Context: an optimization exercise on an open-source flow, tuned for a short achievable clock period and few clock cycles. The choices shown serve that exercise and are no tape-out recipe. RTL that was checked went through simulation tests only; none was proved equivalent to the original. The series may have gaps, and a smaller design here may also do less where the tests do not look. No functional check of the RTL was part of runs 2, 3 and 5. Power and IR drop assume default switching activity.

--- flow/run.sh ---
#!/bin/bash
# synth_recipe.tcl (not shown) runs the flow's synth.tcl, then flattens the netlist and writes it again
# the make line also repeats each setting of config.mk as NAME=value (left out here)
make -C /OpenROAD-flow-scripts/flow DESIGN_CONFIG=/design/flow/config.mk WORK_HOME=/design/flow/orfs CLKGATE_MAP_FILE= SYNTH_SCRIPT=/design/flow/synth_recipe.tcl finish
--- flow/constraint.sdc ---
create_clock -name core_clock -period 7.0 [get_ports {clk}]
set_input_delay 1.4000 -clock core_clock [delete_from_list [all_inputs] [get_ports {clk}]]
set_output_delay 1.4000 -clock core_clock [all_outputs]
set_load 0.01 [all_outputs]
--- flow/config.mk ---
export PLATFORM = sky130hd
export DESIGN_NAME = riscv_forwarding_pipeline
export DESIGN_NICKNAME = riscv_forwarding_pipeline
export VERILOG_FILES = /design/flow/design.v
export SDC_FILE = /design/flow/constraint.sdc
export NUM_CORES = 4
export LEC_CHECK = 0
export CAP_MARGIN = 20
export CORE_MARGIN = 2
export CORE_UTILIZATION = 40
export SLEW_MARGIN = 20
--- flow/design.v ---
localparam[3:0] ALUOP_AND = 4'b0000;
localparam[3:0] ALUOP_OR = 4'b0001;
localparam[3:0] ALUOP_ADD = 4'b0010;
localparam[3:0] ALUOP_SUB = 4'b0011;
localparam[3:0] ALUOP_LT = 4'b0111;
localparam[3:0] ALUOP_XOR = 4'b1101;
`timescale 1 ns / 1 ps 
module alu(op1, op2, alu_op, result);
    input [31:0] op1, op2;
    input [3:0] alu_op;
    output [31:0] result;
localparam[3:0] ALUOP_AND = 4'b0000;
localparam[3:0] ALUOP_OR = 4'b0001;
localparam[3:0] ALUOP_ADD = 4'b0010;
localparam[3:0] ALUOP_SUB = 4'b0011;
localparam[3:0] ALUOP_LT = 4'b0111;
localparam[3:0] ALUOP_XOR = 4'b1101;
    logic [31:0] math;
    always_comb begin
        math = op1 + op2;
        case (alu_op)
            ALUOP_AND: 
                math = op1 & op2;
            ALUOP_OR: 
                math = op1 | op2;
            ALUOP_SUB: 
                math = op1 - op2;
            ALUOP_LT: 
                math = $signed(op1) < $signed(op2);
            ALUOP_XOR: 
                math = op1 ^ op2;
            default: 
                math = op1 + op2;
        endcase
    end
    assign result = math;
endmodule
`timescale 1 ns / 1 ps 
module regfile(clk, regAddrA, regAddrB, regAddrWrite, regWriteData, regWrite, regReadDataA, regReadDataB);
    input clk, regWrite;
    input [4:0] regAddrA, regAddrB, regAddrWrite;
    input [31:0] regWriteData;
    output logic [31:0] regReadDataA, regReadDataB;
    localparam regZero = 5'b00000;
    logic [31:0] register[31:0];
    always_ff@(posedge clk) begin
        regReadDataA <= (regAddrA == regZero) ? 32'h0 : register[regAddrA];
        regReadDataB <= (regAddrB == regZero) ? 32'h0 : register[regAddrB];
        if(regWrite && !(regAddrWrite == regZero)) begin
            register[regAddrWrite] <= regWriteData;
            if (regAddrA == regAddrWrite)
                regReadDataA <= regWriteData;
            if (regAddrB == regAddrWrite)
                regReadDataB <= regWriteData;
        end
    end
endmodule
`timescale 1 ns / 1 ps 
module riscv_forwarding_pipeline #(parameter INITIAL_PC = 32'h00400000)
(clk, rst, instruction, dReadData, PC, iMemRead, dAddress, dWriteData, MemRead, MemWrite);
    input wire logic clk, rst;
    input wire logic [31:0] instruction, dReadData;
    output logic iMemRead, MemRead, MemWrite;
    output logic [31:0] PC, dAddress, dWriteData;
localparam[3:0] ALUOP_AND = 4'b0000;
localparam[3:0] ALUOP_OR = 4'b0001;
localparam[3:0] ALUOP_ADD = 4'b0010;
localparam[3:0] ALUOP_SUB = 4'b0011;
localparam[3:0] ALUOP_LT = 4'b0111;
localparam[3:0] ALUOP_XOR = 4'b1101;
    localparam [31:0] PC_INIT = 32'h00400000;
    localparam [19:0] IMM_ONES = 20'hfffff;
    localparam [19:0] IMM_ZEROS = 20'h00000;
    localparam ZERO_HI = 1'b1;
    localparam ZERO_LOW = 1'b0;
    localparam LOAD_PC_HIGH = 1'b1;
    localparam [6:0] BRANCH_OPCODE = 7'b1100011;
    localparam [6:0] R_TYPE_OPCODE = 7'b0110011;
    localparam [6:0] LOAD_OPCODE = 7'b0000011;
    localparam [6:0] IMM_OPCODE = 7'b0010011;
    localparam [6:0] STORE_OPCODE = 7'b0100011;
    localparam[3:0] FUNC3_AND = 3'b111;
    localparam[3:0] FUNC3_OR = 3'b110;
    localparam[3:0] FUNC3_ADD = 3'b000;
    localparam[3:0] FUNC3_LT = 3'b010;
    localparam[3:0] FUNC3_XOR = 3'b100;
    localparam[6:0] FUNC7_SUB = 7'b0100000;
    localparam[6:0] FUNC7_ADD = 7'b0000000;
    localparam[31:0] NOP_INSTRUCTION = 32'h00000013;
    localparam [4:0] REG_ZERO = 5'b00000;
    logic [31:0] if_PC;
    logic [31:0] id_PC;
    logic [6:0] id_opCode, id_func7;
    logic [2:0] id_func3;
    logic [31:0] id_s_imm_data, id_i_imm_data, id_imm_data, id_branch_offset;
    logic [3:0] id_ALUCtrl;
    logic id_s_type, id_branch, id_ALUSrc, id_MemWrite, id_MemRead, id_RegWrite, id_MemtoReg;
    logic [4:0] id_regWriteAddr, id_rs1, id_rs2;
    logic [31:0] ex_PC, ex_imm_data, ex_op2, ex_op1, ex_op2_forwarding, ex_result;
    logic [3:0] ex_ALUCtrl;
    logic [31:0] ex_regReadDataA, ex_regReadDataB, ex_branch_target, ex_branch_offset;
    logic ex_Zero, ex_branch, ex_ALUSrc, ex_MemWrite, ex_MemRead, ex_RegWrite, ex_MemtoReg;
    logic [4:0] ex_regWriteAddr, ex_rs1, ex_rs2;
    logic [31:0] mem_PC, mem_result;
    logic mem_PCSrc, mem_MemWrite, mem_MemRead;
    logic [31:0] mem_branch_target, mem_regReadDataB, mem_dWriteData, mem_dAddress, mem_op2_forwarding;
    logic mem_Zero, mem_branch, mem_RegWrite, mem_MemtoReg;    
    logic [4:0] mem_regWriteAddr;
    logic [31:0] wb_PC;
    logic wb_MemtoReg, wb_RegWrite, wb_Zero, wb_branch;
    logic [31:0] wb_regWriteData, wb_result;
    logic [4:0] wb_regWriteAddr;
    logic load_use_hazard, branch_mem_taken, branch_wb_taken;
    always_ff@(posedge clk) begin
        if (rst)
            if_PC <= INITIAL_PC;
        else if (load_use_hazard)
            if_PC <= if_PC;
        else if (mem_PCSrc)
            if_PC <= mem_branch_target; 
        else
            if_PC <= if_PC + 4;  
    end
    always_ff@(posedge clk) begin
        if(rst)
            id_PC <= PC_INIT;
        else if (load_use_hazard)
            id_PC <= id_PC;
        else
            id_PC <= if_PC;
    end 
    assign iMemRead = !load_use_hazard;
    assign id_opCode = instruction[6:0];
    assign id_func3 = instruction[14:12];
    assign id_func7 = instruction[31:25];    
    assign id_rs1 = instruction[19:15];
    assign id_rs2 = instruction[24:20];
    assign id_MemRead = (id_opCode == LOAD_OPCODE);
    assign id_MemWrite = (id_opCode == STORE_OPCODE);
    assign id_branch = (id_opCode == BRANCH_OPCODE);
    assign id_MemtoReg = (id_opCode == LOAD_OPCODE);
    assign id_RegWrite = ((id_opCode == R_TYPE_OPCODE) || (id_opCode == LOAD_OPCODE) || (id_opCode == IMM_OPCODE));
    assign id_ALUSrc = ((id_opCode == R_TYPE_OPCODE) || (id_opCode == BRANCH_OPCODE))?1'b0:1'b1;
    always_comb begin
        case (id_func3)
                FUNC3_AND: begin
                    id_ALUCtrl = ALUOP_AND;
            end FUNC3_OR: begin
                    id_ALUCtrl = ALUOP_OR;
            end FUNC3_ADD: begin 
                    if ((id_func7 == FUNC7_SUB) && (id_opCode == R_TYPE_OPCODE))
                        id_ALUCtrl = ALUOP_SUB;
                    else 
                        id_ALUCtrl = ALUOP_ADD;
            end FUNC3_LT: begin
                    id_ALUCtrl = ALUOP_LT;
            end FUNC3_XOR: begin
                    id_ALUCtrl = ALUOP_XOR;
            end default: begin
                    id_ALUCtrl = ALUOP_ADD;
            end
        endcase
        if (id_opCode == BRANCH_OPCODE)
          id_ALUCtrl = ALUOP_SUB;
        if ((id_opCode == LOAD_OPCODE) || (id_opCode == STORE_OPCODE))
          id_ALUCtrl = ALUOP_ADD;    
        id_regWriteAddr = instruction[11:7];   
    end
    assign id_i_imm_data[11:0] = instruction[31:20];
    assign id_i_imm_data[31:12] = id_i_imm_data[11]?IMM_ONES:IMM_ZEROS;
    assign id_s_imm_data[4:0] = instruction[11:7];
    assign id_s_imm_data[11:5] = instruction[31:25];
    assign id_s_imm_data[31:12] = id_s_imm_data[11]?IMM_ONES:IMM_ZEROS;
    assign id_s_type = (instruction[7:0] == STORE_OPCODE)?1'b1:1'b0;
    assign id_imm_data = id_s_type?id_s_imm_data:id_i_imm_data;
    assign id_branch_offset[0] = ZERO_LOW;
    assign id_branch_offset[4:1] = instruction[11:8];
    assign id_branch_offset[10:5] = instruction[30:25];
    assign id_branch_offset[11] = instruction[7]; 
    assign id_branch_offset[12] = instruction[31];
    assign id_branch_offset[31:13] = id_branch_offset[12]?19'b1111111111111111111:19'b0000000000000000000;
    regfile my_regfile(.clk(clk), .regAddrA(instruction[19:15]), .regAddrB(instruction[24:20]), .regAddrWrite(wb_regWriteAddr),
                        .regWriteData(wb_regWriteData), .regWrite(wb_RegWrite), .regReadDataA(ex_regReadDataA), .regReadDataB(ex_regReadDataB));
    always_ff@(posedge clk) begin
        if (rst || load_use_hazard || branch_mem_taken || branch_wb_taken) begin 
            ex_PC <= PC_INIT; 
            ex_ALUSrc <= 1'b0;
            ex_RegWrite <= 0;
            ex_MemtoReg <= 0;
            ex_ALUCtrl <= ALUOP_ADD;
            ex_MemRead <= 0;
            ex_MemWrite <= 0;
            ex_branch <= 0;
            ex_branch_offset <= 0;
            ex_regWriteAddr <= 0;
            ex_imm_data <= 0;
            ex_rs1 <= 0;
            ex_rs2 <= 0;
        end
        else begin
            ex_PC <= id_PC;
            ex_ALUCtrl <= id_ALUCtrl;
            ex_imm_data <= id_imm_data;
            ex_ALUSrc <= id_ALUSrc;
            ex_MemWrite <= id_MemWrite;
            ex_MemRead <= id_MemRead;
            ex_RegWrite <= id_RegWrite;
            ex_MemtoReg <= id_MemtoReg;
            ex_regWriteAddr <= id_regWriteAddr;
            ex_branch_offset <= id_branch_offset;
            ex_branch <= id_branch;
            ex_rs1 <= id_rs1;
            ex_rs2 <= id_rs2;
        end
    end
    always_comb begin
        ex_op1 = ex_regReadDataA;
        ex_op2_forwarding = ex_regReadDataB;
        ex_op2 = ex_op2_forwarding;
        if(!(ex_rs1 == REG_ZERO)) begin
            if ((mem_regWriteAddr == ex_rs1) && mem_RegWrite)
                ex_op1 = mem_result;
            else if ((wb_regWriteAddr == ex_rs1) && wb_RegWrite)
                ex_op1 = wb_regWriteData;   
        end
        if(!(ex_rs2 == REG_ZERO)) begin
            if ((mem_regWriteAddr == ex_rs2) && mem_RegWrite)
                ex_op2_forwarding = mem_result;
            else if ((wb_regWriteAddr == ex_rs2) && wb_RegWrite)
                ex_op2_forwarding = wb_regWriteData;  
        end
        if(ex_ALUSrc)
            ex_op2 = ex_imm_data;
        else 
            ex_op2 = ex_op2_forwarding;
    end
    alu my_alu(.op1(ex_op1), .op2(ex_op2), .alu_op(ex_ALUCtrl), .result(ex_result));
    assign ex_Zero = ex_result?1'b0:1'b1;
    assign ex_branch_target = ex_PC + $signed(ex_branch_offset);
    always_ff@(posedge clk) begin
        if (rst || branch_mem_taken || branch_wb_taken) begin
            mem_PC <= PC_INIT;
            mem_result <= 0;
            mem_Zero <= 0;
            mem_branch <= 0;
            mem_branch_target <= 0;
            mem_MemWrite <= 0;
            mem_MemRead <= 0;
            mem_MemtoReg <= 0;
            mem_RegWrite <= 0;
            mem_regWriteAddr <= 0;
            mem_regReadDataB <= 0;
        end
        else begin 
            mem_PC <= ex_PC;
            mem_result <= ex_result;
            mem_Zero <= ex_Zero;
            mem_branch <= ex_branch;
            mem_branch_target <= ex_branch_target;
            mem_MemWrite <= ex_MemWrite;
            mem_MemRead <= ex_MemRead;
            mem_MemtoReg <= ex_MemtoReg;
            mem_RegWrite <= ex_RegWrite;
            mem_regWriteAddr <= ex_regWriteAddr;
            mem_regReadDataB <= ex_regReadDataB;
            mem_op2_forwarding <= ex_op2_forwarding;
        end
    end
    assign mem_PCSrc = (mem_Zero && mem_branch);
    assign branch_mem_taken = (mem_Zero && mem_branch);
    assign mem_dWriteData = mem_op2_forwarding;
    assign mem_dAddress = mem_result;
    assign MemRead = mem_MemRead;
    assign MemWrite = mem_MemWrite;
    always_ff@(posedge clk) begin
        if(rst || branch_wb_taken) begin
            wb_PC <= PC_INIT;
            wb_result <= 0;
            wb_MemtoReg <= 0;
            wb_RegWrite <= 0;
            wb_regWriteAddr <= 0;
            wb_Zero <= 0;
            wb_branch <= 0;
        end
        else begin
            wb_PC <= mem_PC;
            wb_result <= mem_result;
            wb_MemtoReg <= mem_MemtoReg;
            wb_RegWrite <= mem_RegWrite;
            wb_regWriteAddr <= mem_regWriteAddr;
            wb_Zero <= mem_Zero;
            wb_branch <= mem_branch;
        end
    end
    assign wb_regWriteData = wb_MemtoReg?dReadData:wb_result;
    assign branch_wb_taken = (wb_Zero && wb_branch);
    assign PC = if_PC;  
    assign dWriteData = mem_dWriteData;  
    assign dAddress = mem_dAddress;
    assign load_use_hazard = (ex_MemRead && ((ex_regWriteAddr == id_rs1) || (ex_regWriteAddr == id_rs2)) && !(mem_Zero && mem_branch));
endmodule
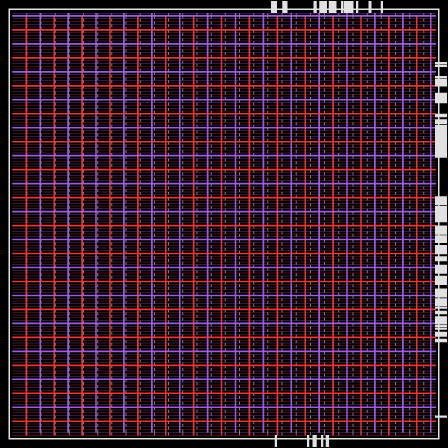
**Above:** run 1 (supply network).
Pins as bars on the die edge. Tap cells in grey.
[VSS] red
[VDD] purple
met1 rails: 152
rows: 151
width of the die: 416.5 um
die span in y: 416.5 um
core area: 169300 um^2

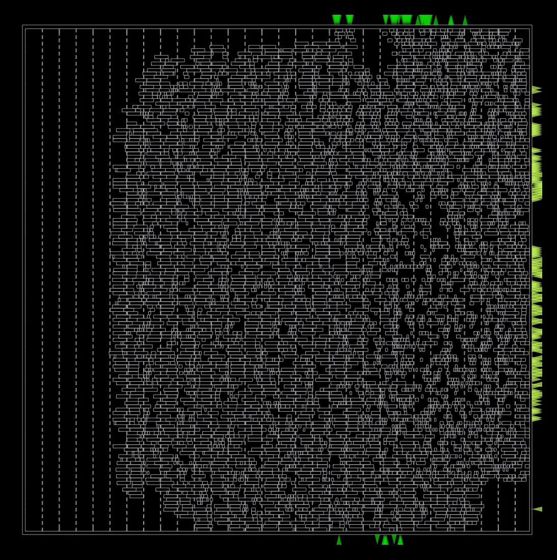
**Above:** run 1 (placed standard cells).
tapcell count: 2218
sequential fraction of total cell area: 48.87%
FFs & Latches: 1367

==> reports/metrics.yaml, run 1 <==
run_status:
  outcome: "finished clean"
critical_path:
  crit_required_ps: 7750
  worstPathMaxFanout: 19
  worstSetupStartpointType: "flop"
  crit_arrival_ps: 7050
  r2r_end: "mem_Zero"
  startpoint: "wb_regWriteAddr[3]"
  r2r_start: "wb_regWriteAddr[3]"
  crit_path_end: "mem_Zero"
  reg2reg_depth: 21
  critPathKind: "flop to flop"
  crit_path_end_kind: "flop"
  r2r_slack_ps: 700
final_layout:
  fill_cells: 15010
  final_cell_area_um2: 77630
  largest_reg_flops: 1024
  top_register: "my_regfile.register"
  finalNetCount: 5679
  layout_commonest_cell: "edfxtp_1"
  drive_gt1_share_pct: 15.86
  final_cells: 7819
  multiInputGateArea_um2: 28530
  synthToLayoutAreaGrowth_pct: 14.06
  final_cell_mix: "edfxtp_1, mux2i_1, nor2_1, o21ai_0, a21oi_1"
power:
  swShare_pct: 27.37
  p_int_w: 0.01454
  leakagePower_nw: 27.35
  powerComb_w: 0.00310
  pwr-share-seq_pct: 46.3
  power_w: 0.02002
  switchingPower_w: 0.005480
  power.density_nw_per_um2: 257.9
  powerClk_w: 0.00766
  p_comb_share_pct: 15.5
  power_leader: "registers"
  peakVddDrop_mv: 0.2105
  pwr-share-clk_pct: 38.3
synthesis:
  synth_area_leaders: "edfxtp_1, dfxtp_1, mux4_2, mux2i_1, o21ai_0"
  synth_most_common_cell: "edfxtp_1"
  yosysUniqueCellTypes: 100
  synth_fa_ha_area_share_pct: 2.423
  synth_edf_count: 1056
  yosysWarnings: 3
  synth_top_area_share_pct: 46.59
  async_reset_ff_share_pct: 0
  synthCells: 5354
  ys_seq_area_share_pct: 55.74
  synth-seq-cells: 1367
  synth_ff_type: "edfxtp_1"
  ys_top_cells_by_count: "edfxtp_1, mux2i_1, nor2_1, o21ai_0, a21oi_1"
  synth_top_family_by_area: "multiplexers"
  synth_compound_area_share_pct: 13.48
  synth_top_area_cell: "edfxtp_1"
  syn_avg_cell_area_um2: 12.71
  synth_xor_xnor_area_share_pct: 1.197
  yosys.area_share.simple_pct: 7.026
  synthMuxAreaShare_pct: 17.10
timing:
  finalHoldViolations: 0
  worstMarginPinSlew_ps: 1133
  skew_ps: 33.79
  period_share_pct: 90.02
  timing.hold.ws_ps: 435.6
  clock.fmax_ghz: 0.1587
  setup_viol: 0
  slew_headroom_pct: 23.70
  tns_ps: 0
  slew_violations: 0
  layout_setup_ws_ps: 698.5
  rsz0062_at_grt: "false"
  min_period_ps: 6302
routing:
  initialDrtViolationCount: 4996
  routedWlPerCell_um: 30.20
  vias: 49050
  drt_wl_total_um: 236100
  dr.pass1.iters: 8
  viasPerCell: 6.274
  route.detailed.drc: 0
  ant_nets: 0
clock_network:
  cts_sinks: 1367
  cts_setup_buffers: 0
  htreeDepth: 4
  worstSkewPairLatency_ps: 800
  cts_made_buffers: 142
  clockBufferDepth: 3
  holdBufCountCts: 0
  cts_root_buf: "clkbuf_16"
  cts_resized: 0
  clk_pin_slew_ps: 60
worst_hold_path:
  worst_hold_path_type: "flop to flop"
  hp-start: "mem_branch_target[0]"
  holdPathStages: 2
  hold_end: "if_PC[0]"
die:
  initial_core_util_pct: 40.21
  rows: 151
  num_io_pins: 165
  dieArea_um2: 173500
placed_design:
  port_buffers: 164
  place_ws_ps: 420.0
  place_inst: 7556
  gp_congestion: 0.9464
  hpwl_um: 144000
  placed_cell_area_um2: 72960
run:
  cap_viol_max_count: 0
grt:
  first_global_vias: 48130
  grt_max_degree: 93
  grt_usage_pct: 26.67
  grt_overflow: 0
  antenna_found_initial: 3
  grt_first_pass_wirelength_um: 338100
Testbench counts for the RTL of run 1, summed over its fixed seeds: cycles 287,081.
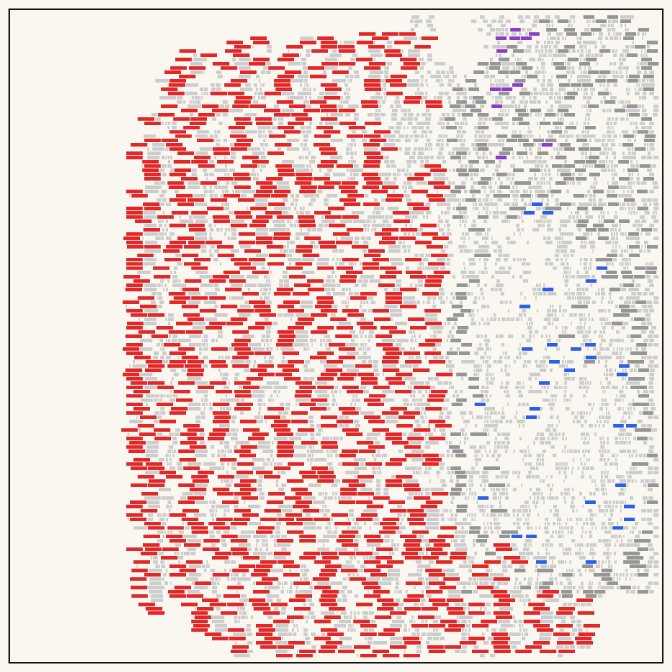
**Above:** run 1 (where the registers sit).
Other sequential cells in the stronger grey, the rest of the logic in the fainter grey.
[mem_result] blue | flops: 32
[ex_imm_data] purple | flops: 12 | where: north-east
[my_regfile.register] red | flops: 1024
not coloured: 299
P_seq: 0.00926 W
total area of sequential cells: 37940 um^2
post-layout util: 45.86%

==> run 1: worst max-delay path, cell delays in order, from the launching register on <==
cell,delay [ps]
dfxtp_1,650
xor2_1,140
nor4_1,330
nand3_1,190
or2_2,390
buf_4,260
nor2_1,130
a21oi_1,50
o21ai_0,250
o21ai_0,220
ha_1,690
inv_1,210
nand2b_1,190
a211oi_1,80
a211oi_1,500
o211ai_2,210
and2_4,220
a2111o_1,400
a22o_1,250
nor4_1,390
and4_1,290
and4_1,190
==> run 1: layout make-up <==
type                            count  share of cell area (%)
Tap cell                         2218                   3.575
Antenna cell                        2                0.006447
Clock inverter                     72                  0.9574
Timing Repair Buffer              334                   4.081
Inverter                          152                  0.7350
Clock buffer                      188                   5.024
Sequential cell                  1367                   48.87
Multi-Input combinational cell   3486                   36.75
==> run 1: per-layer routing <==
metal  vias up  wire (um)  global-route usage [%]
li1      21040          -                       -
met1     25120      94190                   34.91
met2      2394     111900                   43.79
met3       493      20620                   5.082
met4         0       9371                   10.43
met5         -          0                       0
--- run 2 (changed files replaced; the others as in run 1) ---
==> flow/design.v <==
localparam[3:0] ALUOP_AND = 4'b0000;
localparam[3:0] ALUOP_OR = 4'b0001;
localparam[3:0] ALUOP_ADD = 4'b0010;
localparam[3:0] ALUOP_SUB = 4'b0011;
localparam[3:0] ALUOP_LT = 4'b0111;
localparam[3:0] ALUOP_XOR = 4'b1101;
`timescale 1 ns / 1 ps
module alu(op1, op2, op_add, op_sub, op_and, op_or, op_xor, op_slt, result);
    input  [31:0] op1, op2;
    input         op_add, op_sub, op_and, op_or, op_xor, op_slt;
    output [31:0] result;
    logic [31:0] sum, diff;
    logic        lt;
    assign sum  = op1 + op2;
    assign diff = op1 - op2;
    assign lt   = (op1[31] ^ op2[31]) ? op1[31] : diff[31];
    assign result = ({32{op_add}} & sum)
                  | ({32{op_sub}} & diff)
                  | ({32{op_and}} & (op1 & op2))
                  | ({32{op_or}}  & (op1 | op2))
                  | ({32{op_xor}} & (op1 ^ op2))
                  | ({31'b0, op_slt & lt});
endmodule
`timescale 1 ns / 1 ps
module regfile(clk, regAddrA, regAddrB, regAddrWrite, regWriteData, regWrite, regReadDataA, regReadDataB);
    input clk, regWrite;
    input [4:0] regAddrA, regAddrB, regAddrWrite;
    input [31:0] regWriteData;
    output logic [31:0] regReadDataA, regReadDataB;
    logic [31:0] register[31:1];
    always_ff@(posedge clk) begin
        if (regWrite && regAddrWrite != 5'd0)
            register[regAddrWrite] <= regWriteData;
    end
    always_comb begin
        if (regAddrA == 5'd0)
            regReadDataA = 32'h0;
        else if (regWrite && regAddrWrite == regAddrA)
            regReadDataA = regWriteData;
        else
            regReadDataA = register[regAddrA];
        if (regAddrB == 5'd0)
            regReadDataB = 32'h0;
        else if (regWrite && regAddrWrite == regAddrB)
            regReadDataB = regWriteData;
        else
            regReadDataB = register[regAddrB];
    end
endmodule
`timescale 1 ns / 1 ps
module riscv_forwarding_pipeline #(parameter INITIAL_PC = 32'h00400000)
(clk, rst, instruction, dReadData, PC, iMemRead, dAddress, dWriteData, MemRead, MemWrite);
    input wire logic clk, rst;
    input wire logic [31:0] instruction, dReadData;
    output logic iMemRead, MemRead, MemWrite;
    output logic [31:0] PC, dAddress, dWriteData;
    localparam [6:0] BRANCH_OPCODE = 7'b1100011;
    localparam [6:0] R_TYPE_OPCODE = 7'b0110011;
    localparam [6:0] LOAD_OPCODE   = 7'b0000011;
    localparam [6:0] IMM_OPCODE    = 7'b0010011;
    localparam [6:0] STORE_OPCODE  = 7'b0100011;
    localparam BTB_BITS = 3;
    localparam BTB_N    = 1 << BTB_BITS;
    logic [31:0] pc_f;
    logic        stall;                  
    logic        btb_v    [BTB_N];
    logic [31:BTB_BITS+2] btb_tag [BTB_N];
    logic [31:0] btb_tgt  [BTB_N];
    logic [31:0] btb_word [BTB_N];
    logic [31:0] pc_d;
    logic        d_valid;
    logic        d_pred;                 
    logic [31:0] d_pred_word;            
    logic [31:0] ex_a, ex_b, ex_sd;      
    logic [31:0] ex_tgt;                 
    logic        ex_add, ex_sub, ex_and, ex_or, ex_xor, ex_slt;
    logic        ex_cbr, ex_ld, ex_st, ex_wr;
    logic [4:0]  ex_rd;
    logic        fa_m, fa_w, fa_wl;      
    logic        fb_m, fb_w, fb_wl;      
    logic        fs_m, fs_w, fs_wl;      
    logic [31:0] mem_res, mem_sd;
    logic        mem_ld, mem_st, mem_wr;
    logic [4:0]  mem_rd;
    logic [31:0] wb_res;
    logic        wb_ld, wb_wr;
    logic [4:0]  wb_rd;
    logic [31:0] wb_data;
    assign wb_data = wb_ld ? dReadData : wb_res;
    logic [31:0] op_a, op_b, op_sd, ex_result;
    logic        ex_redirect;
    assign op_a  = fa_wl ? dReadData : fa_m ? mem_res : fa_w ? wb_res : ex_a;
    assign op_b  = fb_wl ? dReadData : fb_m ? mem_res : fb_w ? wb_res : ex_b;
    assign op_sd = fs_wl ? dReadData : fs_m ? mem_res : fs_w ? wb_res : ex_sd;
    alu my_alu(.op1(op_a), .op2(op_b), .op_add(ex_add), .op_sub(ex_sub), .op_and(ex_and),
               .op_or(ex_or), .op_xor(ex_xor), .op_slt(ex_slt), .result(ex_result));
    assign ex_redirect = ex_cbr && !stall && (op_a == op_b);
    logic [6:0]  d_op;
    logic [2:0]  d_f3;
    logic [4:0]  d_rs1, d_rs2, d_rd;
    logic        d_is_r, d_is_i, d_is_ld, d_is_st, d_is_br, d_dk;
    logic        d_use1, d_use2, d_wr, d_alusrc;
    logic [31:0] d_iimm, d_simm, d_boff, d_imm, d_tgt, d_pc4;
    logic [31:0] rf_a, rf_b;
    logic        d_add, d_sub, d_and, d_or, d_xor, d_slt;
    assign d_op  = instruction[6:0];
    assign d_f3  = instruction[14:12];
    assign d_rd  = instruction[11:7];
    assign d_rs1 = instruction[19:15];
    assign d_rs2 = instruction[24:20];
    assign d_is_r  = (d_op == R_TYPE_OPCODE);
    assign d_is_i  = (d_op == IMM_OPCODE);
    assign d_is_ld = (d_op == LOAD_OPCODE);
    assign d_is_st = (d_op == STORE_OPCODE);
    assign d_is_br = (d_op == BRANCH_OPCODE);
    assign d_dk    = d_is_br && (d_rs1 == d_rs2);        
    assign d_use1   = d_is_r || d_is_i || d_is_ld || d_is_st || (d_is_br && !d_dk);
    assign d_use2   = d_is_r || d_is_st || (d_is_br && !d_dk);
    assign d_wr     = (d_is_r || d_is_i || d_is_ld) && (d_rd != 5'd0);
    assign d_alusrc = d_is_i || d_is_ld || d_is_st;
    assign d_iimm = {{20{instruction[31]}}, instruction[31:20]};
    assign d_simm = {{20{instruction[31]}}, instruction[31:25], instruction[11:7]};
    assign d_boff = {{19{instruction[31]}}, instruction[31], instruction[7], instruction[30:25], instruction[11:8], 1'b0};
    assign d_imm  = d_is_st ? d_simm : d_iimm;
    assign d_tgt  = pc_d + d_boff;
    assign d_pc4  = pc_d + 32'd4;
    always_comb begin
        d_add = 1'b0; d_sub = 1'b0; d_and = 1'b0; d_or = 1'b0; d_xor = 1'b0; d_slt = 1'b0;
        if (d_is_r || d_is_i) begin
            case (d_f3)
                3'b111: d_and = 1'b1;
                3'b110: d_or  = 1'b1;
                3'b100: d_xor = 1'b1;
                3'b010: d_slt = 1'b1;
                3'b000: if (d_is_r && instruction[31:25] == 7'b0100000) d_sub = 1'b1; else d_add = 1'b1;
                default: d_add = 1'b1;
            endcase
        end else
            d_add = 1'b1;
    end
    regfile my_regfile(.clk(clk), .regAddrA(d_rs1), .regAddrB(d_rs2), .regAddrWrite(wb_rd),
                       .regWriteData(wb_data), .regWrite(wb_wr), .regReadDataA(rf_a), .regReadDataB(rf_b));
    logic d_mismatch, d_redirect, d_adv, load_use;
    assign d_mismatch = d_pred && (instruction != d_pred_word);
    assign d_redirect = d_valid && !stall && !ex_redirect && (d_pred ? d_mismatch : d_dk);
    assign d_adv      = d_valid && !stall && !ex_redirect;    
    assign load_use = ex_ld && ((d_use1 && d_rs1 == ex_rd) || (d_use2 && d_rs2 == ex_rd));
    logic [BTB_BITS-1:0] f_idx, d_idx;
    logic                btb_hit;
    assign f_idx   = pc_f[BTB_BITS+1:2];
    assign d_idx   = pc_d[BTB_BITS+1:2];
    assign btb_hit = btb_v[f_idx] && (btb_tag[f_idx] == pc_f[31:BTB_BITS+2]);
    always_ff @(posedge clk) begin
        if (rst)
            pc_f <= INITIAL_PC;
        else if (stall)
            pc_f <= pc_f;
        else if (ex_redirect)
            pc_f <= ex_tgt;
        else if (d_redirect)
            pc_f <= d_dk ? d_tgt : d_pc4;
        else if (btb_hit)
            pc_f <= btb_tgt[f_idx];
        else
            pc_f <= pc_f + 32'd4;
    end
    always_ff @(posedge clk) begin
        if (rst) begin
            for (int i = 0; i < BTB_N; i++) btb_v[i] <= 1'b0;
        end else if (d_redirect) begin
            btb_v[d_idx]    <= d_dk;
            btb_tag[d_idx]  <= pc_d[31:BTB_BITS+2];
            btb_tgt[d_idx]  <= d_tgt;
            btb_word[d_idx] <= instruction;
        end
    end
    always_ff @(posedge clk) begin
        if (rst) begin
            d_valid <= 1'b0;
            d_pred  <= 1'b0;
        end else if (!stall) begin
            d_valid <= !(ex_redirect || d_redirect);
            d_pred  <= btb_hit && !(ex_redirect || d_redirect);
        end
        if (!stall) begin
            pc_d        <= pc_f;
            d_pred_word <= btb_word[f_idx];
        end
    end
    always_ff @(posedge clk) begin
        if (rst)
            stall <= 1'b0;
        else
            stall <= d_adv && load_use;
    end
    assign iMemRead = !stall;
    always_ff @(posedge clk) begin
        if (rst) begin
            ex_cbr <= 1'b0; ex_ld <= 1'b0; ex_st <= 1'b0; ex_wr <= 1'b0;
            fa_m <= 1'b0; fa_w <= 1'b0; fa_wl <= 1'b0;
            fb_m <= 1'b0; fb_w <= 1'b0; fb_wl <= 1'b0;
            fs_m <= 1'b0; fs_w <= 1'b0; fs_wl <= 1'b0;
        end else if (stall) begin
            ex_a  <= op_a;
            ex_b  <= op_b;
            ex_sd <= op_sd;
            fa_wl <= fa_m && mem_ld; fa_m <= 1'b0; fa_w <= 1'b0;
            fb_wl <= fb_m && mem_ld; fb_m <= 1'b0; fb_w <= 1'b0;
            fs_wl <= fs_m && mem_ld; fs_m <= 1'b0; fs_w <= 1'b0;
        end else begin
            ex_a   <= rf_a;
            ex_b   <= d_alusrc ? d_imm : rf_b;
            ex_sd  <= rf_b;
            ex_tgt <= d_tgt;
            ex_rd  <= d_rd;
            ex_add <= d_add; ex_sub <= d_sub; ex_and <= d_and;
            ex_or  <= d_or;  ex_xor <= d_xor; ex_slt <= d_slt;
            ex_cbr <= d_adv && d_is_br && !d_dk;
            ex_ld  <= d_adv && d_is_ld;
            ex_st  <= d_adv && d_is_st;
            ex_wr  <= d_adv && d_wr;
            fa_m  <= d_rs1 != 5'd0 && ex_wr && ex_rd == d_rs1;
            fa_w  <= d_rs1 != 5'd0 && !(ex_wr && ex_rd == d_rs1) && mem_wr && !mem_ld && mem_rd == d_rs1;
            fa_wl <= d_rs1 != 5'd0 && !(ex_wr && ex_rd == d_rs1) && mem_wr &&  mem_ld && mem_rd == d_rs1;
            fb_m  <= !d_alusrc && d_rs2 != 5'd0 && ex_wr && ex_rd == d_rs2;
            fb_w  <= !d_alusrc && d_rs2 != 5'd0 && !(ex_wr && ex_rd == d_rs2) && mem_wr && !mem_ld && mem_rd == d_rs2;
            fb_wl <= !d_alusrc && d_rs2 != 5'd0 && !(ex_wr && ex_rd == d_rs2) && mem_wr &&  mem_ld && mem_rd == d_rs2;
            fs_m  <= d_rs2 != 5'd0 && ex_wr && ex_rd == d_rs2;
            fs_w  <= d_rs2 != 5'd0 && !(ex_wr && ex_rd == d_rs2) && mem_wr && !mem_ld && mem_rd == d_rs2;
            fs_wl <= d_rs2 != 5'd0 && !(ex_wr && ex_rd == d_rs2) && mem_wr &&  mem_ld && mem_rd == d_rs2;
        end
    end
    always_ff @(posedge clk) begin
        if (rst || stall) begin
            mem_ld <= 1'b0; mem_st <= 1'b0; mem_wr <= 1'b0;
        end else begin
            mem_ld <= ex_ld;
            mem_st <= ex_st;
            mem_wr <= ex_wr;
        end
        mem_res <= ex_result;
        mem_sd  <= op_sd;
        mem_rd  <= ex_rd;
    end
    assign MemRead    = mem_ld;
    assign MemWrite   = mem_st;
    assign dAddress   = mem_res;
    assign dWriteData = mem_sd;
    assign PC         = pc_f;
    always_ff @(posedge clk) begin
        if (rst) begin
            wb_ld <= 1'b0; wb_wr <= 1'b0;
        end else begin
            wb_ld <= mem_ld;
            wb_wr <= mem_wr;
        end
        wb_res <= mem_res;
        wb_rd  <= mem_rd;
    end
endmodule
==> flow/config.mk <==
export PLATFORM = sky130hd
export DESIGN_NAME = riscv_forwarding_pipeline
export DESIGN_NICKNAME = riscv_forwarding_pipeline
export VERILOG_FILES = /design/flow/design.v
export SDC_FILE = /design/flow/constraint.sdc
export NUM_CORES = 4
export LEC_CHECK = 0
export CAP_MARGIN = 20
export CORE_MARGIN = 2
export CORE_UTILIZATION = 40
export SETUP_SLACK_MARGIN = 4.0
export SLEW_MARGIN = 20
==> reports/metrics.yaml, run 2 <==
run_status:
  outcome: "finished clean"  # unchanged
routing:
  drt_wl_total_um: 368400  # was 236100 um
  ant_nets: 0  # unchanged
  vias: 67630  # was 49.05k
  viasPerCell: 6.396  # was 6.274
synthesis:
  synth_top_area_share_pct: 59.29  # was 46.59%
  ys_seq_area_share_pct: 62.61  # was 55.74%
  synth_ff_type: "edfxtp_1"  # unchanged
  synth_edf_count: 1931  # was 1056
  synth_top_area_cell: "edfxtp_1"  # unchanged
  ys_top_cells_by_count: "edfxtp_1, mux4_2, a21oi_1, mux2i_1, nor2_1"  # was edfxtp_1, mux2i_1, nor2_1, o21ai_0, a21oi_1
  yosysUniqueCellTypes: 77  # was 100
  synth_top_family_by_area: "multiplexers"  # unchanged
  synth-seq-cells: 2093  # was 1367
  yosysWarnings: 2  # was 3
  synthCells: 6339  # was 5354
  syn_avg_cell_area_um2: 15.43  # was 12.71 um^2
placed_design:
  gp_congestion: 0.9090  # was 0.9464
  port_buffers: 164  # unchanged
  hpwl_um: 189700  # was 144000 um
  place_ws_ps: 546.3  # was 420.0 ps
run:
  cap_viol_max_count: 0  # unchanged
final_layout:
  fin_util_pct: 51.86  # was 45.86%
  top_register: "my_regfile.register"  # unchanged
  final_cells: 10570  # was 7819
  synthToLayoutAreaGrowth_pct: 28.96  # was 14.06%
  finalNetCount: 7382  # was 5679
  drive_gt1_share_pct: 37.70  # was 15.86%
  largest_reg_flops: 992  # was 1024
clock_network:
  cts_sinks: 2093  # was 1367
  worstSkewPairLatency_ps: 900  # was 800 ps
  cts_made_buffers: 211  # was 142
  holdBufCountCts: 0  # unchanged
timing:
  slew_headroom_pct: 29.63  # was 23.70%
  finalHoldViolations: 0  # unchanged
  setup_viol: 0  # unchanged
  worstMarginPinSlew_ps: 1056  # was 1133 ps
  min_period_ps: 4379  # was 6302 ps
  period_share_pct: 62.55  # was 90.02%
power:
  leakagePower_nw: 42.76  # was 27.35 nW
  power_w: 0.03037  # was 0.02002 W
critical_path:
  critPathBufInv: 5  # was 2
  crit_chain: "clkdlybuf4s50_1 > nand2_1 > o21ai_2 > inv_1 > ha_4 > nor3_4 > nand2_2 > nand4b_1 > or4_4 > o2111ai_4 > buf_12 > buf_12 > nor2_4 > buf_4 > or3_1 > a21oi_2 > mux2i_1 > nor2_1"  # was xor2_1 > nor4_1 > nand3_1 > or2_2 > buf_4 > nor2_1 > a21oi_1 > o21ai_0 > o21ai_0 > ha_1 > inv_1 > nand2b_1 > a211oi_1 > a211oi_1 > o211ai_2 > and2_4 > a2111o_1 > a22o_1 > nor4_1 > and4_1 > and4_1
  crit_arrival_ps: 5180  # was 7050 ps
  crit_cells: 18  # was 21
  worstPathMaxFanout: 6  # was 19
  cpMostUsedCell: "buf_12"
  r2r_slack_ps: 2650  # was 700 ps
  crit_required_ps: 7800  # was 7750 ps
  crit_path_top_delay_cell: "or4_4"  # was ha_1
  worstSetupStartpointType: "primary input"  # was flop
  crit_family: "simple AND/OR/NAND/NOR gates"  # unchanged
die:
  dieArea_um2: 248500  # was 173500 um^2
grt:
  grt_max_degree: 68  # was 93
-- run 2: final timing paths --
kind | end | start
worst max-delay path | pc_f[1] | dReadData[27]
worst min-delay path | wb_res[15] | mem_res[15]
worst max register to register | pc_f[1] | fb_w
worst min register to register | wb_res[15] | mem_res[15]
-- run 2: final cells by class --
class | count | area, um^2
clock buffers | 253 | 5560
multi-input cells | 3694 | 38800
fillers | 19450 | 117100
clock inverters | 138 | 1603
diodes | 8 | 20.02
well taps | 3202 | 4006
inverters | 130 | 551.8
repair buffers | 1054 | 14110
repair inverters | 1 | 8.758
flip-flops and latches | 2093 | 61460
-- run 2: metal layers --
layer	track usage (%)	share of wire, %	routed length [um]
met5	0	0.049	179
met4	15.30	6.4	23750
met3	6.481	11	40970
met2	44.47	45	167100
met1	37.80	37	136500
-- run 2: power breakdown --
part           switching, W  leakage (nW)  internal (W)
registers          0.000218          18.9        0.0142
clock network       0.00510          3.47       0.00676
logic               0.00246          20.3       0.00163
-- run 2: repair_timing --
action / in CTS / in global routing
pin swaps: 169 / 168
cloned: 145 / 9
endpoints found under the setup margin: 1292 / 1393
resized for setup: 1340 / 362
setup buffers: 380 / 183
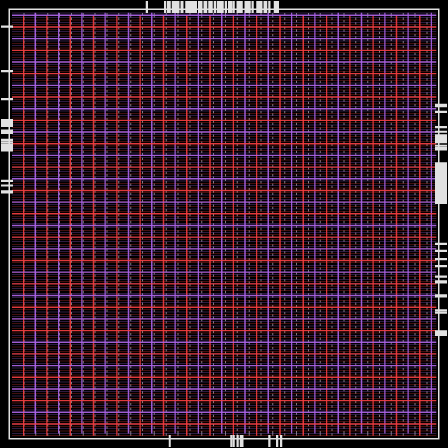
**Above:** run 2 (supply network).
Pins as bars on the die edge. Tap cells in grey.
[VSS] red
[VDD] purple
signal pins: 165
met1 rails: 182
rows: 181
met5 straps: 36
width of the die: 498.5 um
core area: 243200 um^2
worst IR drop on VDD: 0.2125 mV
die span in y: 498.5 um

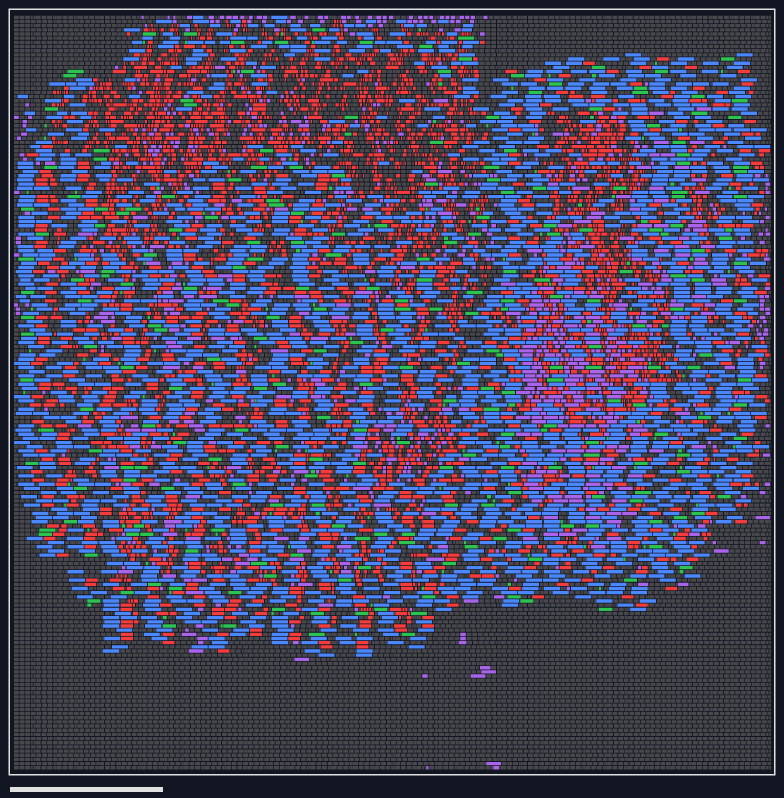
**Above:** run 2 (cell classes on the final placement).
The bar under the picture is 100 um long. Fill, decap, tap and diode cells in grey.
[remaining logic cells] red | cells: 3825 | share of their area: 32%
[remaining buffers and delay cells] purple | cells: 1054 | share of their area: 12%
[registers] blue | cells: 2093 | share of their area: 50%
[clock drivers and dummy loads] green | cells: 391 | share of their area: 5.9%
Std-Cell Rows: 181
sequential fraction of total cell area: 48.73%

## Run 3: files that changed since run 2, shown whole
removed: flow/run.sh
==> flow/design.v <==
localparam[3:0] ALUOP_AND = 4'b0000;
localparam[3:0] ALUOP_OR = 4'b0001;
localparam[3:0] ALUOP_ADD = 4'b0010;
localparam[3:0] ALUOP_SUB = 4'b0011;
localparam[3:0] ALUOP_LT = 4'b0111;
localparam[3:0] ALUOP_XOR = 4'b1101;
`timescale 1 ns / 1 ps
module ks_add #(parameter W = 32) (a, b, cin, s);
    input  [W-1:0] a, b;
    input          cin;
    output [W-1:0] s;
    localparam L = $clog2(W);
    logic [W-1:0] g [0:L];
    logic [W-1:0] p [0:L];
    logic [W-1:0] x, c;
    always_comb begin
        g[0] = a & b;
        p[0] = a | b;
        g[0][0] = (a[0] & b[0]) | ((a[0] | b[0]) & cin);
        for (int l = 0; l < L; l++) begin
            for (int i = 0; i < W; i++) begin
                if (i >= (1 << l)) begin
                    g[l+1][i] = g[l][i] | (p[l][i] & g[l][i - (1 << l)]);
                    p[l+1][i] = p[l][i] & p[l][i - (1 << l)];
                end else begin
                    g[l+1][i] = g[l][i];
                    p[l+1][i] = p[l][i];
                end
            end
        end
    end
    assign x = a ^ b;
    assign c = {g[L][W-2:0], cin};
    assign s = x ^ c;
endmodule
module alu(op1, op2, lop1, lop2, op_add, op_sub, op_and, op_or, op_xor, op_slt, sum, result);
    input  [31:0] op1, op2;          
    input  [31:0] lop1, lop2;        
    input         op_add, op_sub, op_and, op_or, op_xor, op_slt;
    output [31:0] sum;
    output [31:0] result;
    logic [31:0] diff;
    logic        lt;
    ks_add #(32) add_u(.a(op1), .b(op2),  .cin(1'b0), .s(sum));
    ks_add #(32) sub_u(.a(op1), .b(~op2), .cin(1'b1), .s(diff));
    assign lt = (op1[31] ^ op2[31]) ? op1[31] : diff[31];
    assign result = ({32{op_add}} & sum)
                  | ({32{op_sub}} & diff)
                  | ({32{op_and}} & (lop1 & lop2))
                  | ({32{op_or}}  & (lop1 | lop2))
                  | ({32{op_xor}} & (lop1 ^ lop2))
                  | ({31'b0, op_slt & lt});
endmodule
`timescale 1 ns / 1 ps
module regfile(clk, regAddrA, regAddrB, regAddrWrite, regWriteData, regWrite, regReadDataA, regReadDataB);
    input clk, regWrite;
    input [4:0] regAddrA, regAddrB, regAddrWrite;
    input [31:0] regWriteData;
    output logic [31:0] regReadDataA, regReadDataB;
    logic [31:0] register[31:1];
    always_ff@(posedge clk) begin
        if (regWrite && regAddrWrite != 5'd0)
            register[regAddrWrite] <= regWriteData;
    end
    assign regReadDataA = (regAddrA == 5'd0) ? 32'h0 : register[regAddrA];
    assign regReadDataB = (regAddrB == 5'd0) ? 32'h0 : register[regAddrB];
endmodule
`timescale 1 ns / 1 ps
module riscv_forwarding_pipeline #(parameter INITIAL_PC = 32'h00400000)
(clk, rst, instruction, dReadData, PC, iMemRead, dAddress, dWriteData, MemRead, MemWrite);
    input wire logic clk, rst;
    input wire logic [31:0] instruction, dReadData;
    output logic iMemRead, MemRead, MemWrite;
    output logic [31:0] PC, dAddress, dWriteData;
    localparam [6:0] BRANCH_OPCODE = 7'b1100011;
    localparam [6:0] R_TYPE_OPCODE = 7'b0110011;
    localparam [6:0] LOAD_OPCODE   = 7'b0000011;
    localparam [6:0] IMM_OPCODE    = 7'b0010011;
    localparam [6:0] STORE_OPCODE  = 7'b0100011;
    localparam BTB_N    = 4;                  
    localparam TAG_HI   = 11;                 
    localparam TAG_LO   = 2;
    logic [31:0] pc_f;
    logic        stall, stall2;               
    logic [BTB_N-1:0] btb_v;
    logic [TAG_HI:TAG_LO] btb_tag [BTB_N];
    logic [31:0] btb_tgt  [BTB_N];
    logic [31:0] btb_word [BTB_N];
    logic [31:TAG_HI+1] btb_hi [BTB_N];      
    logic [1:0]  btb_ptr;                     
    logic        bw_en;
    logic [TAG_HI:TAG_LO] bw_tag;
    logic [31:0] bw_tgt, bw_word;
    logic [31:TAG_HI+1] bw_hi;
    logic [31:0] pc_d;
    logic [31:13] pc_d_hi_p1, pc_d_hi_m1;     
    logic        d_valid;
    logic        d_pred;                      
    logic [BTB_N-1:0] d_hitv;                 
    logic [31:0] d_pred_word;                 
    logic [31:TAG_HI+1] d_pred_hi;            
    logic [31:0] ex_a, ex_b, ex_sd;           
    logic [31:0] ex_tgt;                      
    logic [31:0] ex_pc;                       
    logic [BTB_N-1:0] ex_hitv;
    logic        ex_add, ex_sub, ex_and, ex_or, ex_xor, ex_slt;
    logic        ex_cbr, ex_fix, ex_ld, ex_st, ex_wr, ex_go;
    logic [4:0]  ex_rd;
    logic        la0, la1, lb0, lb1, ls0, ls1;
    logic [31:0] mem_res, dq_addr, dq_wdata;
    logic        mem_ld, mem_st, mem_wr;
    logic [4:0]  mem_rd;
    logic [31:0] wb_res;
    logic        wb_ld, wb_wr;
    logic [4:0]  wb_rd;
    logic [31:0] wb_data;
    assign wb_data = wb_ld ? dReadData : wb_res;
    logic [31:0] opf_a, opf_b, opf_sd, ex_sum, ex_result;
    logic        ex_taken, ex_redirect;
    assign opf_a  = la0 ? dReadData : ex_a;
    assign opf_b  = lb0 ? dReadData : ex_b;
    assign opf_sd = ls0 ? dReadData : ex_sd;
    alu my_alu(.op1(ex_a), .op2(ex_b), .lop1(opf_a), .lop2(opf_b),
               .op_add(ex_add), .op_sub(ex_sub), .op_and(ex_and),
               .op_or(ex_or), .op_xor(ex_xor), .op_slt(ex_slt),
               .sum(ex_sum), .result(ex_result));
    assign ex_taken    = ex_cbr && (ex_a == ex_b);
    assign ex_redirect = ex_go && (ex_taken || ex_fix);
    logic [6:0]  d_op;
    logic [2:0]  d_f3;
    logic [4:0]  d_rs1, d_rs2, d_rd;
    logic        d_is_r, d_is_i, d_is_ld, d_is_st, d_is_br, d_dk, d_logic;
    logic        d_use1, d_use2, d_wr, d_alusrc, d_slow1, d_slow2;
    logic [31:0] d_iimm, d_simm, d_imm, d_tgt;
    logic [12:0] d_boff;
    logic [13:0] d_tgt_lo;
    logic [31:0] rf_a, rf_b;
    logic        d_add, d_sub, d_and, d_or, d_xor, d_slt;
    assign d_op  = instruction[6:0];
    assign d_f3  = instruction[14:12];
    assign d_rd  = instruction[11:7];
    assign d_rs1 = instruction[19:15];
    assign d_rs2 = instruction[24:20];
    assign d_is_r  = (d_op == R_TYPE_OPCODE);
    assign d_is_i  = (d_op == IMM_OPCODE);
    assign d_is_ld = (d_op == LOAD_OPCODE);
    assign d_is_st = (d_op == STORE_OPCODE);
    assign d_is_br = (d_op == BRANCH_OPCODE);
    assign d_dk    = d_is_br && (d_rs1 == d_rs2);        
    assign d_logic = (d_is_r || d_is_i) && (d_f3 == 3'b100 || d_f3 == 3'b110 || d_f3 == 3'b111);
    assign d_use1   = d_is_r || d_is_i || d_is_ld || d_is_st || (d_is_br && !d_dk);
    assign d_use2   = d_is_r || d_is_st || (d_is_br && !d_dk);
    assign d_wr     = (d_is_r || d_is_i || d_is_ld) && (d_rd != 5'd0);
    assign d_alusrc = d_is_i || d_is_ld || d_is_st;
    assign d_slow1  = d_use1 && !d_logic;
    assign d_slow2  = (d_is_r && !d_logic) || (d_is_br && !d_dk);
    assign d_iimm = {{20{instruction[31]}}, instruction[31:20]};
    assign d_simm = {{20{instruction[31]}}, instruction[31:25], instruction[11:7]};
    assign d_imm  = d_is_st ? d_simm : d_iimm;
    assign d_boff = {instruction[31], instruction[7], instruction[30:25], instruction[11:8], 1'b0};
    ks_add #(14) tgt_add(.a({1'b0, pc_d[12:0]}), .b({1'b0, d_boff}), .cin(1'b0), .s(d_tgt_lo));
    always_comb begin
        d_tgt[12:0] = d_tgt_lo[12:0];
        case ({instruction[31], d_tgt_lo[13]})
            2'b01:   d_tgt[31:13] = pc_d_hi_p1;
            2'b10:   d_tgt[31:13] = pc_d_hi_m1;
            default: d_tgt[31:13] = pc_d[31:13];
        endcase
    end
    always_comb begin
        d_add = 1'b0; d_sub = 1'b0; d_and = 1'b0; d_or = 1'b0; d_xor = 1'b0; d_slt = 1'b0;
        if (d_is_r || d_is_i) begin
            case (d_f3)
                3'b111: d_and = 1'b1;
                3'b110: d_or  = 1'b1;
                3'b100: d_xor = 1'b1;
                3'b010: d_slt = 1'b1;
                3'b000: if (d_is_r && instruction[31:25] == 7'b0100000) d_sub = 1'b1; else d_add = 1'b1;
                default: d_add = 1'b1;
            endcase
        end else
            d_add = 1'b1;
    end
    regfile my_regfile(.clk(clk), .regAddrA(d_rs1), .regAddrB(d_rs2), .regAddrWrite(wb_rd),
                       .regWriteData(wb_data), .regWrite(wb_wr), .regReadDataA(rf_a), .regReadDataB(rf_b));
    logic d_adv, d_redirect, d_mismatch;
    assign d_adv      = d_valid && !stall && !ex_redirect;    
    assign d_redirect = d_adv && !d_pred && d_dk;
    assign d_mismatch = d_pred && (instruction != d_pred_word || pc_d[31:TAG_HI+1] != d_pred_hi);
    logic e1a, e1b, m2a, m2b;
    assign e1a = ex_wr && (ex_rd == d_rs1);
    assign e1b = ex_wr && (ex_rd == d_rs2);
    assign m2a = !e1a && mem_wr && (mem_rd == d_rs1);
    assign m2b = !e1b && mem_wr && (mem_rd == d_rs2);
    logic haz_one, haz_two;
    assign haz_two = ex_ld && ((e1a && d_slow1) || (e1b && d_slow2));
    assign haz_one = ex_ld && ((e1a && d_use1) || (e1b && d_use2)) ||
                     mem_ld && ((m2a && d_slow1) || (m2b && d_slow2));
    logic [BTB_N-1:0] f_hitv;
    logic             btb_hit, d_redir_raw;
    logic [31:0]      btb_t, btb_w, pc_seq, pc_next;
    logic [31:TAG_HI+1] btb_h;
    always_comb begin
        btb_t = 32'h0;
        btb_w = 32'h0;
        btb_h = '0;
        for (int i = 0; i < BTB_N; i++) begin
            f_hitv[i] = btb_v[i] && (btb_tag[i] == pc_f[TAG_HI:TAG_LO]);
            btb_t = btb_t | ({32{f_hitv[i]}} & btb_tgt[i]);
            btb_w = btb_w | ({32{f_hitv[i]}} & btb_word[i]);
            btb_h = btb_h | ({(31-TAG_HI){f_hitv[i]}} & btb_hi[i]);
        end
    end
    assign btb_hit = |f_hitv;
    assign d_redir_raw = d_valid && !d_pred && d_dk;
    always_comb begin
        pc_seq = btb_hit ? btb_t : pc_f + 32'd4;
        if (ex_redirect)
            pc_next = ex_fix ? ex_pc : ex_tgt;
        else if (d_redir_raw)
            pc_next = d_tgt;
        else
            pc_next = pc_seq;
    end
    always_ff @(posedge clk) begin
        if (rst)
            pc_f <= INITIAL_PC;
        else if (!stall)
            pc_f <= pc_next;
    end
    always_ff @(posedge clk) begin
        if (rst)
            bw_en <= 1'b0;
        else
            bw_en <= d_redirect;
        bw_tag  <= pc_d[TAG_HI:TAG_LO];
        bw_tgt  <= d_tgt;
        bw_word <= instruction;
        bw_hi   <= pc_d[31:TAG_HI+1];
    end
    always_ff @(posedge clk) begin
        if (rst) begin
            btb_v   <= '0;
            btb_ptr <= 2'd0;
        end else if (ex_redirect && ex_fix) begin
            btb_v   <= btb_v & ~ex_hitv;
        end else if (bw_en) begin
            btb_v[btb_ptr]    <= 1'b1;
            btb_tag[btb_ptr]  <= bw_tag;
            btb_tgt[btb_ptr]  <= bw_tgt;
            btb_word[btb_ptr] <= bw_word;
            btb_hi[btb_ptr]   <= bw_hi;
            btb_ptr           <= btb_ptr + 2'd1;
        end
    end
    always_ff @(posedge clk) begin
        if (rst) begin
            d_valid <= 1'b0;
            d_pred  <= 1'b0;
        end else if (!stall) begin
            d_valid <= !(ex_redirect || d_redirect);
            d_pred  <= btb_hit && !(ex_redirect || d_redirect);
            d_hitv  <= f_hitv;
        end
        if (!stall) begin
            pc_d        <= pc_f;
            pc_d_hi_p1  <= pc_f[31:13] + 19'd1;
            pc_d_hi_m1  <= pc_f[31:13] - 19'd1;
            d_pred_word <= btb_w;
            d_pred_hi   <= btb_h;
        end
    end
    always_ff @(posedge clk) begin
        if (rst) begin
            stall  <= 1'b0;
            stall2 <= 1'b0;
        end else begin
            stall  <= stall2 || (d_adv && (haz_one || haz_two));
            stall2 <= d_adv && haz_two;
        end
    end
    assign iMemRead = !stall;
    logic [31:0] hold_a, hold_b, hold_sd;         
    logic [31:0] nx_a, nx_b, nx_sd;
    logic        w3a, w3b, rfa, rfb;
    assign w3a = !e1a && !m2a && wb_wr && (wb_rd == d_rs1);
    assign w3b = !e1b && !m2b && wb_wr && (wb_rd == d_rs2);
    assign rfa = !e1a && !m2a && !w3a && (d_rs1 != 5'd0);
    assign rfb = !e1b && !m2b && !w3b && (d_rs2 != 5'd0);
    assign nx_a  = ({32{e1a}} & ex_result) | ({32{m2a}} & mem_res) |
                   ({32{w3a}} & wb_data)   | ({32{rfa}} & rf_a);
    assign nx_sd = ({32{e1b}} & ex_result) | ({32{m2b}} & mem_res) |
                   ({32{w3b}} & wb_data)   | ({32{rfb}} & rf_b);
    assign nx_b  = d_alusrc ? d_imm : nx_sd;
    always_ff @(posedge clk) begin
        ex_a    <= !stall ? nx_a  : la0 ? dReadData : hold_a;
        ex_b    <= !stall ? nx_b  : lb0 ? dReadData : hold_b;
        ex_sd   <= !stall ? nx_sd : ls0 ? dReadData : hold_sd;
        hold_a  <= !stall ? nx_a  : la0 ? dReadData : ex_a;
        hold_b  <= !stall ? nx_b  : lb0 ? dReadData : ex_b;
        hold_sd <= !stall ? nx_sd : ls0 ? dReadData : ex_sd;
    end
    always_ff @(posedge clk) begin
        if (rst) begin
            ex_cbr <= 1'b0; ex_fix <= 1'b0; ex_ld <= 1'b0; ex_st <= 1'b0; ex_wr <= 1'b0;
            ex_go <= 1'b1;
            la0 <= 1'b0; la1 <= 1'b0; lb0 <= 1'b0; lb1 <= 1'b0; ls0 <= 1'b0; ls1 <= 1'b0;
        end else if (stall) begin
            la0 <= la1; la1 <= 1'b0;
            lb0 <= lb1; lb1 <= 1'b0;
            ls0 <= ls1; ls1 <= 1'b0;
            ex_go <= !stall2;
        end else begin
            la1 <= e1a && ex_ld;
            la0 <= m2a && mem_ld;
            lb1 <= !d_alusrc && e1b && ex_ld;
            lb0 <= !d_alusrc && m2b && mem_ld;
            ls1 <= e1b && ex_ld;
            ls0 <= m2b && mem_ld;
            ex_tgt     <= d_tgt;
            ex_pc      <= pc_d;
            ex_hitv    <= d_hitv;
            ex_rd      <= d_rd;
            ex_add <= d_add; ex_sub <= d_sub; ex_and <= d_and;
            ex_or  <= d_or;  ex_xor <= d_xor; ex_slt <= d_slt;
            ex_cbr <= d_adv && d_is_br && !d_dk;
            ex_fix <= d_adv && d_mismatch;
            ex_ld  <= d_adv && d_is_ld;
            ex_st  <= d_adv && d_is_st;
            ex_wr  <= d_adv && d_wr;
            ex_go  <= !(d_adv && (haz_one || haz_two));
        end
    end
    always_ff @(posedge clk) begin
        if (rst || stall || ex_fix) begin
            mem_ld <= 1'b0; mem_st <= 1'b0; mem_wr <= 1'b0;
        end else begin
            mem_ld <= ex_ld;
            mem_st <= ex_st;
            mem_wr <= ex_wr;
        end
        mem_res <= ex_result;
        mem_rd  <= ex_rd;
        if ((ex_ld || ex_st) && !stall)
            dq_addr <= ex_sum;
        if (ex_st && !stall)
            dq_wdata <= opf_sd;
    end
    assign MemRead    = mem_ld;
    assign MemWrite   = mem_st;
    assign dAddress   = dq_addr;
    assign dWriteData = dq_wdata;
    assign PC         = pc_f;
    always_ff @(posedge clk) begin
        if (rst) begin
            wb_ld <= 1'b0; wb_wr <= 1'b0;
        end else begin
            wb_ld <= mem_ld;
            wb_wr <= mem_wr;
        end
        wb_res <= mem_res;
        wb_rd  <= mem_rd;
    end
endmodule
==> flow/flow/run.sh <==
#!/bin/bash
# Layout flow: the standard ORFS flow, with one change to synthesis:
# no ADDER_MAP_FILE, so Yosys does not extract full/half adder cells and
# ABC maps the adders (and everything else) as plain logic. Registers,
# their names and cell types are the same as in the standard synthesis.
set -euo pipefail
bash standard.sh ADDER_MAP_FILE= finish > flow_make.log 2>&1
==> flow/standard.sh <==
#!/bin/bash
# synth_recipe.tcl (not shown) runs the flow's synth.tcl, then flattens the netlist and writes it again
# the make line also repeats each setting of config.mk as NAME=value (left out here)
make -C /OpenROAD-flow-scripts/flow DESIGN_CONFIG=/design/flow/config.mk WORK_HOME=/design/flow/orfs CLKGATE_MAP_FILE= SYNTH_SCRIPT=/design/flow/synth_recipe.tcl "${@:-finish}"
==> reports/metrics.yaml, run 3 <==
run_status:
  outcome: "finished clean"  # unchanged
routing:
  ant_nets: 0  # unchanged
  dr.pass1.iters: 6  # was 9
  routed.top_layer: "met5"  # unchanged
  viasPerCell: 6.212  # was 6.396
  initialDrtViolationCount: 7339  # was 9295
  route.detailed.drc: 0  # unchanged
  wl_met2_um: 143900  # was 167100 um
  wl_met3_um: 27510  # was 40970 um
  wl_met1_um: 120100  # was 136500 um
  drt_wl_total_um: 303800  # was 368400 um
die:
  taps: 3009  # was 3202
  num_io_pins: 165  # unchanged
  fp.dieH_um: 483.2  # was 498.5 um
  die_width_um: 483.2  # was 498.5 um
  dieArea_um2: 233500  # was 248500 um^2
  rows: 175  # was 181
  initial_core_util_pct: 40.30  # was 40.21%
synthesis:
  ys_top_cells_by_count: "edfxtp_1, mux4_2, dfxtp_1, nor2_1, nand2_1"  # was edfxtp_1, mux4_2, a21oi_1, mux2i_1, nor2_1
  synth_xor_xnor_area_share_pct: 2.555  # was 1.764%
  synth_fa_ha_area_share_pct: 0.5353  # was 1.707%
  async_reset_ff_share_pct: 0  # unchanged
  synth-seq-cells: 2055  # was 2093
  synth_most_common_cell: "edfxtp_1"  # unchanged
  synth_top_family_by_area: "multiplexers"  # unchanged
  synth_area_leaders: "edfxtp_1, mux4_2, dfxtp_1, mux2i_1, a22oi_1"  # was edfxtp_1, mux4_2, mux2i_1, dfxtp_1, a21oi_1
  syn_avg_cell_area_um2: 15.22  # was 15.43 um^2
  ys_seq_area_share_pct: 62.60  # was 62.61%
  synth_top_area_share_pct: 53.45  # was 59.29%
  yosysUniqueCellTypes: 104  # was 77
  synth_edf_count: 1635  # was 1931
  synthMuxAreaShare_pct: 18.00  # was 19.11%
  synth_ff_type: "edfxtp_1"  # unchanged
  synthCells: 6036  # was 6339
critical_path:
  crit_chain: "buf_16 > buf_16 > buf_12 > buf_16 > mux4_2 > mux4_2 > mux2i_4 > o21ai_2 > a41oi_2 > o211ai_1 > nor2_1 > o21ba_2"  # was clkdlybuf4s50_1 > nand2_1 > o21ai_2 > inv_1 > ha_4 > nor3_4 > nand2_2 > nand4b_1 > or4_4 > o2111ai_4 > buf_12 > buf_12 > nor2_4 > buf_4 > or3_1 > a21oi_2 > mux2i_1 > nor2_1
  worstPathMaxFanout: 7  # was 6
  crit_required_ps: 7760  # was 7800 ps
  worstSetupStartpointType: "primary input"  # unchanged
  crit_path_end_kind: "flop"  # unchanged
  critPathKind: "primary input to flop"  # unchanged
  crit_path_top_delay_cell: "mux4_2"  # was or4_4
  cpMostUsedCell: "buf_16"  # was buf_12
power:
  leakagePower_nw: 37.30  # was 42.76 nW
  peakVddDrop_mv: 0.2413  # was 0.2125 mV
  power.density_nw_per_um2: 269.1  # was 240.8 nW/um^2
grt:
  met1_usage_pct: 34.07  # was 37.80%
  top_usage_layer: "met2"  # unchanged
  grt_max_degree: 149  # was 68
  first_global_vias: 57100  # was 65.57k
  grt_first_pass_wirelength_um: 422500  # was 508000 um
  met2_usage_pct: 40.00  # was 44.47%
  antenna_found_initial: 20  # was 35
final_layout:
  n_antenna_cell: 9  # was 8
  num-nonclk-inverters: 107  # was 131
  largest_reg_flops: 992  # unchanged
  regArea_um2: 57740  # was 61460 um^2
  seq_area_share_pct: 51.46  # was 48.73%
  layout_commonest_cell: "edfxtp_1"  # unchanged
  finalNetCount: 6520  # was 7382
  top_register: "my_regfile.register"  # unchanged
  synthToLayoutAreaGrowth_pct: 22.17  # was 28.96%
  final-clk-cell-share_pct: 6.136  # was 5.679%
  seq_cell_count: 2055  # was 2093
  buffers: 650  # was 1054
  clock_buffers: 270  # was 253
  fill_cells: 18740  # was 19.45k
  multi_input_area_share_pct: 31.65  # was 30.77%
  drive_gt1_share_pct: 31.46  # was 37.70%
  final_cells: 9652  # was 10.57k
  largestClassByArea: "registers"  # unchanged
placed_design:
  placed_cell_area_um2: 97410  # was 104100 um^2
  place_ws_ps: 1834  # was 546.3 ps
  hpwl_um: 171900  # was 189700 um
  gp_congestion: 0.9335  # was 0.9090
  port_buffers: 164  # unchanged
  place_inst: 8903  # was 9457
timing:
  clock.fmax_ghz: 0.3031  # was 0.2284 GHz
  finalHoldViolations: 0  # unchanged
  min_period_ps: 3300  # was 4379 ps
  tns_ps: 0  # unchanged
  layout_setup_ws_ps: 3700  # was 2621 ps
  slew_violations: 0  # unchanged
  skew_ps: 41.74  # was 48.29 ps
  setup_viol: 0  # unchanged
  worstMarginPinSlew_ps: 1051  # was 1056 ps
  timing.hold.ws_ps: 369.5  # was 394.3 ps
clock_network:
  cts_made_buffers: 204  # was 211
  worstSkewPairLatency_ps: 870  # was 900 ps
  htreeDepth: 4  # unchanged
  holdBufCountCts: 0  # unchanged
  cts_sinks: 2055  # was 2093
worst_hold_path:
  worst_hold_path_type: "flop to flop"  # unchanged
run:
  cap_viol_max_count: 0  # unchanged
==> run 3: cell count changes in the layout (fill, tap and decap cells not counted), moves of 95 or more <==
cell	before	now
buf_16	152	57
buf_4	426	281
a21oi_1	370	232
edfxtp_1	1931	1635
dfxtp_1	81	329
mux2i_1	350	220
a22oi_1	17	200
==> run 3: what timing repair did <==
action,4_1_cts,5_1_grt
resized for setup,852,308
setup endpoints to repair,548,325
gates cloned,46,14
pin swaps,97,112
buffers inserted,194,100
==> run 3: where the power goes <==
part	switching (W)	total [W]	internal, W
combinational	0.00279	0.00452	0.00173
clock	0.00482	0.0113	0.00649
sequential	0.000325	0.0144	0.0140
total	0.00794	0.0302	0.0223
==> run 3: critical path: cells and delay by family <==
kind,cells,cell delay (ps)
AO/OA/AOI/OAI,4,650
buffers and inverters,4,530
multiplexers,3,1240
AND/OR/NAND/NOR,1,190
==> run 3: final timing paths <==
check                  start           to  slack (ps)  depth (start not counted)
max          instruction[20]  hold_sd[15]        3700                         12
min               mem_res[4]    wb_res[4]         370                          0
max reg2reg          ex_b[3]  hold_sd[14]        3810                         11
min reg2reg       mem_res[4]    wb_res[4]         370                          0
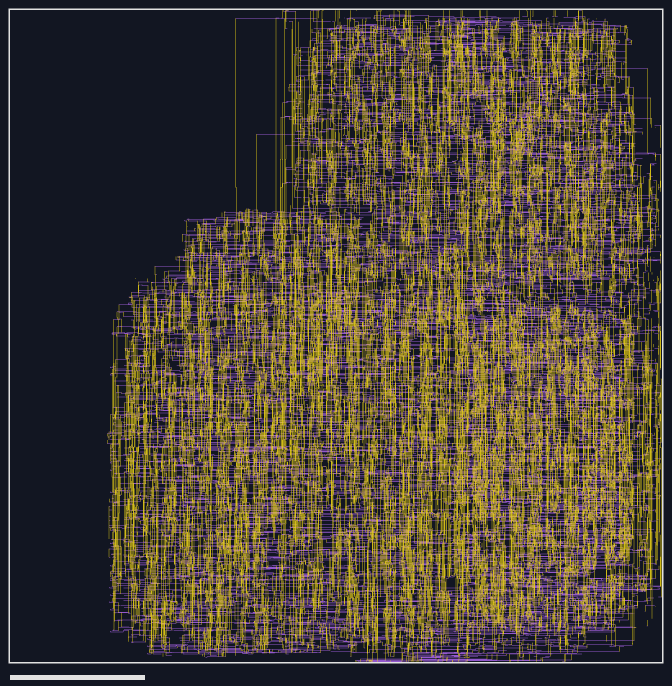
**Above:** run 3 (signal wires by layer).
The bar under the picture is 100 um long. Two of the layers only.
[M2] yellow | wire length: 144 mm
[M1] purple | wire length: 120 mm
GRT Overall Usage: 25.01%
drt wl/cell: 31.47 um
Vias: 59.96k

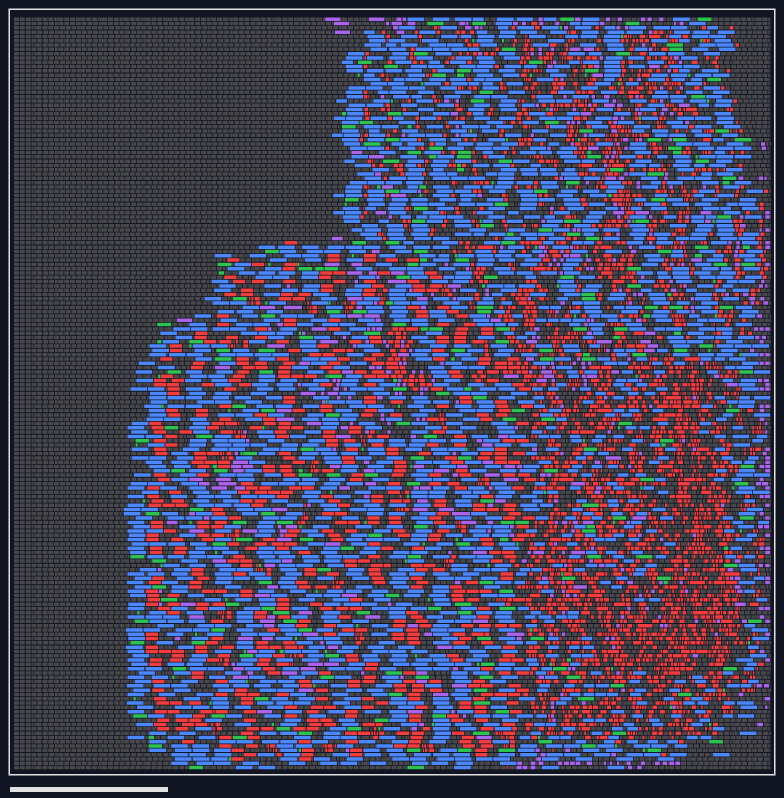
**Above:** run 3 (cell classes on the final placement).
The bar under the picture is 100 um long. Fill, decap, tap and diode cells in grey.
[registers] blue | cells: 2055 | share of their area: 53%
[remaining buffers and delay cells] purple | cells: 650 | share of their area: 7.2%
[clock drivers and dummy loads] green | cells: 386 | share of their area: 6.3%
[remaining logic cells] red | cells: 3543 | share of their area: 33%
core area: 227900 um^2
design area: 112200 um^2
post-layout util: 49.23%

==> run 4: changes to the inputs <==
--- a/flow/design.v
+++ b/flow/design.v
@@ -6,9 +6,8 @@
 localparam[3:0] ALUOP_XOR = 4'b1101;
 `timescale 1 ns / 1 ps
-module ks_add #(parameter W = 32) (a, b, cin, s);
+module ks_add #(parameter W = 32, parameter L = 5) (a, b, cin, s);   
     input  [W-1:0] a, b;
     input          cin;
     output [W-1:0] s;
-    localparam L = $clog2(W);
     logic [W-1:0] g [0:L];
     logic [W-1:0] p [0:L];
@@ -159,5 +158,5 @@
     assign d_imm  = d_is_st ? d_simm : d_iimm;
     assign d_boff = {instruction[31], instruction[7], instruction[30:25], instruction[11:8], 1'b0};
-    ks_add #(14) tgt_add(.a({1'b0, pc_d[12:0]}), .b({1'b0, d_boff}), .cin(1'b0), .s(d_tgt_lo));
+    ks_add #(14, 4) tgt_add(.a({1'b0, pc_d[12:0]}), .b({1'b0, d_boff}), .cin(1'b0), .s(d_tgt_lo));
     always_comb begin
         d_tgt[12:0] = d_tgt_lo[12:0];
==> reports/metrics.yaml, run 4 <==
power:
  power_leader: "registers"  # unchanged
  pg_seq_w: 0.0144  # about the same
  powerClk_w: 0.0113  # about the same
  power.density_nw_per_um2: 269.1  # unchanged
  powerComb_w: 0.00452  # about the same
  p_comb_share_pct: 15.0  # about the same
final_layout:
  multi_input_cells: 3436  # unchanged
  num-nonclk-inverters: 107  # unchanged
  finalNetCount: 6520  # unchanged
  regArea_um2: 57740  # unchanged
  seq_cell_count: 2055  # unchanged
  synthToLayoutAreaGrowth_pct: 22.17  # unchanged
  buffer_area_share_pct: 6.994  # unchanged
clock_network:
  cts_made_buffers: 204  # unchanged
critical_path:
  crit_family: "multiplexers"  # unchanged
  crit_required_ps: 7760  # about the same
  worstPathMaxFanout: 7  # unchanged
  crit_arrival_ps: 4060  # about the same
  crit_chain: "buf_16 > buf_16 > buf_12 > buf_16 > mux4_2 > mux4_2 > mux2i_4 > o21ai_2 > a41oi_2 > o211ai_1 > nor2_1 > o21ba_2"  # unchanged
  crit_path_end_kind: "flop"  # unchanged
  crit_path_top_delay_cell: "mux4_2"  # unchanged
routing:
  wl_met2_um: 143900  # unchanged
  initialDrtViolationCount: 7339  # unchanged
  routed.top_layer: "met5"  # unchanged
  dr.pass1.iters: 6  # unchanged
  wl_met1_um: 120100  # unchanged
run_status:
  outcome: "finished clean"  # unchanged
synthesis:
  synth_top_area_share_pct: 53.45  # unchanged
  synthCells: 6036  # unchanged
  ys_seq_area_share_pct: 62.60  # unchanged
  syn_avg_cell_area_um2: 15.22  # unchanged
  yosysUniqueCellTypes: 104  # unchanged
  yosysWarnings: 8  # unchanged
  synth_ff_type: "edfxtp_1"  # unchanged
  synth-seq-cells: 2055  # unchanged
timing:
  slew_violations: 0  # unchanged
  skew_ps: 41.74  # unchanged
  period_share_pct: 47.14  # unchanged
  min_period_ps: 3300  # unchanged
  setup_viol: 0  # unchanged
placed_design:
  place_inst: 8903  # unchanged
  hpwl_um: 171900  # unchanged
die:
  initial_core_util_pct: 40.30  # unchanged
  dieArea_um2: 233500  # unchanged
run:
  cap_viol_max_count: 0  # unchanged
grt:
  antenna_found_initial: 20  # unchanged
  first_global_vias: 57100  # unchanged
  top_usage_layer: "met2"  # unchanged
worst_hold_path:
  worst_hold_path_type: "flop to flop"  # unchanged
Testbench counts for the RTL of run 4, summed over its fixed seeds: cycles 223,586.
run 4: repair_timing:
action / CTS / global route
cloned: 46 / 14
setup endpoints to repair: 548 / 325
endpoints found under the hold margin: 0 / 0
setup buffers: 194 / 100
pin swaps: 97 / 112
gates resized for setup: 852 / 308
run 4: stage by stage:
stage	worst slack, ps	hold WS (ps)	util [%]	power (W)
floorplan	2383	350.9	-	0.01684
global placement	1828	356.6	42.72	0.01805
detailed placement	1834	358.5	42.73	0.01812
CTS	3754	362.7	48.15	0.02989
global route	3674	376.7	49.23	0.03106
finish	3700	369.5	49.23	0.03020
run 4: kinds of logic (layout without fill, tap and decap cells):
logic type      Yosys count  after routing  share of synthesized area [%]
flops                  2055           2055                          62.60
compound gates         1171           1171                          8.627
simple gates           1021           1024                          5.307
mux                     924            924                          18.00
buf+inv                 548           1143                          2.366
xor+xnor                268            268                          2.555
fa+ha+maj                49             49                         0.5353
other cells               0              9                              0
run 4: final timing paths:
kind | to | slack [ps] | cells past startpoint
worst max-delay path | hold_sd[15] | 3700 | 12
worst min-delay path | wb_res[4] | 370 | 0
worst max register to register | hold_sd[14] | 3810 | 11
worst min register to register | wb_res[4] | 370 | 0
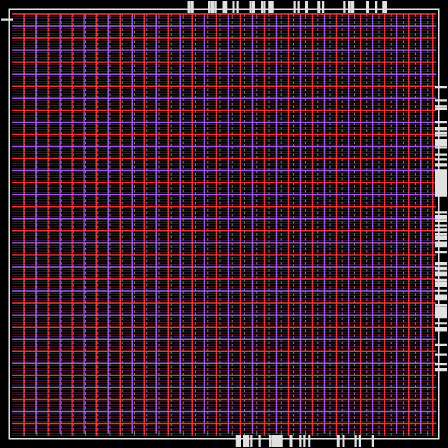
**Above:** run 4 (supply network).
Pins as bars on the die edge. Tap cells in grey.
die span in y: 483.2 um
width of the die: 483.2 um
worst IR drop on VDD: 0.2413 mV

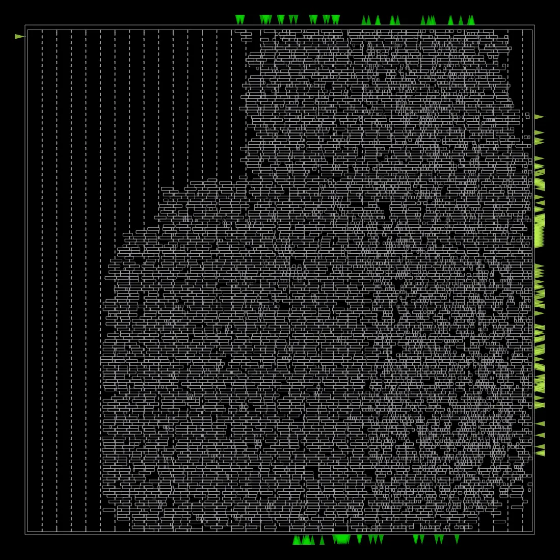
**Above:** run 4 (placed standard cells).
# fillers: 18.74k
Std-Cell Rows: 175
sequential fraction of total cell area: 51.46%
Finished Layout Cells: 9652
tapcell count: 3009

==> run 5: changes to the inputs <==
--- a/flow/design.v
+++ b/flow/design.v
@@ -187,9 +187,11 @@
     assign d_redirect = d_adv && !d_pred && d_dk;
     assign d_mismatch = d_pred && (instruction != d_pred_word || pc_d[31:TAG_HI+1] != d_pred_hi);
-    logic e1a, e1b, m2a, m2b;
+    logic e1a, e1b, m2a, m2b, sh_m, sh_w;
+    assign sh_m = ex_wr && (ex_rd == mem_rd);
+    assign sh_w = (ex_wr && (ex_rd == wb_rd)) || (mem_wr && (mem_rd == wb_rd));
     assign e1a = ex_wr && (ex_rd == d_rs1);
     assign e1b = ex_wr && (ex_rd == d_rs2);
-    assign m2a = !e1a && mem_wr && (mem_rd == d_rs1);
-    assign m2b = !e1b && mem_wr && (mem_rd == d_rs2);
+    assign m2a = mem_wr && !sh_m && (mem_rd == d_rs1);
+    assign m2b = mem_wr && !sh_m && (mem_rd == d_rs2);
     logic haz_one, haz_two;
     assign haz_two = ex_ld && ((e1a && d_slow1) || (e1b && d_slow2));
@@ -228,4 +230,11 @@
             pc_f <= pc_next;
     end
+    logic [31:0] pc_out;
+    always_ff @(posedge clk) begin
+        if (rst)
+            pc_out <= INITIAL_PC;
+        else
+            pc_out <= (stall && !stall2) ? pc_f : pc_next;
+    end
     always_ff @(posedge clk) begin
         if (rst)
@@ -270,21 +279,24 @@
         end
     end
+    logic fetch_en;                           
     always_ff @(posedge clk) begin
         if (rst) begin
-            stall  <= 1'b0;
-            stall2 <= 1'b0;
+            stall    <= 1'b0;
+            stall2   <= 1'b0;
+            fetch_en <= 1'b1;
         end else begin
-            stall  <= stall2 || (d_adv && (haz_one || haz_two));
-            stall2 <= d_adv && haz_two;
+            stall    <= stall2 || (d_adv && (haz_one || haz_two));
+            stall2   <= d_adv && haz_two;
+            fetch_en <= !(stall2 || (d_adv && (haz_one || haz_two)));
         end
     end
-    assign iMemRead = !stall;
+    assign iMemRead = fetch_en;
     logic [31:0] hold_a, hold_b, hold_sd;         
     logic [31:0] nx_a, nx_b, nx_sd;
     logic        w3a, w3b, rfa, rfb;
-    assign w3a = !e1a && !m2a && wb_wr && (wb_rd == d_rs1);
-    assign w3b = !e1b && !m2b && wb_wr && (wb_rd == d_rs2);
-    assign rfa = !e1a && !m2a && !w3a && (d_rs1 != 5'd0);
-    assign rfb = !e1b && !m2b && !w3b && (d_rs2 != 5'd0);
+    assign w3a = wb_wr && !sh_w && (wb_rd == d_rs1);
+    assign w3b = wb_wr && !sh_w && (wb_rd == d_rs2);
+    assign rfa = !(e1a || m2a || w3a);
+    assign rfb = !(e1b || m2b || w3b);
     assign nx_a  = ({32{e1a}} & ex_result) | ({32{m2a}} & mem_res) |
                    ({32{w3a}} & wb_data)   | ({32{rfa}} & rf_a);
@@ -341,8 +353,6 @@
         mem_res <= ex_result;
         mem_rd  <= ex_rd;
-        if ((ex_ld || ex_st) && !stall)
-            dq_addr <= ex_sum;
-        if (ex_st && !stall)
-            dq_wdata <= opf_sd;
+        dq_addr  <= ex_sum;
+        dq_wdata <= opf_sd;
     end
     assign MemRead    = mem_ld;
@@ -350,5 +360,5 @@
     assign dAddress   = dq_addr;
     assign dWriteData = dq_wdata;
-    assign PC         = pc_f;
+    assign PC         = pc_out;
     always_ff @(posedge clk) begin
         if (rst) begin
==> flow/flow/run.sh (replaced) <==
#!/bin/bash
# Layout flow: the standard ORFS flow (standard.sh) with two changes:
#  - synthesis without ADDER_MAP_FILE, so Yosys does not extract full/half
#    adder cells and ABC maps the adders like the rest of the logic
#    (registers, their names and cell types are those of the standard
#    synthesis);
#  - the buffers that global placement puts on every input and output port
#    are buf_4 cells instead of the flow's default choice.
set -euo pipefail
bash standard.sh ADDER_MAP_FILE= "BUFFER_PORTS_ARGS=-buffer_cell sky130_fd_sc_hd__buf_4" finish > flow_make.log 2>&1
--- a/flow/config.mk
+++ b/flow/config.mk
@@ -9,4 +9,4 @@
 export CORE_MARGIN = 2
 export CORE_UTILIZATION = 40
-export SETUP_SLACK_MARGIN = 4.0
+export SETUP_SLACK_MARGIN = 4.4
 export SLEW_MARGIN = 20
==> reports/metrics.yaml, run 5 <==
synthesis:
  synth_area_leaders: "edfxtp_1, mux4_2, dfxtp_1, mux2i_1, a21oi_1"  # was edfxtp_1, mux4_2, dfxtp_1, mux2i_1, a22oi_1
  ys_seq_area_share_pct: 61.89  # was 62.60%
  synth_most_common_cell: "edfxtp_1"  # unchanged
  synth_fa_ha_area_share_pct: 0.5991  # was 0.5353%
  synthCells: 6292  # was 6036
  synth_top_family_by_area: "multiplexers"  # unchanged
  synth_top_area_cell: "edfxtp_1"  # unchanged
  synth_top_area_share_pct: 50.76  # was 53.45%
  synth_xor_xnor_area_share_pct: 2.601  # was 2.555%
  synth_compound_area_share_pct: 8.916  # was 8.627%
  syn_avg_cell_area_um2: 14.77  # was 15.22 um^2
  yosysWarnings: 8  # unchanged
  synth_ff_type: "edfxtp_1"  # unchanged
  synth-seq-cells: 2088  # was 2055
  yosysUniqueCellTypes: 105  # was 104
  synth_edf_count: 1571  # was 1635
  synthMuxAreaShare_pct: 17.81  # was 18.00%
grt:
  top_usage_layer: "met2"  # unchanged
  first_global_vias: 60970  # was 57.10k
  grt_max_degree: 162  # was 149
  grt_usage_pct: 26.65  # was 25.01%
  met3_usage_pct: 5.581  # was 4.650%
  grt_overflow: 0  # unchanged
  met2_usage_pct: 41.90  # was 40.00%
  met1_usage_pct: 36.45  # was 34.07%
routing:
  ant_nets: 0  # unchanged
  drt_wl_total_um: 325600  # was 303800 um
  route.detailed.drc: 0  # unchanged
  initialDrtViolationCount: 8023  # was 7339
  vias: 63550  # was 59.96k
  wl_met1_um: 127000  # was 120100 um
  dr.pass1.iters: 6  # unchanged
  wl_met2_um: 149900  # was 143900 um
  routed.top_layer: "met5"  # unchanged
  viasPerCell: 6.315  # was 6.212
  wl_met3_um: 34530  # was 27510 um
  routedWlPerCell_um: 32.35  # was 31.47 um
timing:
  finalHoldViolations: 0  # unchanged
  tns_ps: 0  # unchanged
  slew_headroom_pct: 20.71  # was 29.84%
  skew_ps: 43.68  # was 41.74 ps
  worstMarginPinSlew_ps: 1173  # was 1051 ps
  clock.fmax_ghz: 0.3075  # was 0.3031 GHz
  min_period_ps: 3252  # was 3300 ps
  timing.hold.ws_ps: 358.5  # was 369.5 ps
  slew_violations: 0  # unchanged
  period_share_pct: 46.46  # was 47.14%
  rsz0062_at_grt: "true"  # unchanged
  setup_viol: 0  # unchanged
clock_network:
  cts_root_buf: "clkbuf_16"  # unchanged
  clockBufferDepth: 3  # unchanged
  cts_made_buffers: 207  # was 204
  cts_resized: 1247  # was 852
  clk_pin_slew_ps: 60  # about the same
  worstSkewPairLatency_ps: 870  # about the same
  cts_sinks: 2088  # was 2055
  cts_setup_buffers: 298  # was 194
  htreeDepth: 4  # unchanged
  holdBufCountCts: 0  # unchanged
power:
  p_int_w: 0.02329  # was 0.02226 W
  peakVddDrop_mv: 0.2233  # was 0.2413 mV
  leakagePower_nw: 39.76  # was 37.30 nW
  power.density_nw_per_um2: 270.9  # was 269.1 nW/um^2
  switchingPower_w: 0.008678  # was 0.007937 W
  pwr-share-clk_pct: 35.9  # was 37.5%
  pwr-share-seq_pct: 46.1  # was 47.6%
  swShare_pct: 27.15  # was 26.28%
placed_design:
  place_ws_ps: 1693  # was 1834 ps
  port_buffers: 164  # unchanged
  place_inst: 9140  # was 8903
  gp_congestion: 0.9128  # was 0.9335
critical_path:
  crit_path_end_kind: "flop"  # unchanged
  crit_path_end: "hold_b[30]"  # was hold_sd[15]
  worstSetupStartpointType: "flop"  # was primary input
  r2r_slack_ps: 3750  # was 3810 ps
  crit_required_ps: 7760  # about the same
  worstPathMaxFanout: 4  # was 7
  reg2reg_depth: 11  # unchanged
  crit_arrival_ps: 4010  # was 4060 ps
  startpoint: "ex_b[1]"  # was instruction[20]
  r2r_start: "ex_b[1]"  # was ex_b[3]
  critPathKind: "flop to flop"  # was primary input to flop
  r2r_end: "hold_b[30]"  # was hold_sd[14]
die:
  initial_core_util_pct: 40.31  # was 40.30%
  dieArea_um2: 236200  # was 233500 um^2
  fp.dieH_um: 486.0  # was 483.2 um
  num_io_pins: 165  # unchanged
  rows: 176  # was 175
final_layout:
  largest_reg_flops: 992  # unchanged
  buffers: 811  # was 650
  num-nonclk-inverters: 126  # was 107
  drive_gt1_share_pct: 38.46  # was 31.46%
  clock_buffers: 261  # was 270
  multi_input_cells: 3618  # was 3436
  buffer_area_share_pct: 9.037  # was 6.994%
  top_register: "my_regfile.register"  # unchanged
  fin_util_pct: 51.19  # was 49.23%
  layout_commonest_cell: "edfxtp_1"  # unchanged
  synthToLayoutAreaGrowth_pct: 26.98  # was 22.17%
  largestClassByArea: "registers"  # unchanged
  multi_input_area_share_pct: 32.29  # was 31.65%
  final_cells: 10060  # was 9652
  multiInputGateArea_um2: 38110  # was 35510 um^2
  final_cell_area_um2: 118000  # was 112200 um^2
  regArea_um2: 57930  # was 57740 um^2
run:
  cap_viol_max_count: 0  # unchanged
worst_hold_path:
  hold_end: "wb_res[25]"  # was wb_res[4]
  holdPathStages: 0  # unchanged
  worst_hold_path_type: "flop to flop"  # unchanged
run_status:
  outcome: "finished clean"  # unchanged
[run 5: cell types whose count changed after synthesis, moves of 19 or more]
cell,delta
dfxtp_1,+97
a21oi_1,+72
a22oi_1,-71
edfxtp_1,-64
nand2_1,+44
buf_2,-39
clkbuf_1,+34
o221ai_1,+28
a211oi_1,+26
xnor2_1,+26
o21ai_0,+25
mux2i_1,+21
a222oi_1,+19
inv_1,+19
[run 5: worst max-delay path: stages, from the launching register on]
cell and delay (ps):
dfxtp_4 380, inv_2 60, a2111oi_4 400, o31ai_2 90, buf_4 180, o21ai_4 250
a211oi_4 140, o41ai_2 390, xor2_2 200, a21o_2 270, or3_4 410, o41a_1 360
[run 5: power by group through the flow]
| stage | clock (W) | sequential (W) | combinational (W) |
|---|---|---|---|
| after floorplan | 0 | 0.0147 | 0.00257 |
| after CTS | 0.0116 | 0.0147 | 0.00510 |
| after detailed placement | 0 | 0.0149 | 0.00389 |
| after global placement | 0 | 0.0149 | 0.00385 |
| after global routing | 0.0121 | 0.0148 | 0.00599 |
| final | 0.0115 | 0.0147 | 0.00574 |
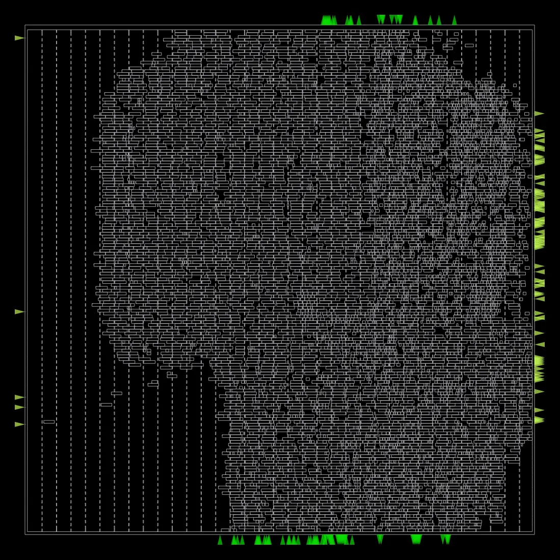
**Above:** run 5 (placed standard cells).
tapcell count: 3026
sequential fraction of total cell area: 49.09%
# fillers: 18.52k
core area: 230600 um^2

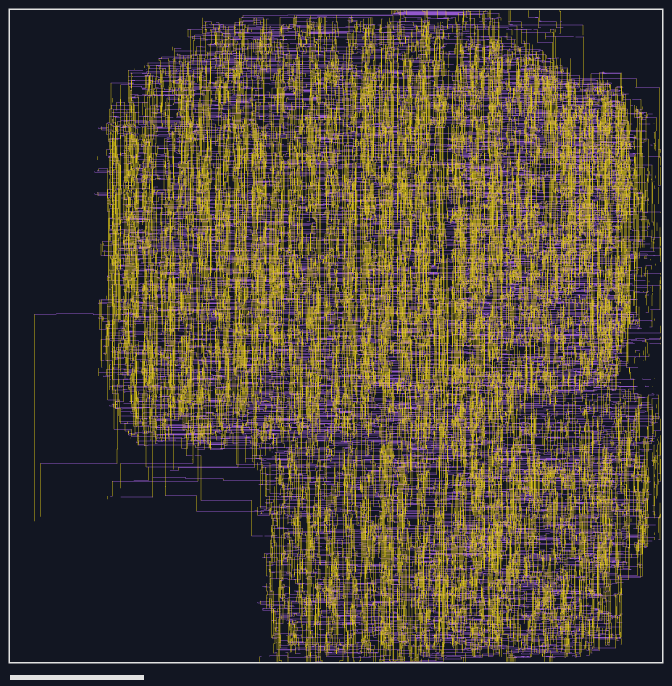
**Above:** run 5 (signal wires by layer).
The bar under the picture is 100 um long. Two of the layers only.
[M2] yellow | wire length: 150 mm
[M1] purple | wire length: 127 mm

==> run 6: changes to the inputs <==
--- a/flow/design.v
+++ b/flow/design.v
@@ -105,4 +105,5 @@
     logic        ex_add, ex_sub, ex_and, ex_or, ex_xor, ex_slt;
     logic        ex_cbr, ex_fix, ex_ld, ex_st, ex_wr, ex_go;
+    logic        ex_cbr_r, ex_fix_r, ex_ld_r, ex_st_r, ex_wr_r, ex_kill;
     logic [4:0]  ex_rd;
     logic        la0, la1, lb0, lb1, ls0, ls1;
@@ -124,4 +125,9 @@
                .op_or(ex_or), .op_xor(ex_xor), .op_slt(ex_slt),
                .sum(ex_sum), .result(ex_result));
+    assign ex_cbr = ex_cbr_r && !ex_kill;
+    assign ex_fix = ex_fix_r && !ex_kill;
+    assign ex_ld  = ex_ld_r  && !ex_kill;
+    assign ex_st  = ex_st_r  && !ex_kill;
+    assign ex_wr  = ex_wr_r  && !ex_kill;
     assign ex_taken    = ex_cbr && (ex_a == ex_b);
     assign ex_redirect = ex_go && (ex_taken || ex_fix);
@@ -184,5 +190,5 @@
                        .regWriteData(wb_data), .regWrite(wb_wr), .regReadDataA(rf_a), .regReadDataB(rf_b));
     logic d_adv, d_redirect, d_mismatch;
-    assign d_adv      = d_valid && !stall && !ex_redirect;    
+    assign d_adv      = d_valid && !stall;
     assign d_redirect = d_adv && !d_pred && d_dk;
     assign d_mismatch = d_pred && (instruction != d_pred_word || pc_d[31:TAG_HI+1] != d_pred_hi);
@@ -314,5 +320,6 @@
     always_ff @(posedge clk) begin
         if (rst) begin
-            ex_cbr <= 1'b0; ex_fix <= 1'b0; ex_ld <= 1'b0; ex_st <= 1'b0; ex_wr <= 1'b0;
+            ex_cbr_r <= 1'b0; ex_fix_r <= 1'b0; ex_ld_r <= 1'b0; ex_st_r <= 1'b0; ex_wr_r <= 1'b0;
+            ex_kill <= 1'b0;
             ex_go <= 1'b1;
             la0 <= 1'b0; la1 <= 1'b0; lb0 <= 1'b0; lb1 <= 1'b0; ls0 <= 1'b0; ls1 <= 1'b0;
@@ -335,9 +342,10 @@
             ex_add <= d_add; ex_sub <= d_sub; ex_and <= d_and;
             ex_or  <= d_or;  ex_xor <= d_xor; ex_slt <= d_slt;
-            ex_cbr <= d_adv && d_is_br && !d_dk;
-            ex_fix <= d_adv && d_mismatch;
-            ex_ld  <= d_adv && d_is_ld;
-            ex_st  <= d_adv && d_is_st;
-            ex_wr  <= d_adv && d_wr;
+            ex_cbr_r <= d_adv && d_is_br && !d_dk;
+            ex_fix_r <= d_adv && d_mismatch;
+            ex_ld_r  <= d_adv && d_is_ld;
+            ex_st_r  <= d_adv && d_is_st;
+            ex_wr_r  <= d_adv && d_wr;
+            ex_kill  <= ex_redirect;
             ex_go  <= !(d_adv && (haz_one || haz_two));
         end
==> reports/metrics.yaml, run 6 <==
worst_hold_path:
  hp-start: "mem_res[17]"  # was mem_res[25]
  worst_hold_path_type: "flop to flop"  # unchanged
synthesis:
  synthCells: 6283  # was 6292
  synth_most_common_cell: "edfxtp_1"  # unchanged
  synth_top_area_share_pct: 50.65  # was 50.76%
  synth_edf_count: 1571  # unchanged
  synth-seq-cells: 2089  # was 2088
  synth_ff_type: "edfxtp_1"  # unchanged
  async_reset_ff_share_pct: 0  # unchanged
  syn_avg_cell_area_um2: 14.82  # was 14.77 um^2
  synth_area_leaders: "edfxtp_1, mux4_2, dfxtp_1, mux2i_1, xnor2_1"  # was edfxtp_1, mux4_2, dfxtp_1, mux2i_1, a21oi_1
  ys_seq_area_share_pct: 61.79  # was 61.89%
  yosysWarnings: 8  # unchanged
  yosysUniqueCellTypes: 88  # was 105
  ys_top_cells_by_count: "edfxtp_1, mux4_2, dfxtp_1, clkbuf_1, nor2_1"  # was edfxtp_1, mux4_2, dfxtp_1, a21oi_1, nand2_1
  synth_top_area_cell: "edfxtp_1"  # unchanged
clock_network:
  htreeDepth: 4  # unchanged
  cts_sinks: 2089  # was 2088
  cts_setup_buffers: 354  # was 298
  cts_made_buffers: 210  # was 207
  cts_root_buf: "clkbuf_16"  # unchanged
  clk_pin_slew_ps: 70  # was 60 ps
  holdBufCountCts: 0  # unchanged
  worstSkewPairLatency_ps: 910  # was 870 ps
  cts_resized: 1446  # was 1247
  clockBufferDepth: 3  # unchanged
routing:
  wl_met1_um: 124700  # was 127000 um
  route.detailed.drc: 0  # unchanged
  routed.top_layer: "met5"  # unchanged
  ant_nets: 0  # unchanged
  dr.pass1.iters: 6  # unchanged
  routedWlPerCell_um: 33.02  # was 32.35 um
  wl_met3_um: 33680  # was 34530 um
  wl_met2_um: 155000  # was 149900 um
  viasPerCell: 6.347  # was 6.315
  vias: 64220  # was 63.55k
  drt_wl_total_um: 334100  # was 325600 um
critical_path:
  crit_family: "simple AND/OR/NAND/NOR gates"  # was compound AO/OA/AOI/OAI gates
  crit_chain: "buf_4 > buf_6 > buf_6 > buf_12 > xnor2_4 > nand4_1 > nor4_4 > a41o_4 > buf_12 > buf_6 > buf_8 > and2_4 > a31oi_2 > o221ai_2 > o22a_1 > a211oi_2"  # was inv_2 > a2111oi_4 > o31ai_2 > buf_4 > o21ai_4 > a211oi_4 > o41ai_2 > xor2_2 > a21o_2 > or3_4 > o41a_1
  startpoint: "ex_b[4]"  # was ex_b[1]
  worstSetupStartpointType: "flop"  # unchanged
  r2r_start: "ex_b[4]"  # was ex_b[1]
  critPathBufInv: 7  # was 2
  cpMostUsedCell: "buf_6"
  worstPathMaxFanout: 5  # was 4
  slowest_delay_ps: 420  # was 410 ps
  crit_path_top_delay_cell: "nor4_4"  # was or3_4
  critPathKind: "flop to flop"  # unchanged
  crit_required_ps: 7770  # was 7760 ps
  crit_arrival_ps: 4010  # about the same
  crit_path_end_kind: "flop"  # unchanged
grt:
  first_global_vias: 62310  # was 60.97k
  antenna_found_initial: 19  # was 21
  grt_usage_pct: 27.28  # was 26.65%
  grt_max_degree: 95  # was 162
  top_usage_layer: "met2"  # unchanged
  grt_overflow: 0  # unchanged
  met3_usage_pct: 5.567  # was 5.581%
  met1_usage_pct: 35.58  # was 36.45%
  grt_first_pass_wirelength_um: 463200  # was 452500 um
  met2_usage_pct: 43.35  # was 41.90%
placed_design:
  gp_congestion: 0.9048  # was 0.9128
  placed_cell_area_um2: 97900  # was 97720 um^2
  port_buffers: 164  # unchanged
  place_ws_ps: 1589  # was 1693 ps
  hpwl_um: 176800  # was 169900 um
  place_inst: 9140  # unchanged
timing:
  setup_viol: 0  # unchanged
  clock.fmax_ghz: 0.3083  # was 0.3075 GHz
  slew_violations: 0  # unchanged
  min_period_ps: 3243  # was 3252 ps
  finalHoldViolations: 0  # unchanged
  timing.hold.ws_ps: 367.1  # was 358.5 ps
  tns_ps: 0  # unchanged
  worstMarginPinSlew_ps: 1164  # was 1173 ps
  layout_setup_ws_ps: 3757  # was 3748 ps
  skew_ps: 71.65  # was 43.68 ps
  rsz0062_at_grt: "true"  # unchanged
  period_share_pct: 46.33  # was 46.46%
  slew_headroom_pct: 22.43  # was 20.71%
power:
  pg_seq_w: 0.0147  # about the same
  power_w: 0.03183  # was 0.03197 W
  powerComb_w: 0.00568  # was 0.00574 W
  pwr-share-seq_pct: 46.3  # was 46.1%
  powerClk_w: 0.0114  # was 0.0115 W
  power_leader: "registers"  # unchanged
  p_int_w: 0.02308  # was 0.02329 W
  p_comb_share_pct: 17.8  # was 18.0%
  pwr-share-clk_pct: 35.8  # was 35.9%
  swShare_pct: 27.48  # was 27.15%
  power.density_nw_per_um2: 266.7  # was 270.9 nW/um^2
  switchingPower_w: 0.008747  # was 0.008678 W
  leakagePower_nw: 40.56  # was 39.76 nW
final_layout:
  synthToLayoutAreaGrowth_pct: 28.15  # was 26.98%
  finalNetCount: 6950  # was 6918
  final_cell_mix: "edfxtp_1, mux4_2, buf_4, dfxtp_1, nor2_1"  # was edfxtp_1, mux4_2, buf_4, dfxtp_1, nand2_1
  layout_commonest_cell: "edfxtp_1"  # unchanged
  final_cell_area_um2: 119300  # was 118000 um^2
  largest_reg_flops: 992  # unchanged
die:
  die_width_um: 486.5  # was 486.0 um
  rows: 177  # was 176
  num_io_pins: 165  # unchanged
  dieArea_um2: 236700  # was 236200 um^2
  initial_core_util_pct: 40.13  # was 40.31%
run:
  cap_viol_max_count: 0  # unchanged
run_status:
  outcome: "finished clean"  # unchanged
Testbench counts for the RTL of run 6, summed over its fixed seeds: cycles 223,586.
==> run 6: cell count changes after synthesis, moves of 23 or more <==
cell      change
mux2_2       +23
clkbuf_1     +43
a21oi_1      -37
nor2_1       +39
inv_1        -30
o21ai_0      -37
nand2_1      -54
nor2b_1      -31
==> run 6: logic make-up (layout without fill, tap and decap cells) <==
family	count (synthesis)	after routing	share of synthesized area [%]
AO/OA/AOI/OAI	1241	1241	8.874
XOR/XNOR	292	292	2.746
adder cells (fa/ha/maj)	35	39	0.3802
buffers and inverters	580	1354	2.406
flip-flops	2089	2089	61.79
multiplexers	973	973	18.29
other	0	9	0
AND/OR/NAND/NOR	1073	1079	5.512
==> run 6: cell type report <==
class | instances | area (um^2)
Clock inverter | 116 | 1122
Multi-Input combinational cell | 3624 | 39140
Fill cell | 18650 | 112700
Timing Repair Buffer | 863 | 11020
Clock buffer | 279 | 5881
Tap cell | 3043 | 3807
Antenna cell | 9 | 22.52
Sequential cell | 2089 | 57960
Inverter | 96 | 384.1
==> run 6: worst paths after layout <==
path	to	cells after the start	slack [ps]
worst min register to register	wb_res[17]	0	370
worst max-delay path	pc_f[16]	16	3760
worst max register to register	pc_f[16]	16	3760
worst min-delay path	wb_res[17]	0	370
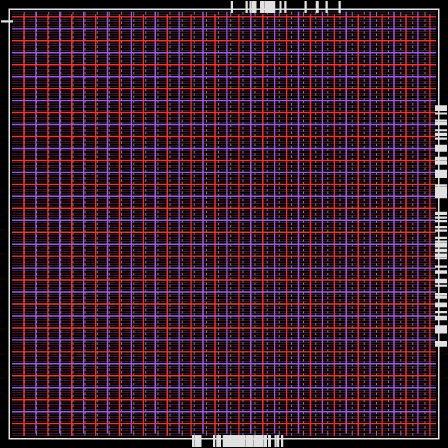
**Above:** run 6 (supply network).
Pins as bars on the die edge. Tap cells in grey.
core area: 232100 um^2
worst IR drop on VDD: 0.2062 mV
die span in y: 486.5 um

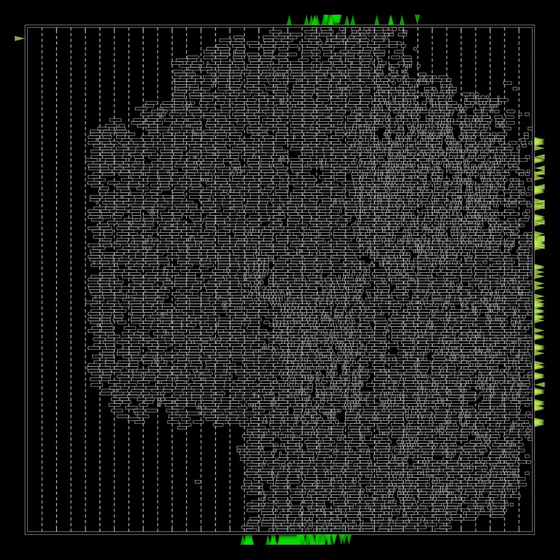
**Above:** run 6 (placed standard cells).
tapcell count: 3043
post-layout util: 51.42%
Finished Layout Cells: 10.12k
FFs & Latches: 2089

==> run 7: changes to the inputs <==
--- a/flow/design.v
+++ b/flow/design.v
@@ -189,8 +189,4 @@
     regfile my_regfile(.clk(clk), .regAddrA(d_rs1), .regAddrB(d_rs2), .regAddrWrite(wb_rd),
                        .regWriteData(wb_data), .regWrite(wb_wr), .regReadDataA(rf_a), .regReadDataB(rf_b));
-    logic d_adv, d_redirect, d_mismatch;
-    assign d_adv      = d_valid && !stall;
-    assign d_redirect = d_adv && !d_pred && d_dk;
-    assign d_mismatch = d_pred && (instruction != d_pred_word || pc_d[31:TAG_HI+1] != d_pred_hi);
     logic e1a, e1b, m2a, m2b, sh_m, sh_w;
     assign sh_m = ex_wr && (ex_rd == mem_rd);
@@ -200,4 +196,17 @@
     assign m2a = mem_wr && !sh_m && (mem_rd == d_rs1);
     assign m2b = mem_wr && !sh_m && (mem_rd == d_rs2);
+    logic        w3a, w3b, rfa, rfb;
+    assign w3a = wb_wr && !sh_w && (wb_rd == d_rs1);
+    assign w3b = wb_wr && !sh_w && (wb_rd == d_rs2);
+    assign rfa = !(e1a || m2a || w3a);
+    assign rfb = !(e1b || m2b || w3b);
+    logic mem_zero, wb_zero, d_zt;
+    assign mem_zero = (mem_res == 32'h0);
+    assign d_zt = d_is_br && (d_rs2 == 5'd0) &&
+                  ((m2a && !mem_ld && mem_zero) || (w3a && !wb_ld && wb_zero));
+    logic d_adv, d_redirect, d_mismatch;
+    assign d_adv      = d_valid && !stall;
+    assign d_redirect = d_adv && !d_pred && (d_dk || d_zt);
+    assign d_mismatch = d_pred && (instruction != d_pred_word || pc_d[31:TAG_HI+1] != d_pred_hi);
     logic haz_one, haz_two;
     assign haz_two = ex_ld && ((e1a && d_slow1) || (e1b && d_slow2));
@@ -220,5 +229,5 @@
     end
     assign btb_hit = |f_hitv;
-    assign d_redir_raw = d_valid && !d_pred && d_dk;
+    assign d_redir_raw = d_valid && !d_pred && (d_dk || d_zt);
     always_comb begin
         pc_seq = btb_hit ? btb_t : pc_f + 32'd4;
@@ -247,5 +256,5 @@
             bw_en <= 1'b0;
         else
-            bw_en <= d_redirect;
+            bw_en <= d_redirect && d_dk;
         bw_tag  <= pc_d[TAG_HI:TAG_LO];
         bw_tgt  <= d_tgt;
@@ -300,9 +309,4 @@
     logic [31:0] hold_a, hold_b, hold_sd;         
     logic [31:0] nx_a, nx_b, nx_sd;
-    logic        w3a, w3b, rfa, rfb;
-    assign w3a = wb_wr && !sh_w && (wb_rd == d_rs1);
-    assign w3b = wb_wr && !sh_w && (wb_rd == d_rs2);
-    assign rfa = !(e1a || m2a || w3a);
-    assign rfb = !(e1b || m2b || w3b);
     assign nx_a  = ({32{e1a}} & ex_result) | ({32{m2a}} & mem_res) |
                    ({32{w3a}} & wb_data)   | ({32{rfa}} & rf_a);
@@ -342,5 +346,5 @@
             ex_add <= d_add; ex_sub <= d_sub; ex_and <= d_and;
             ex_or  <= d_or;  ex_xor <= d_xor; ex_slt <= d_slt;
-            ex_cbr_r <= d_adv && d_is_br && !d_dk;
+            ex_cbr_r <= d_adv && d_is_br && !d_dk && !d_zt;
             ex_fix_r <= d_adv && d_mismatch;
             ex_ld_r  <= d_adv && d_is_ld;
@@ -377,4 +381,5 @@
         end
         wb_res <= mem_res;
+        wb_zero <= mem_zero;
         wb_rd  <= mem_rd;
     end
==> reports/metrics.yaml, run 7 <==
run_status:
  outcome: "finished clean"  # unchanged
grt:
  grt_overflow: 0  # unchanged
  antenna_found_initial: 17  # was 19
  grt_max_degree: 197  # was 95
  grt_usage_pct: 29.04  # was 27.28%
final_layout:
  largestClassByArea: "registers"  # unchanged
  drive_gt1_share_pct: 40.76  # was 39.66%
  top_register: "my_regfile.register"  # unchanged
  final-clk-cell-share_pct: 5.477  # was 5.868%
  buffer_area_share_pct: 10.20  # was 9.236%
  buffers: 976  # was 863
  regArea_um2: 57960  # about the same
  multi_input_cells: 3851  # was 3624
clock_network:
  worstSkewPairLatency_ps: 900  # was 910 ps
  cts_root_buf: "clkbuf_16"  # unchanged
  htreeDepth: 4  # unchanged
placed_design:
  port_buffers: 164  # unchanged
  place_inst: 9470  # was 9140
  hpwl_um: 191800  # was 176800 um
die:
  fp.dieH_um: 488.3  # was 486.5 um
  die_width_um: 488.3  # was 486.5 um
  core_um2: 233000  # was 232100 um^2
synthesis:
  ys_seq_area_share_pct: 61.35  # was 61.79%
  syn_avg_cell_area_um2: 14.36  # was 14.82 um^2
  synth_top_family_by_area: "multiplexers"  # unchanged
  ys_top_cells_by_count: "edfxtp_1, dfxtp_1, mux4_2, nand2_1, clkbuf_1"  # was edfxtp_1, mux4_2, dfxtp_1, clkbuf_1, nor2_1
  yosysUniqueCellTypes: 101  # was 88
  synth_ff_type: "edfxtp_1"  # unchanged
  yosys.area_share.simple_pct: 6.178  # was 5.512%
  synth_compound_area_share_pct: 10.47  # was 8.874%
  synth_top_area_share_pct: 50.27  # was 50.65%
routing:
  viasPerCell: 6.437  # was 6.347
  route.detailed.drc: 0  # unchanged
  routedWlPerCell_um: 34.02  # was 33.02 um
critical_path:
  crit_path_end_kind: "flop"  # unchanged
  r2r_end: "ex_b[28]"  # was pc_f[16]
  worstPathMaxFanout: 9  # was 5
  crit_arrival_ps: 4100  # was 4010 ps
  startpoint: "instruction[25]"  # was ex_b[4]
  crit_path_end: "pc_out[30]"  # was pc_f[16]
  reg2reg_depth: 13  # was 16
  r2r_slack_ps: 3730  # was 3760 ps
  critPathKind: "primary input to flop"  # was flop to flop
power:
  peakVddDrop_mv: 0.2337  # was 0.2062 mV
  swShare_pct: 27.81  # was 27.48%
  pwr-share-clk_pct: 35.1  # was 35.8%
  p_comb_share_pct: 18.6  # was 17.8%
timing:
  period_share_pct: 47.46  # was 46.33%
  worstMarginPinSlew_ps: 1259  # was 1164 ps
  finalHoldViolations: 0  # unchanged
  setup_viol: 0  # unchanged
run:
  cap_viol_max_count: 0  # unchanged
worst_hold_path:
  hp-start: "mem_res[12]"  # was mem_res[17]
  hold_end: "wb_res[12]"  # was wb_res[17]
  worst_hold_path_type: "flop to flop"  # unchanged
Testbench counts for the RTL of run 7, summed over its fixed seeds: cycles 220,848.
run 7: repair_timing:
item                       4_1_cts  5_1_grt
buffers inserted               412      161
setup endpoints to repair     1548      744
gates cloned                    90       11
pin swaps                      352      267
resized for setup             1532      549
run 7: critical path, stage by stage:
cell	delay, ps
buf_16	140
a21o_1	190
a221oi_2	360
or2_4	210
buf_4	110
nand2_4	70
a31o_4	260
o21ai_4	220
buf_8	200
buf_4	140
o22ai_4	70
a221oi_2	330
o21a_1	190
o21a_1	210
run 7: through the flow:
| stage | instance area, um^2 | total power [W] | setup slack (ps) |
|---|---|---|---|
| 2_1_floorplan | 94550 | 0.01704 | 1784 |
| 4_1_cts | 118100 | 0.03118 | 3790 |
| 3_5_place_dp | 98790 | 0.01873 | 1678 |
| 5_1_grt | 122300 | 0.03255 | 3668 |
| 3_3_place_gp | 98790 | 0.01868 | 1681 |
| 6_report | 122300 | 0.03180 | 3678 |
run 7: layer usage:
metal,vias to the layer above,wire length [um],track usage (%)
li1,27380,-,-
met1,34890,130300,37.57
met2,4488,163300,45.31
met3,1091,39450,6.484
met4,10,25540,16.18
met5,-,67,0
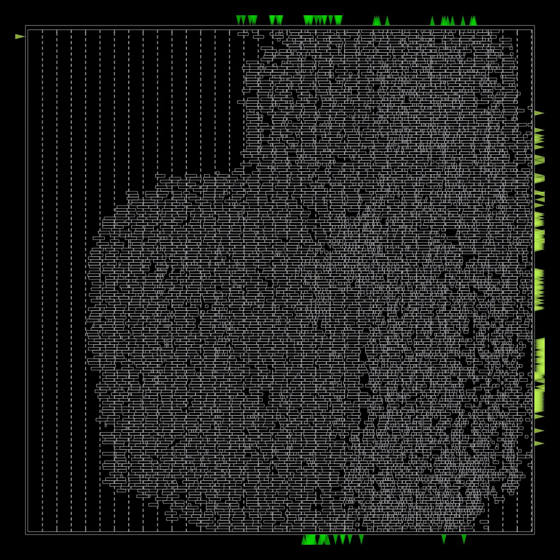
**Above:** run 7 (placed standard cells).
tapcell count: 3132
Finished Layout Cells: 10.54k
Std-Cell Rows: 177
sequential fraction of total cell area: 47.38%
post-layout util: 52.51%

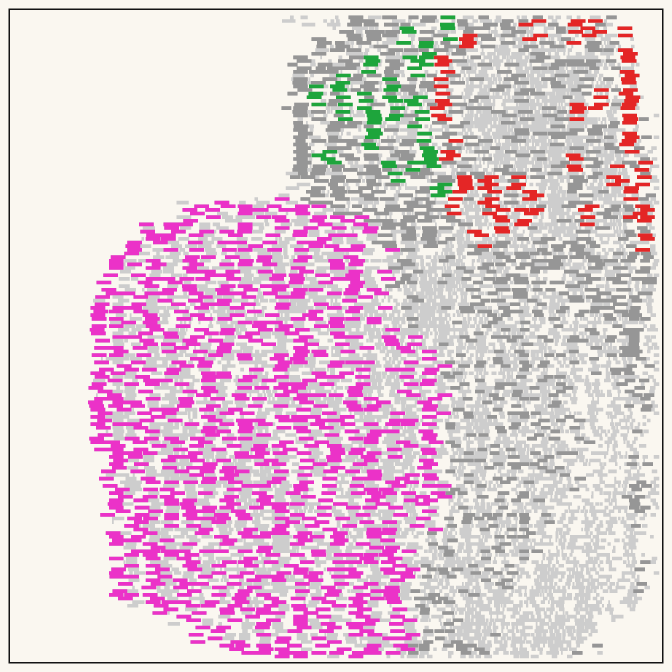
**Above:** run 7 (where the registers sit).
Other sequential cells in the stronger grey, the rest of the logic in the fainter grey.
[my_regfile.register] magenta | flops: 992
[btb_hi] green | flops: 80 | where: north
[btb_tgt] red | flops: 128 | where: north-east

==> run 8: changes to the inputs <==
--- a/flow/design.v
+++ b/flow/design.v
@@ -190,6 +190,4 @@
                        .regWriteData(wb_data), .regWrite(wb_wr), .regReadDataA(rf_a), .regReadDataB(rf_b));
     logic e1a, e1b, m2a, m2b, sh_m, sh_w;
-    assign sh_m = ex_wr && (ex_rd == mem_rd);
-    assign sh_w = (ex_wr && (ex_rd == wb_rd)) || (mem_wr && (mem_rd == wb_rd));
     assign e1a = ex_wr && (ex_rd == d_rs1);
     assign e1b = ex_wr && (ex_rd == d_rs2);
@@ -215,5 +213,5 @@
     logic [BTB_N-1:0] f_hitv;
     logic             btb_hit, d_redir_raw;
-    logic [31:0]      btb_t, btb_w, pc_seq, pc_next;
+    logic [31:0]      btb_t, btb_w, pc_seq;
     logic [31:TAG_HI+1] btb_h;
     always_comb begin
@@ -230,26 +228,17 @@
     assign btb_hit = |f_hitv;
     assign d_redir_raw = d_valid && !d_pred && (d_dk || d_zt);
-    always_comb begin
-        pc_seq = btb_hit ? btb_t : pc_f + 32'd4;
-        if (ex_redirect)
-            pc_next = ex_fix ? ex_pc : ex_tgt;
-        else if (d_redir_raw)
-            pc_next = d_tgt;
-        else
-            pc_next = pc_seq;
-    end
-    always_ff @(posedge clk) begin
-        if (rst)
-            pc_f <= INITIAL_PC;
-        else if (!stall)
-            pc_f <= pc_next;
-    end
+    logic        exr, dr;
+    logic [31:0] ex_target, pc_hold_f, pc_hold_o;
+    assign exr       = ex_redirect && !rst;
+    assign dr        = d_redir_raw && !stall && !rst;
+    assign ex_target = ex_fix ? ex_pc : ex_tgt;
+    assign pc_seq    = btb_hit ? btb_t : pc_f + 32'd4;
+    assign pc_hold_f = rst ? INITIAL_PC : stall ? pc_f : pc_seq;
+    always_ff @(posedge clk)
+        pc_f <= exr ? ex_target : dr ? d_tgt : pc_hold_f;
     logic [31:0] pc_out;
-    always_ff @(posedge clk) begin
-        if (rst)
-            pc_out <= INITIAL_PC;
-        else
-            pc_out <= (stall && !stall2) ? pc_f : pc_next;
-    end
+    assign pc_hold_o = rst ? INITIAL_PC : (stall && !stall2) ? pc_f : pc_seq;
+    always_ff @(posedge clk)
+        pc_out <= exr ? ex_target : dr ? d_tgt : pc_hold_o;
     always_ff @(posedge clk) begin
         if (rst)
@@ -294,4 +283,13 @@
         end
     end
+    always_ff @(posedge clk) begin
+        if (stall) begin
+            sh_m <= 1'b0;
+            sh_w <= ex_wr && (ex_rd == mem_rd);
+        end else begin
+            sh_m <= d_adv && d_wr && ex_wr_r && (d_rd == ex_rd);
+            sh_w <= (d_adv && d_wr && (d_rd == mem_rd)) || (ex_wr && (ex_rd == mem_rd));
+        end
+    end
     logic fetch_en;                           
     always_ff @(posedge clk) begin
@@ -308,17 +306,33 @@
     assign iMemRead = fetch_en;
     logic [31:0] hold_a, hold_b, hold_sd;         
-    logic [31:0] nx_a, nx_b, nx_sd;
-    assign nx_a  = ({32{e1a}} & ex_result) | ({32{m2a}} & mem_res) |
-                   ({32{w3a}} & wb_data)   | ({32{rfa}} & rf_a);
-    assign nx_sd = ({32{e1b}} & ex_result) | ({32{m2b}} & mem_res) |
-                   ({32{w3b}} & wb_data)   | ({32{rfb}} & rf_b);
-    assign nx_b  = d_alusrc ? d_imm : nx_sd;
-    always_ff @(posedge clk) begin
-        ex_a    <= !stall ? nx_a  : la0 ? dReadData : hold_a;
-        ex_b    <= !stall ? nx_b  : lb0 ? dReadData : hold_b;
-        ex_sd   <= !stall ? nx_sd : ls0 ? dReadData : hold_sd;
-        hold_a  <= !stall ? nx_a  : la0 ? dReadData : ex_a;
-        hold_b  <= !stall ? nx_b  : lb0 ? dReadData : ex_b;
-        hold_sd <= !stall ? nx_sd : ls0 ? dReadData : ex_sd;
+    logic [31:0] oth_a, oth_b, oth_sd, oth_ha, oth_hb, oth_hs;
+    logic        tk_a, tk_b, tk_sd;                   
+    assign tk_a  = !stall && e1a;
+    assign tk_b  = !stall && e1b && !d_alusrc;
+    assign tk_sd = !stall && e1b;
+    logic        ns, nsb;
+    assign ns  = !stall;
+    assign nsb = !stall && !d_alusrc;
+    assign oth_a  = ({32{ns && m2a}} & mem_res) | ({32{ns && w3a}} & wb_data) | ({32{ns && rfa}} & rf_a) |
+                    ({32{stall && la0}} & dReadData) | ({32{stall && !la0}} & hold_a);
+    assign oth_ha = ({32{ns && m2a}} & mem_res) | ({32{ns && w3a}} & wb_data) | ({32{ns && rfa}} & rf_a) |
+                    ({32{stall && la0}} & dReadData) | ({32{stall && !la0}} & ex_a);
+    assign oth_b  = ({32{nsb && m2b}} & mem_res) | ({32{nsb && w3b}} & wb_data) | ({32{nsb && rfb}} & rf_b) |
+                    ({32{ns && d_alusrc}} & d_imm) |
+                    ({32{stall && lb0}} & dReadData) | ({32{stall && !lb0}} & hold_b);
+    assign oth_hb = ({32{nsb && m2b}} & mem_res) | ({32{nsb && w3b}} & wb_data) | ({32{nsb && rfb}} & rf_b) |
+                    ({32{ns && d_alusrc}} & d_imm) |
+                    ({32{stall && lb0}} & dReadData) | ({32{stall && !lb0}} & ex_b);
+    assign oth_sd = ({32{ns && m2b}} & mem_res) | ({32{ns && w3b}} & wb_data) | ({32{ns && rfb}} & rf_b) |
+                    ({32{stall && ls0}} & dReadData) | ({32{stall && !ls0}} & hold_sd);
+    assign oth_hs = ({32{ns && m2b}} & mem_res) | ({32{ns && w3b}} & wb_data) | ({32{ns && rfb}} & rf_b) |
+                    ({32{stall && ls0}} & dReadData) | ({32{stall && !ls0}} & ex_sd);
+    always_ff @(posedge clk) begin
+        ex_a    <= tk_a  ? ex_result : oth_a;
+        ex_b    <= tk_b  ? ex_result : oth_b;
+        ex_sd   <= tk_sd ? ex_result : oth_sd;
+        hold_a  <= tk_a  ? ex_result : oth_ha;
+        hold_b  <= tk_b  ? ex_result : oth_hb;
+        hold_sd <= tk_sd ? ex_result : oth_hs;
     end
     always_ff @(posedge clk) begin
==> reports/metrics.yaml, run 8 <==
final_layout:
  multiInputGateArea_um2: 38770  # was 40870 um^2
  n_antenna_cell: 9  # was 7
  largest_reg_flops: 992  # unchanged
  largestClassByArea: "registers"  # unchanged
  buffer_area_share_pct: 10.48  # was 10.20%
  finalNetCount: 7182  # was 7289
  final-clk-cell-share_pct: 5.609  # was 5.477%
  layout_commonest_cell: "edfxtp_1"  # unchanged
  fin_util_pct: 51.87  # was 52.51%
  regArea_um2: 58270  # was 57960 um^2
  synthToLayoutAreaGrowth_pct: 28.88  # was 30.38%
  top_register: "my_regfile.register"  # unchanged
clock_network:
  cts_sinks: 2092  # was 2090
  cts_root_buf: "clkbuf_16"  # unchanged
  cts_resized: 1354  # was 1532
  worstSkewPairLatency_ps: 870  # was 900 ps
  clockBufferDepth: 3  # unchanged
  holdBufCountCts: 0  # unchanged
die:
  die_width_um: 487.9  # was 488.3 um
  dieArea_um2: 238100  # was 238500 um^2
  rows: 177  # unchanged
  initial_core_util_pct: 40.25  # was 40.28%
  taps: 3132  # unchanged
  core_um2: 232800  # was 233000 um^2
critical_path:
  worstSetupStartpointType: "flop"  # was primary input
  crit_chain: "nor2b_4 > maj3_2 > maj3_2 > maj3_2 > a21o_1 > o311a_4 > a2111oi_4 > nor4_4 > a31oi_4 > buf_12 > a22oi_2"  # was buf_16 > a21o_1 > a221oi_2 > or2_4 > buf_4 > nand2_4 > a31o_4 > o21ai_4 > buf_8 > buf_4 > o22ai_4 > a221oi_2 > o21a_1 > o21a_1
  slowest_delay_ps: 390  # was 360 ps
  crit_path_end: "ex_b[28]"  # was pc_out[30]
  crit_family: "compound AO/OA/AOI/OAI gates"  # unchanged
  crit_arrival_ps: 3910  # was 4100 ps
  critPathBufInv: 1  # was 4
  cpMostUsedCell: "maj3_2"
  critPathKind: "flop to flop"  # was primary input to flop
  crit_required_ps: 7720  # was 7780 ps
power:
  swShare_pct: 26.87  # was 27.81%
  power.density_nw_per_um2: 258.9  # was 259.9 nW/um^2
  p_int_w: 0.02286  # was 0.02296 W
  pwr-share-clk_pct: 36.0  # was 35.1%
  power_w: 0.03126  # was 0.03180 W
  powerClk_w: 0.0113  # was 0.0112 W
  leakagePower_nw: 40.93  # was 41.80 nW
  pwr-share-seq_pct: 47.3  # was 46.3%
  peakVddDrop_mv: 0.2212  # was 0.2337 mV
  powerComb_w: 0.00524  # was 0.00593 W
  power_leader: "registers"  # unchanged
routing:
  wl_met3_um: 36290  # was 39450 um
  vias: 65840  # was 67.86k
  viasPerCell: 6.309  # was 6.437
  dr.pass1.iters: 6  # unchanged
grt:
  top_usage_layer: "met2"  # unchanged
  met3_usage_pct: 5.903  # was 6.484%
  met2_usage_pct: 43.05  # was 45.31%
  grt_first_pass_wirelength_um: 468500  # was 492600 um
  met1_usage_pct: 37.26  # was 37.57%
  antenna_found_initial: 18  # was 17
  grt_max_degree: 81  # was 197
placed_design:
  hpwl_um: 171500  # was 191800 um
  gp_congestion: 0.9141  # was 0.9373
  placed_cell_area_um2: 98620  # was 98790 um^2
synthesis:
  synth_top_area_share_pct: 51.38  # was 50.27%
  synth-seq-cells: 2092  # was 2090
  yosys.area_share.simple_pct: 6.454  # was 6.178%
  synth_fa_ha_area_share_pct: 0.4755  # was 0.4934%
  ys_seq_area_share_pct: 61.83  # was 61.35%
  synth_ff_type: "edfxtp_1"  # unchanged
  synth_area_leaders: "edfxtp_1, mux4_2, dfxtp_1, a21oi_1, mux2i_1"  # was edfxtp_1, mux4_2, dfxtp_1, mux2i_1, xnor2_1
  synth_top_area_cell: "edfxtp_1"  # unchanged
  synth_xor_xnor_area_share_pct: 2.655  # was 2.660%
  syn_avg_cell_area_um2: 14.56  # was 14.36 um^2
  synth_compound_area_share_pct: 8.991  # was 10.47%
  synth_edf_count: 1603  # was 1571
  async_reset_ff_share_pct: 0  # unchanged
  ys_top_cells_by_count: "edfxtp_1, mux4_2, dfxtp_1, a21oi_1, nor2_1"  # was edfxtp_1, dfxtp_1, mux4_2, nand2_1, clkbuf_1
timing:
  skew_ps: 29.73  # was 43.69 ps
  finalHoldViolations: 0  # unchanged
  slew_headroom_pct: 23.58  # was 15.17%
  rsz0062_at_grt: "true"  # unchanged
  period_share_pct: 45.43  # was 47.46%
  slew_violations: 0  # unchanged
worst_hold_path:
  holdPathStages: 0  # unchanged
run_status:
  outcome: "finished clean"  # unchanged
run:
  cap_viol_max_count: 0  # unchanged
Testbench counts for the RTL of run 8, summed over its fixed seeds: cycles 220,848.
run 8: cell types whose count changed after synthesis, moves of 44 or more:
cell,delta
a211oi_1,-57
a21oi_1,+188
a221o_1,+44
a221oi_1,-52
mux2i_1,-49
mux4_2,+76
nor2_1,+108
run 8: worst min-delay path by stage:
stage / start / end / slack [ps]
floorplan: mem_res[0] / wb_res[0] / 360
global placement: mem_res[10] / wb_res[10] / 380
detailed placement: mem_res[10] / wb_res[10] / 380
CTS: mem_res[10] / wb_res[10] / 370
global route: mem_res[10] / wb_res[10] / 380
finish: mem_res[10] / wb_res[10] / 390
run 8: worst register-to-register path, stage by stage (launching register included):
cell and delay [ps]:
dfxtp_4 370, nor2b_4 140, maj3_2 320, maj3_2 320
maj3_2 340, a21o_1 230, o311a_4 390, a2111oi_4 390
nor4_4 100, a31oi_4 220, buf_12 160, a22oi_2 70
run 8: cell families after synthesis:
group	Yosys count
and+or+nand+nor	1293
DFF	2092
AOI/OAI and AO/OA	1277
muxes	885
adders and majority gates	44
buffers and inverters	558
xor gates and xnor gates	284
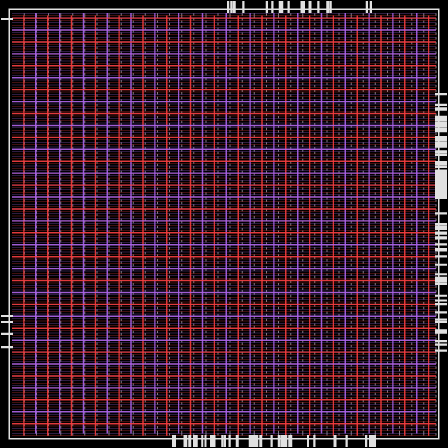
**Above:** run 8 (supply network).
Pins as bars on the die edge. Tap cells in grey.
[VDD] purple
[VSS] red
met1 rails: 178
met4 straps: 35
tap cells: 3132

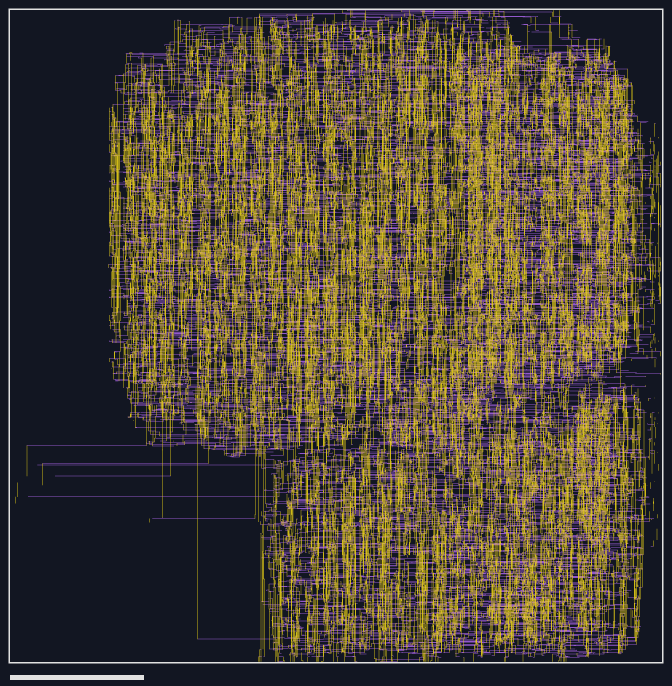
**Above:** run 8 (signal wires by layer).
The bar under the picture is 100 um long. Two of the layers only.
[M2] yellow | wire length: 155 mm
[M1] purple | wire length: 129 mm

==> run 9: changes to the inputs <==
--- a/flow/design.v
+++ b/flow/design.v
@@ -41,6 +41,6 @@
     logic [31:0] diff;
     logic        lt;
-    ks_add #(32) add_u(.a(op1), .b(op2),  .cin(1'b0), .s(sum));
-    ks_add #(32) sub_u(.a(op1), .b(~op2), .cin(1'b1), .s(diff));
+    assign sum  = op1 + op2;
+    assign diff = op1 - op2;
     assign lt = (op1[31] ^ op2[31]) ? op1[31] : diff[31];
     assign result = ({32{op_add}} & sum)
@@ -51,4 +51,27 @@
                   | ({31'b0, op_slt & lt});
 endmodule
+module inc_dec #(parameter W = 30, parameter L = 5) (x, inc, dec);
+    input  [W-1:0] x;
+    output [W-1:0] inc, dec;
+    logic [W-1:0] one [0:L];         
+    logic [W-1:0] zer [0:L];         
+    always_comb begin
+        one[0] = {x[W-2:0], 1'b1};
+        zer[0] = {~x[W-2:0], 1'b1};
+        for (int l = 0; l < L; l++) begin
+            for (int i = 0; i < W; i++) begin
+                if (i >= (1 << l)) begin
+                    one[l+1][i] = one[l][i] & one[l][i - (1 << l)];
+                    zer[l+1][i] = zer[l][i] & zer[l][i - (1 << l)];
+                end else begin
+                    one[l+1][i] = one[l][i];
+                    zer[l+1][i] = zer[l][i];
+                end
+            end
+        end
+    end
+    assign inc = x ^ one[L];
+    assign dec = x ^ zer[L];
+endmodule
 `timescale 1 ns / 1 ps
 module regfile(clk, regAddrA, regAddrB, regAddrWrite, regWriteData, regWrite, regReadDataA, regReadDataB);
@@ -233,5 +256,7 @@
     assign dr        = d_redir_raw && !stall && !rst;
     assign ex_target = ex_fix ? ex_pc : ex_tgt;
-    assign pc_seq    = btb_hit ? btb_t : pc_f + 32'd4;
+    logic [31:2] pc_f_inc;
+    inc_dec #(30, 5) pc_inc(.x(pc_f[31:2]), .inc(pc_f_inc), .dec());
+    assign pc_seq    = btb_hit ? btb_t : {pc_f_inc, pc_f[1:0]};
     assign pc_hold_f = rst ? INITIAL_PC : stall ? pc_f : pc_seq;
     always_ff @(posedge clk)
@@ -266,4 +291,6 @@
         end
     end
+    logic [31:13] pc_hi_inc, pc_hi_dec;
+    inc_dec #(19, 5) pc_hi_id(.x(pc_f[31:13]), .inc(pc_hi_inc), .dec(pc_hi_dec));
     always_ff @(posedge clk) begin
         if (rst) begin
@@ -277,6 +304,6 @@
         if (!stall) begin
             pc_d        <= pc_f;
-            pc_d_hi_p1  <= pc_f[31:13] + 19'd1;
-            pc_d_hi_m1  <= pc_f[31:13] - 19'd1;
+            pc_d_hi_p1  <= pc_hi_inc;
+            pc_d_hi_m1  <= pc_hi_dec;
             d_pred_word <= btb_w;
             d_pred_hi   <= btb_h;
==> reports/metrics.yaml, run 9 <==
placed_design:
  port_buffers: 164  # unchanged
  gp_congestion: 0.9016  # was 0.9141
  place_inst: 9474  # was 9385
synthesis:
  syn_avg_cell_area_um2: 14.49  # was 14.56 um^2
  yosysWarnings: 11  # was 8
  synth_area_leaders: "edfxtp_1, mux4_2, dfxtp_1, mux2i_1, a21oi_1"  # was edfxtp_1, mux4_2, dfxtp_1, a21oi_1, mux2i_1
  synth_compound_area_share_pct: 9.655  # was 8.991%
  synthMuxAreaShare_pct: 16.87  # was 17.24%
  synth_top_family_by_area: "multiplexers"  # unchanged
  yosys.area_share.simple_pct: 6.155  # was 6.454%
  synthCells: 6501  # was 6433
  ys_seq_area_share_pct: 61.50  # was 61.83%
  synth_fa_ha_area_share_pct: 0.3945  # was 0.4755%
die:
  initial_core_util_pct: 40.12  # was 40.25%
  die_width_um: 489.3  # was 487.9 um
  fp.dieH_um: 489.3  # was 487.9 um
  dieArea_um2: 239400  # was 238100 um^2
timing:
  finalHoldViolations: 0  # unchanged
  layout_setup_ws_ps: 3698  # was 3820 ps
  rsz0062_at_grt: "true"  # unchanged
final_layout:
  num-nonclk-inverters: 121  # was 80
  fill_cells: 18760  # was 18.51k
  final_cell_area_um2: 122100  # was 120700 um^2
  layout_commonest_cell: "edfxtp_1"  # unchanged
power:
  pwr-share-clk_pct: 36.0  # about the same
  leakagePower_nw: 41.52  # was 40.93 nW
  powerClk_w: 0.0115  # was 0.0113 W
routing:
  routedWlPerCell_um: 31.76  # was 32.20 um
  route.detailed.drc: 0  # unchanged
  routed.top_layer: "met5"  # unchanged
  dr.pass1.iters: 6  # unchanged
  wl_met1_um: 127800  # was 129000 um
  viasPerCell: 6.320  # was 6.309
run_status:
  outcome: "finished clean"  # unchanged
run:
  cap_viol_max_count: 0  # unchanged
grt:
  grt_usage_pct: 27.11  # was 27.43%
  grt_max_degree: 95  # was 81
critical_path:
  crit_path_end_kind: "flop"  # unchanged
  crit_arrival_ps: 3930  # was 3910 ps
clock_network:
  cts_sinks: 2092  # unchanged
Testbench counts for the RTL of run 9, summed over its fixed seeds: cycles 220,848.
## run 9: cell types whose count changed after synthesis, sizes merged, moves of 20 or more
cell and delta:
nor2 -57, o221ai +33, a21oi -24, clkbuf +27, a31oi +28, o211ai +27, nand3b +20, o21ai -29
nand2 +24, nor3b -21, inv +39, mux2 -20, nor2b -25
## run 9: worst max-delay path by stage
stage                     endpoint  slack [ps]  cells after the start
finish                    pc_f[20]        3700                     12
floorplan             btb_hi[0][0]        2650                      3
global route              pc_f[20]        3710                     12
detailed placement        pc_f[28]        1830                     11
global placement          ex_b[13]        1860                      9
CTS                 pc_d_hi_m1[31]        3830                     10
## run 9: repair_timing
item / CTS / global route
gates resized for setup: 1374 / 451
pin swaps: 301 / 233
setup buffers: 419 / 176
setup endpoints to repair: 1629 / 880
gates cloned: 99 / 12
## run 9: critical path, delay by kind of cell
family | cells | cell delay (ps)
buf+inv | 4 | 650
fa+ha+maj | 1 | 380
mux | 1 | 210
compound gates | 6 | 1260
## run 9: per-layer routing
layer / GRT usage [%] / vias to the layer above
li1: - / 27310
met1: 36.42 / 34390
met2: 42.72 / 4315
met3: 5.641 / 832
met4: 11.59 / 6
met5: 0 / -
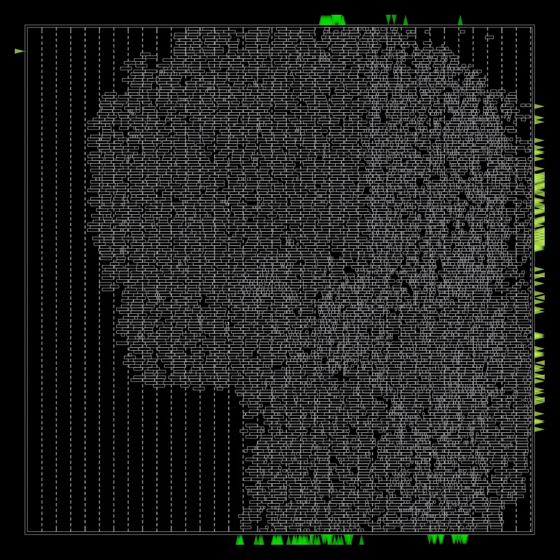
**Above:** run 9 (placed standard cells).
Std-Cell Rows: 178
post-layout util: 52.01%
FFs & Latches: 2092
core area: 234700 um^2
Finished Layout Cells: 10.58k

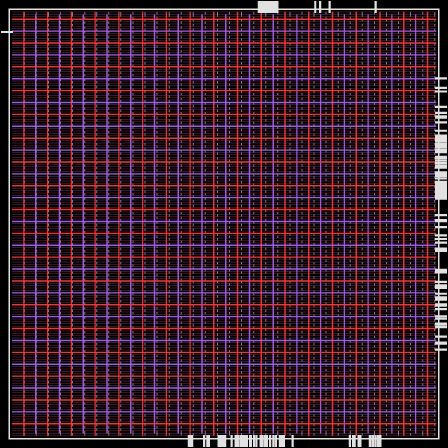
**Above:** run 9 (supply network).
Pins as bars on the die edge. Tap cells in grey.
[VDD] purple
[VSS] red
met5 straps: 35
signal pins: 165
met4 straps: 35
met1 rails: 179

afterwards: timing with drivers on the ports:
In the flow no input, the clock included, has a driving cell. The finished layouts below were timed again as built, in two steps.
Step 1, drivers: a clkbuf_16 drives clk and a buf_2 each remaining input, both assumed.
Step 2 times the ports against the registers' clock, not the clock port: input delays grow and output delays shrink by t, the midpoint of the rising clock arrivals with the driver on.
a / b / c = no drivers / after step 1 / after step 2; a / b = the first two.
| run | t, ns | setup slack, ns | worst setup path after step 2 | worst register clock-pin slew, ns | cell pins on the clock port's net |
|---|---|---|---|---|---|
| run 1 | 0.873 | 0.698 / 0.698 / 0.304 | input to register | 0.07 / 0.07 | 1 |
| run 2 | 0.965 | 2.621 / 2.567 / 1.602 | input to register | 0.07 / 0.07 | 1 |
| run 3 | 0.948 | 3.700 / 3.512 / 2.564 | input to register | 0.07 / 0.07 | 1 |
| run 4 | 0.948 | 3.700 / 3.512 / 2.564 | input to register | 0.07 / 0.07 | 1 |
| run 5 | 0.944 | 3.748 / 3.465 / 2.521 | input to register | 0.07 / 0.07 | 1 |
| run 6 | 0.974 | 3.757 / 3.354 / 2.381 | input to register | 0.07 / 0.07 | 1 |
| run 7 | 0.962 | 3.678 / 3.290 / 2.328 | input to register | 0.07 / 0.07 | 1 |
| run 8 | 0.948 | 3.820 / 3.396 / 2.448 | input to register | 0.07 / 0.07 | 1 |
| run 9 | 0.964 | 3.698 / 3.312 / 2.349 | input to register | 0.07 / 0.07 | 1 |
After both steps every run listed still meets setup and hold. The setup slack of run 6, which loses most, moves by -0.403 ns with the drivers and by -1.376 ns with both steps.
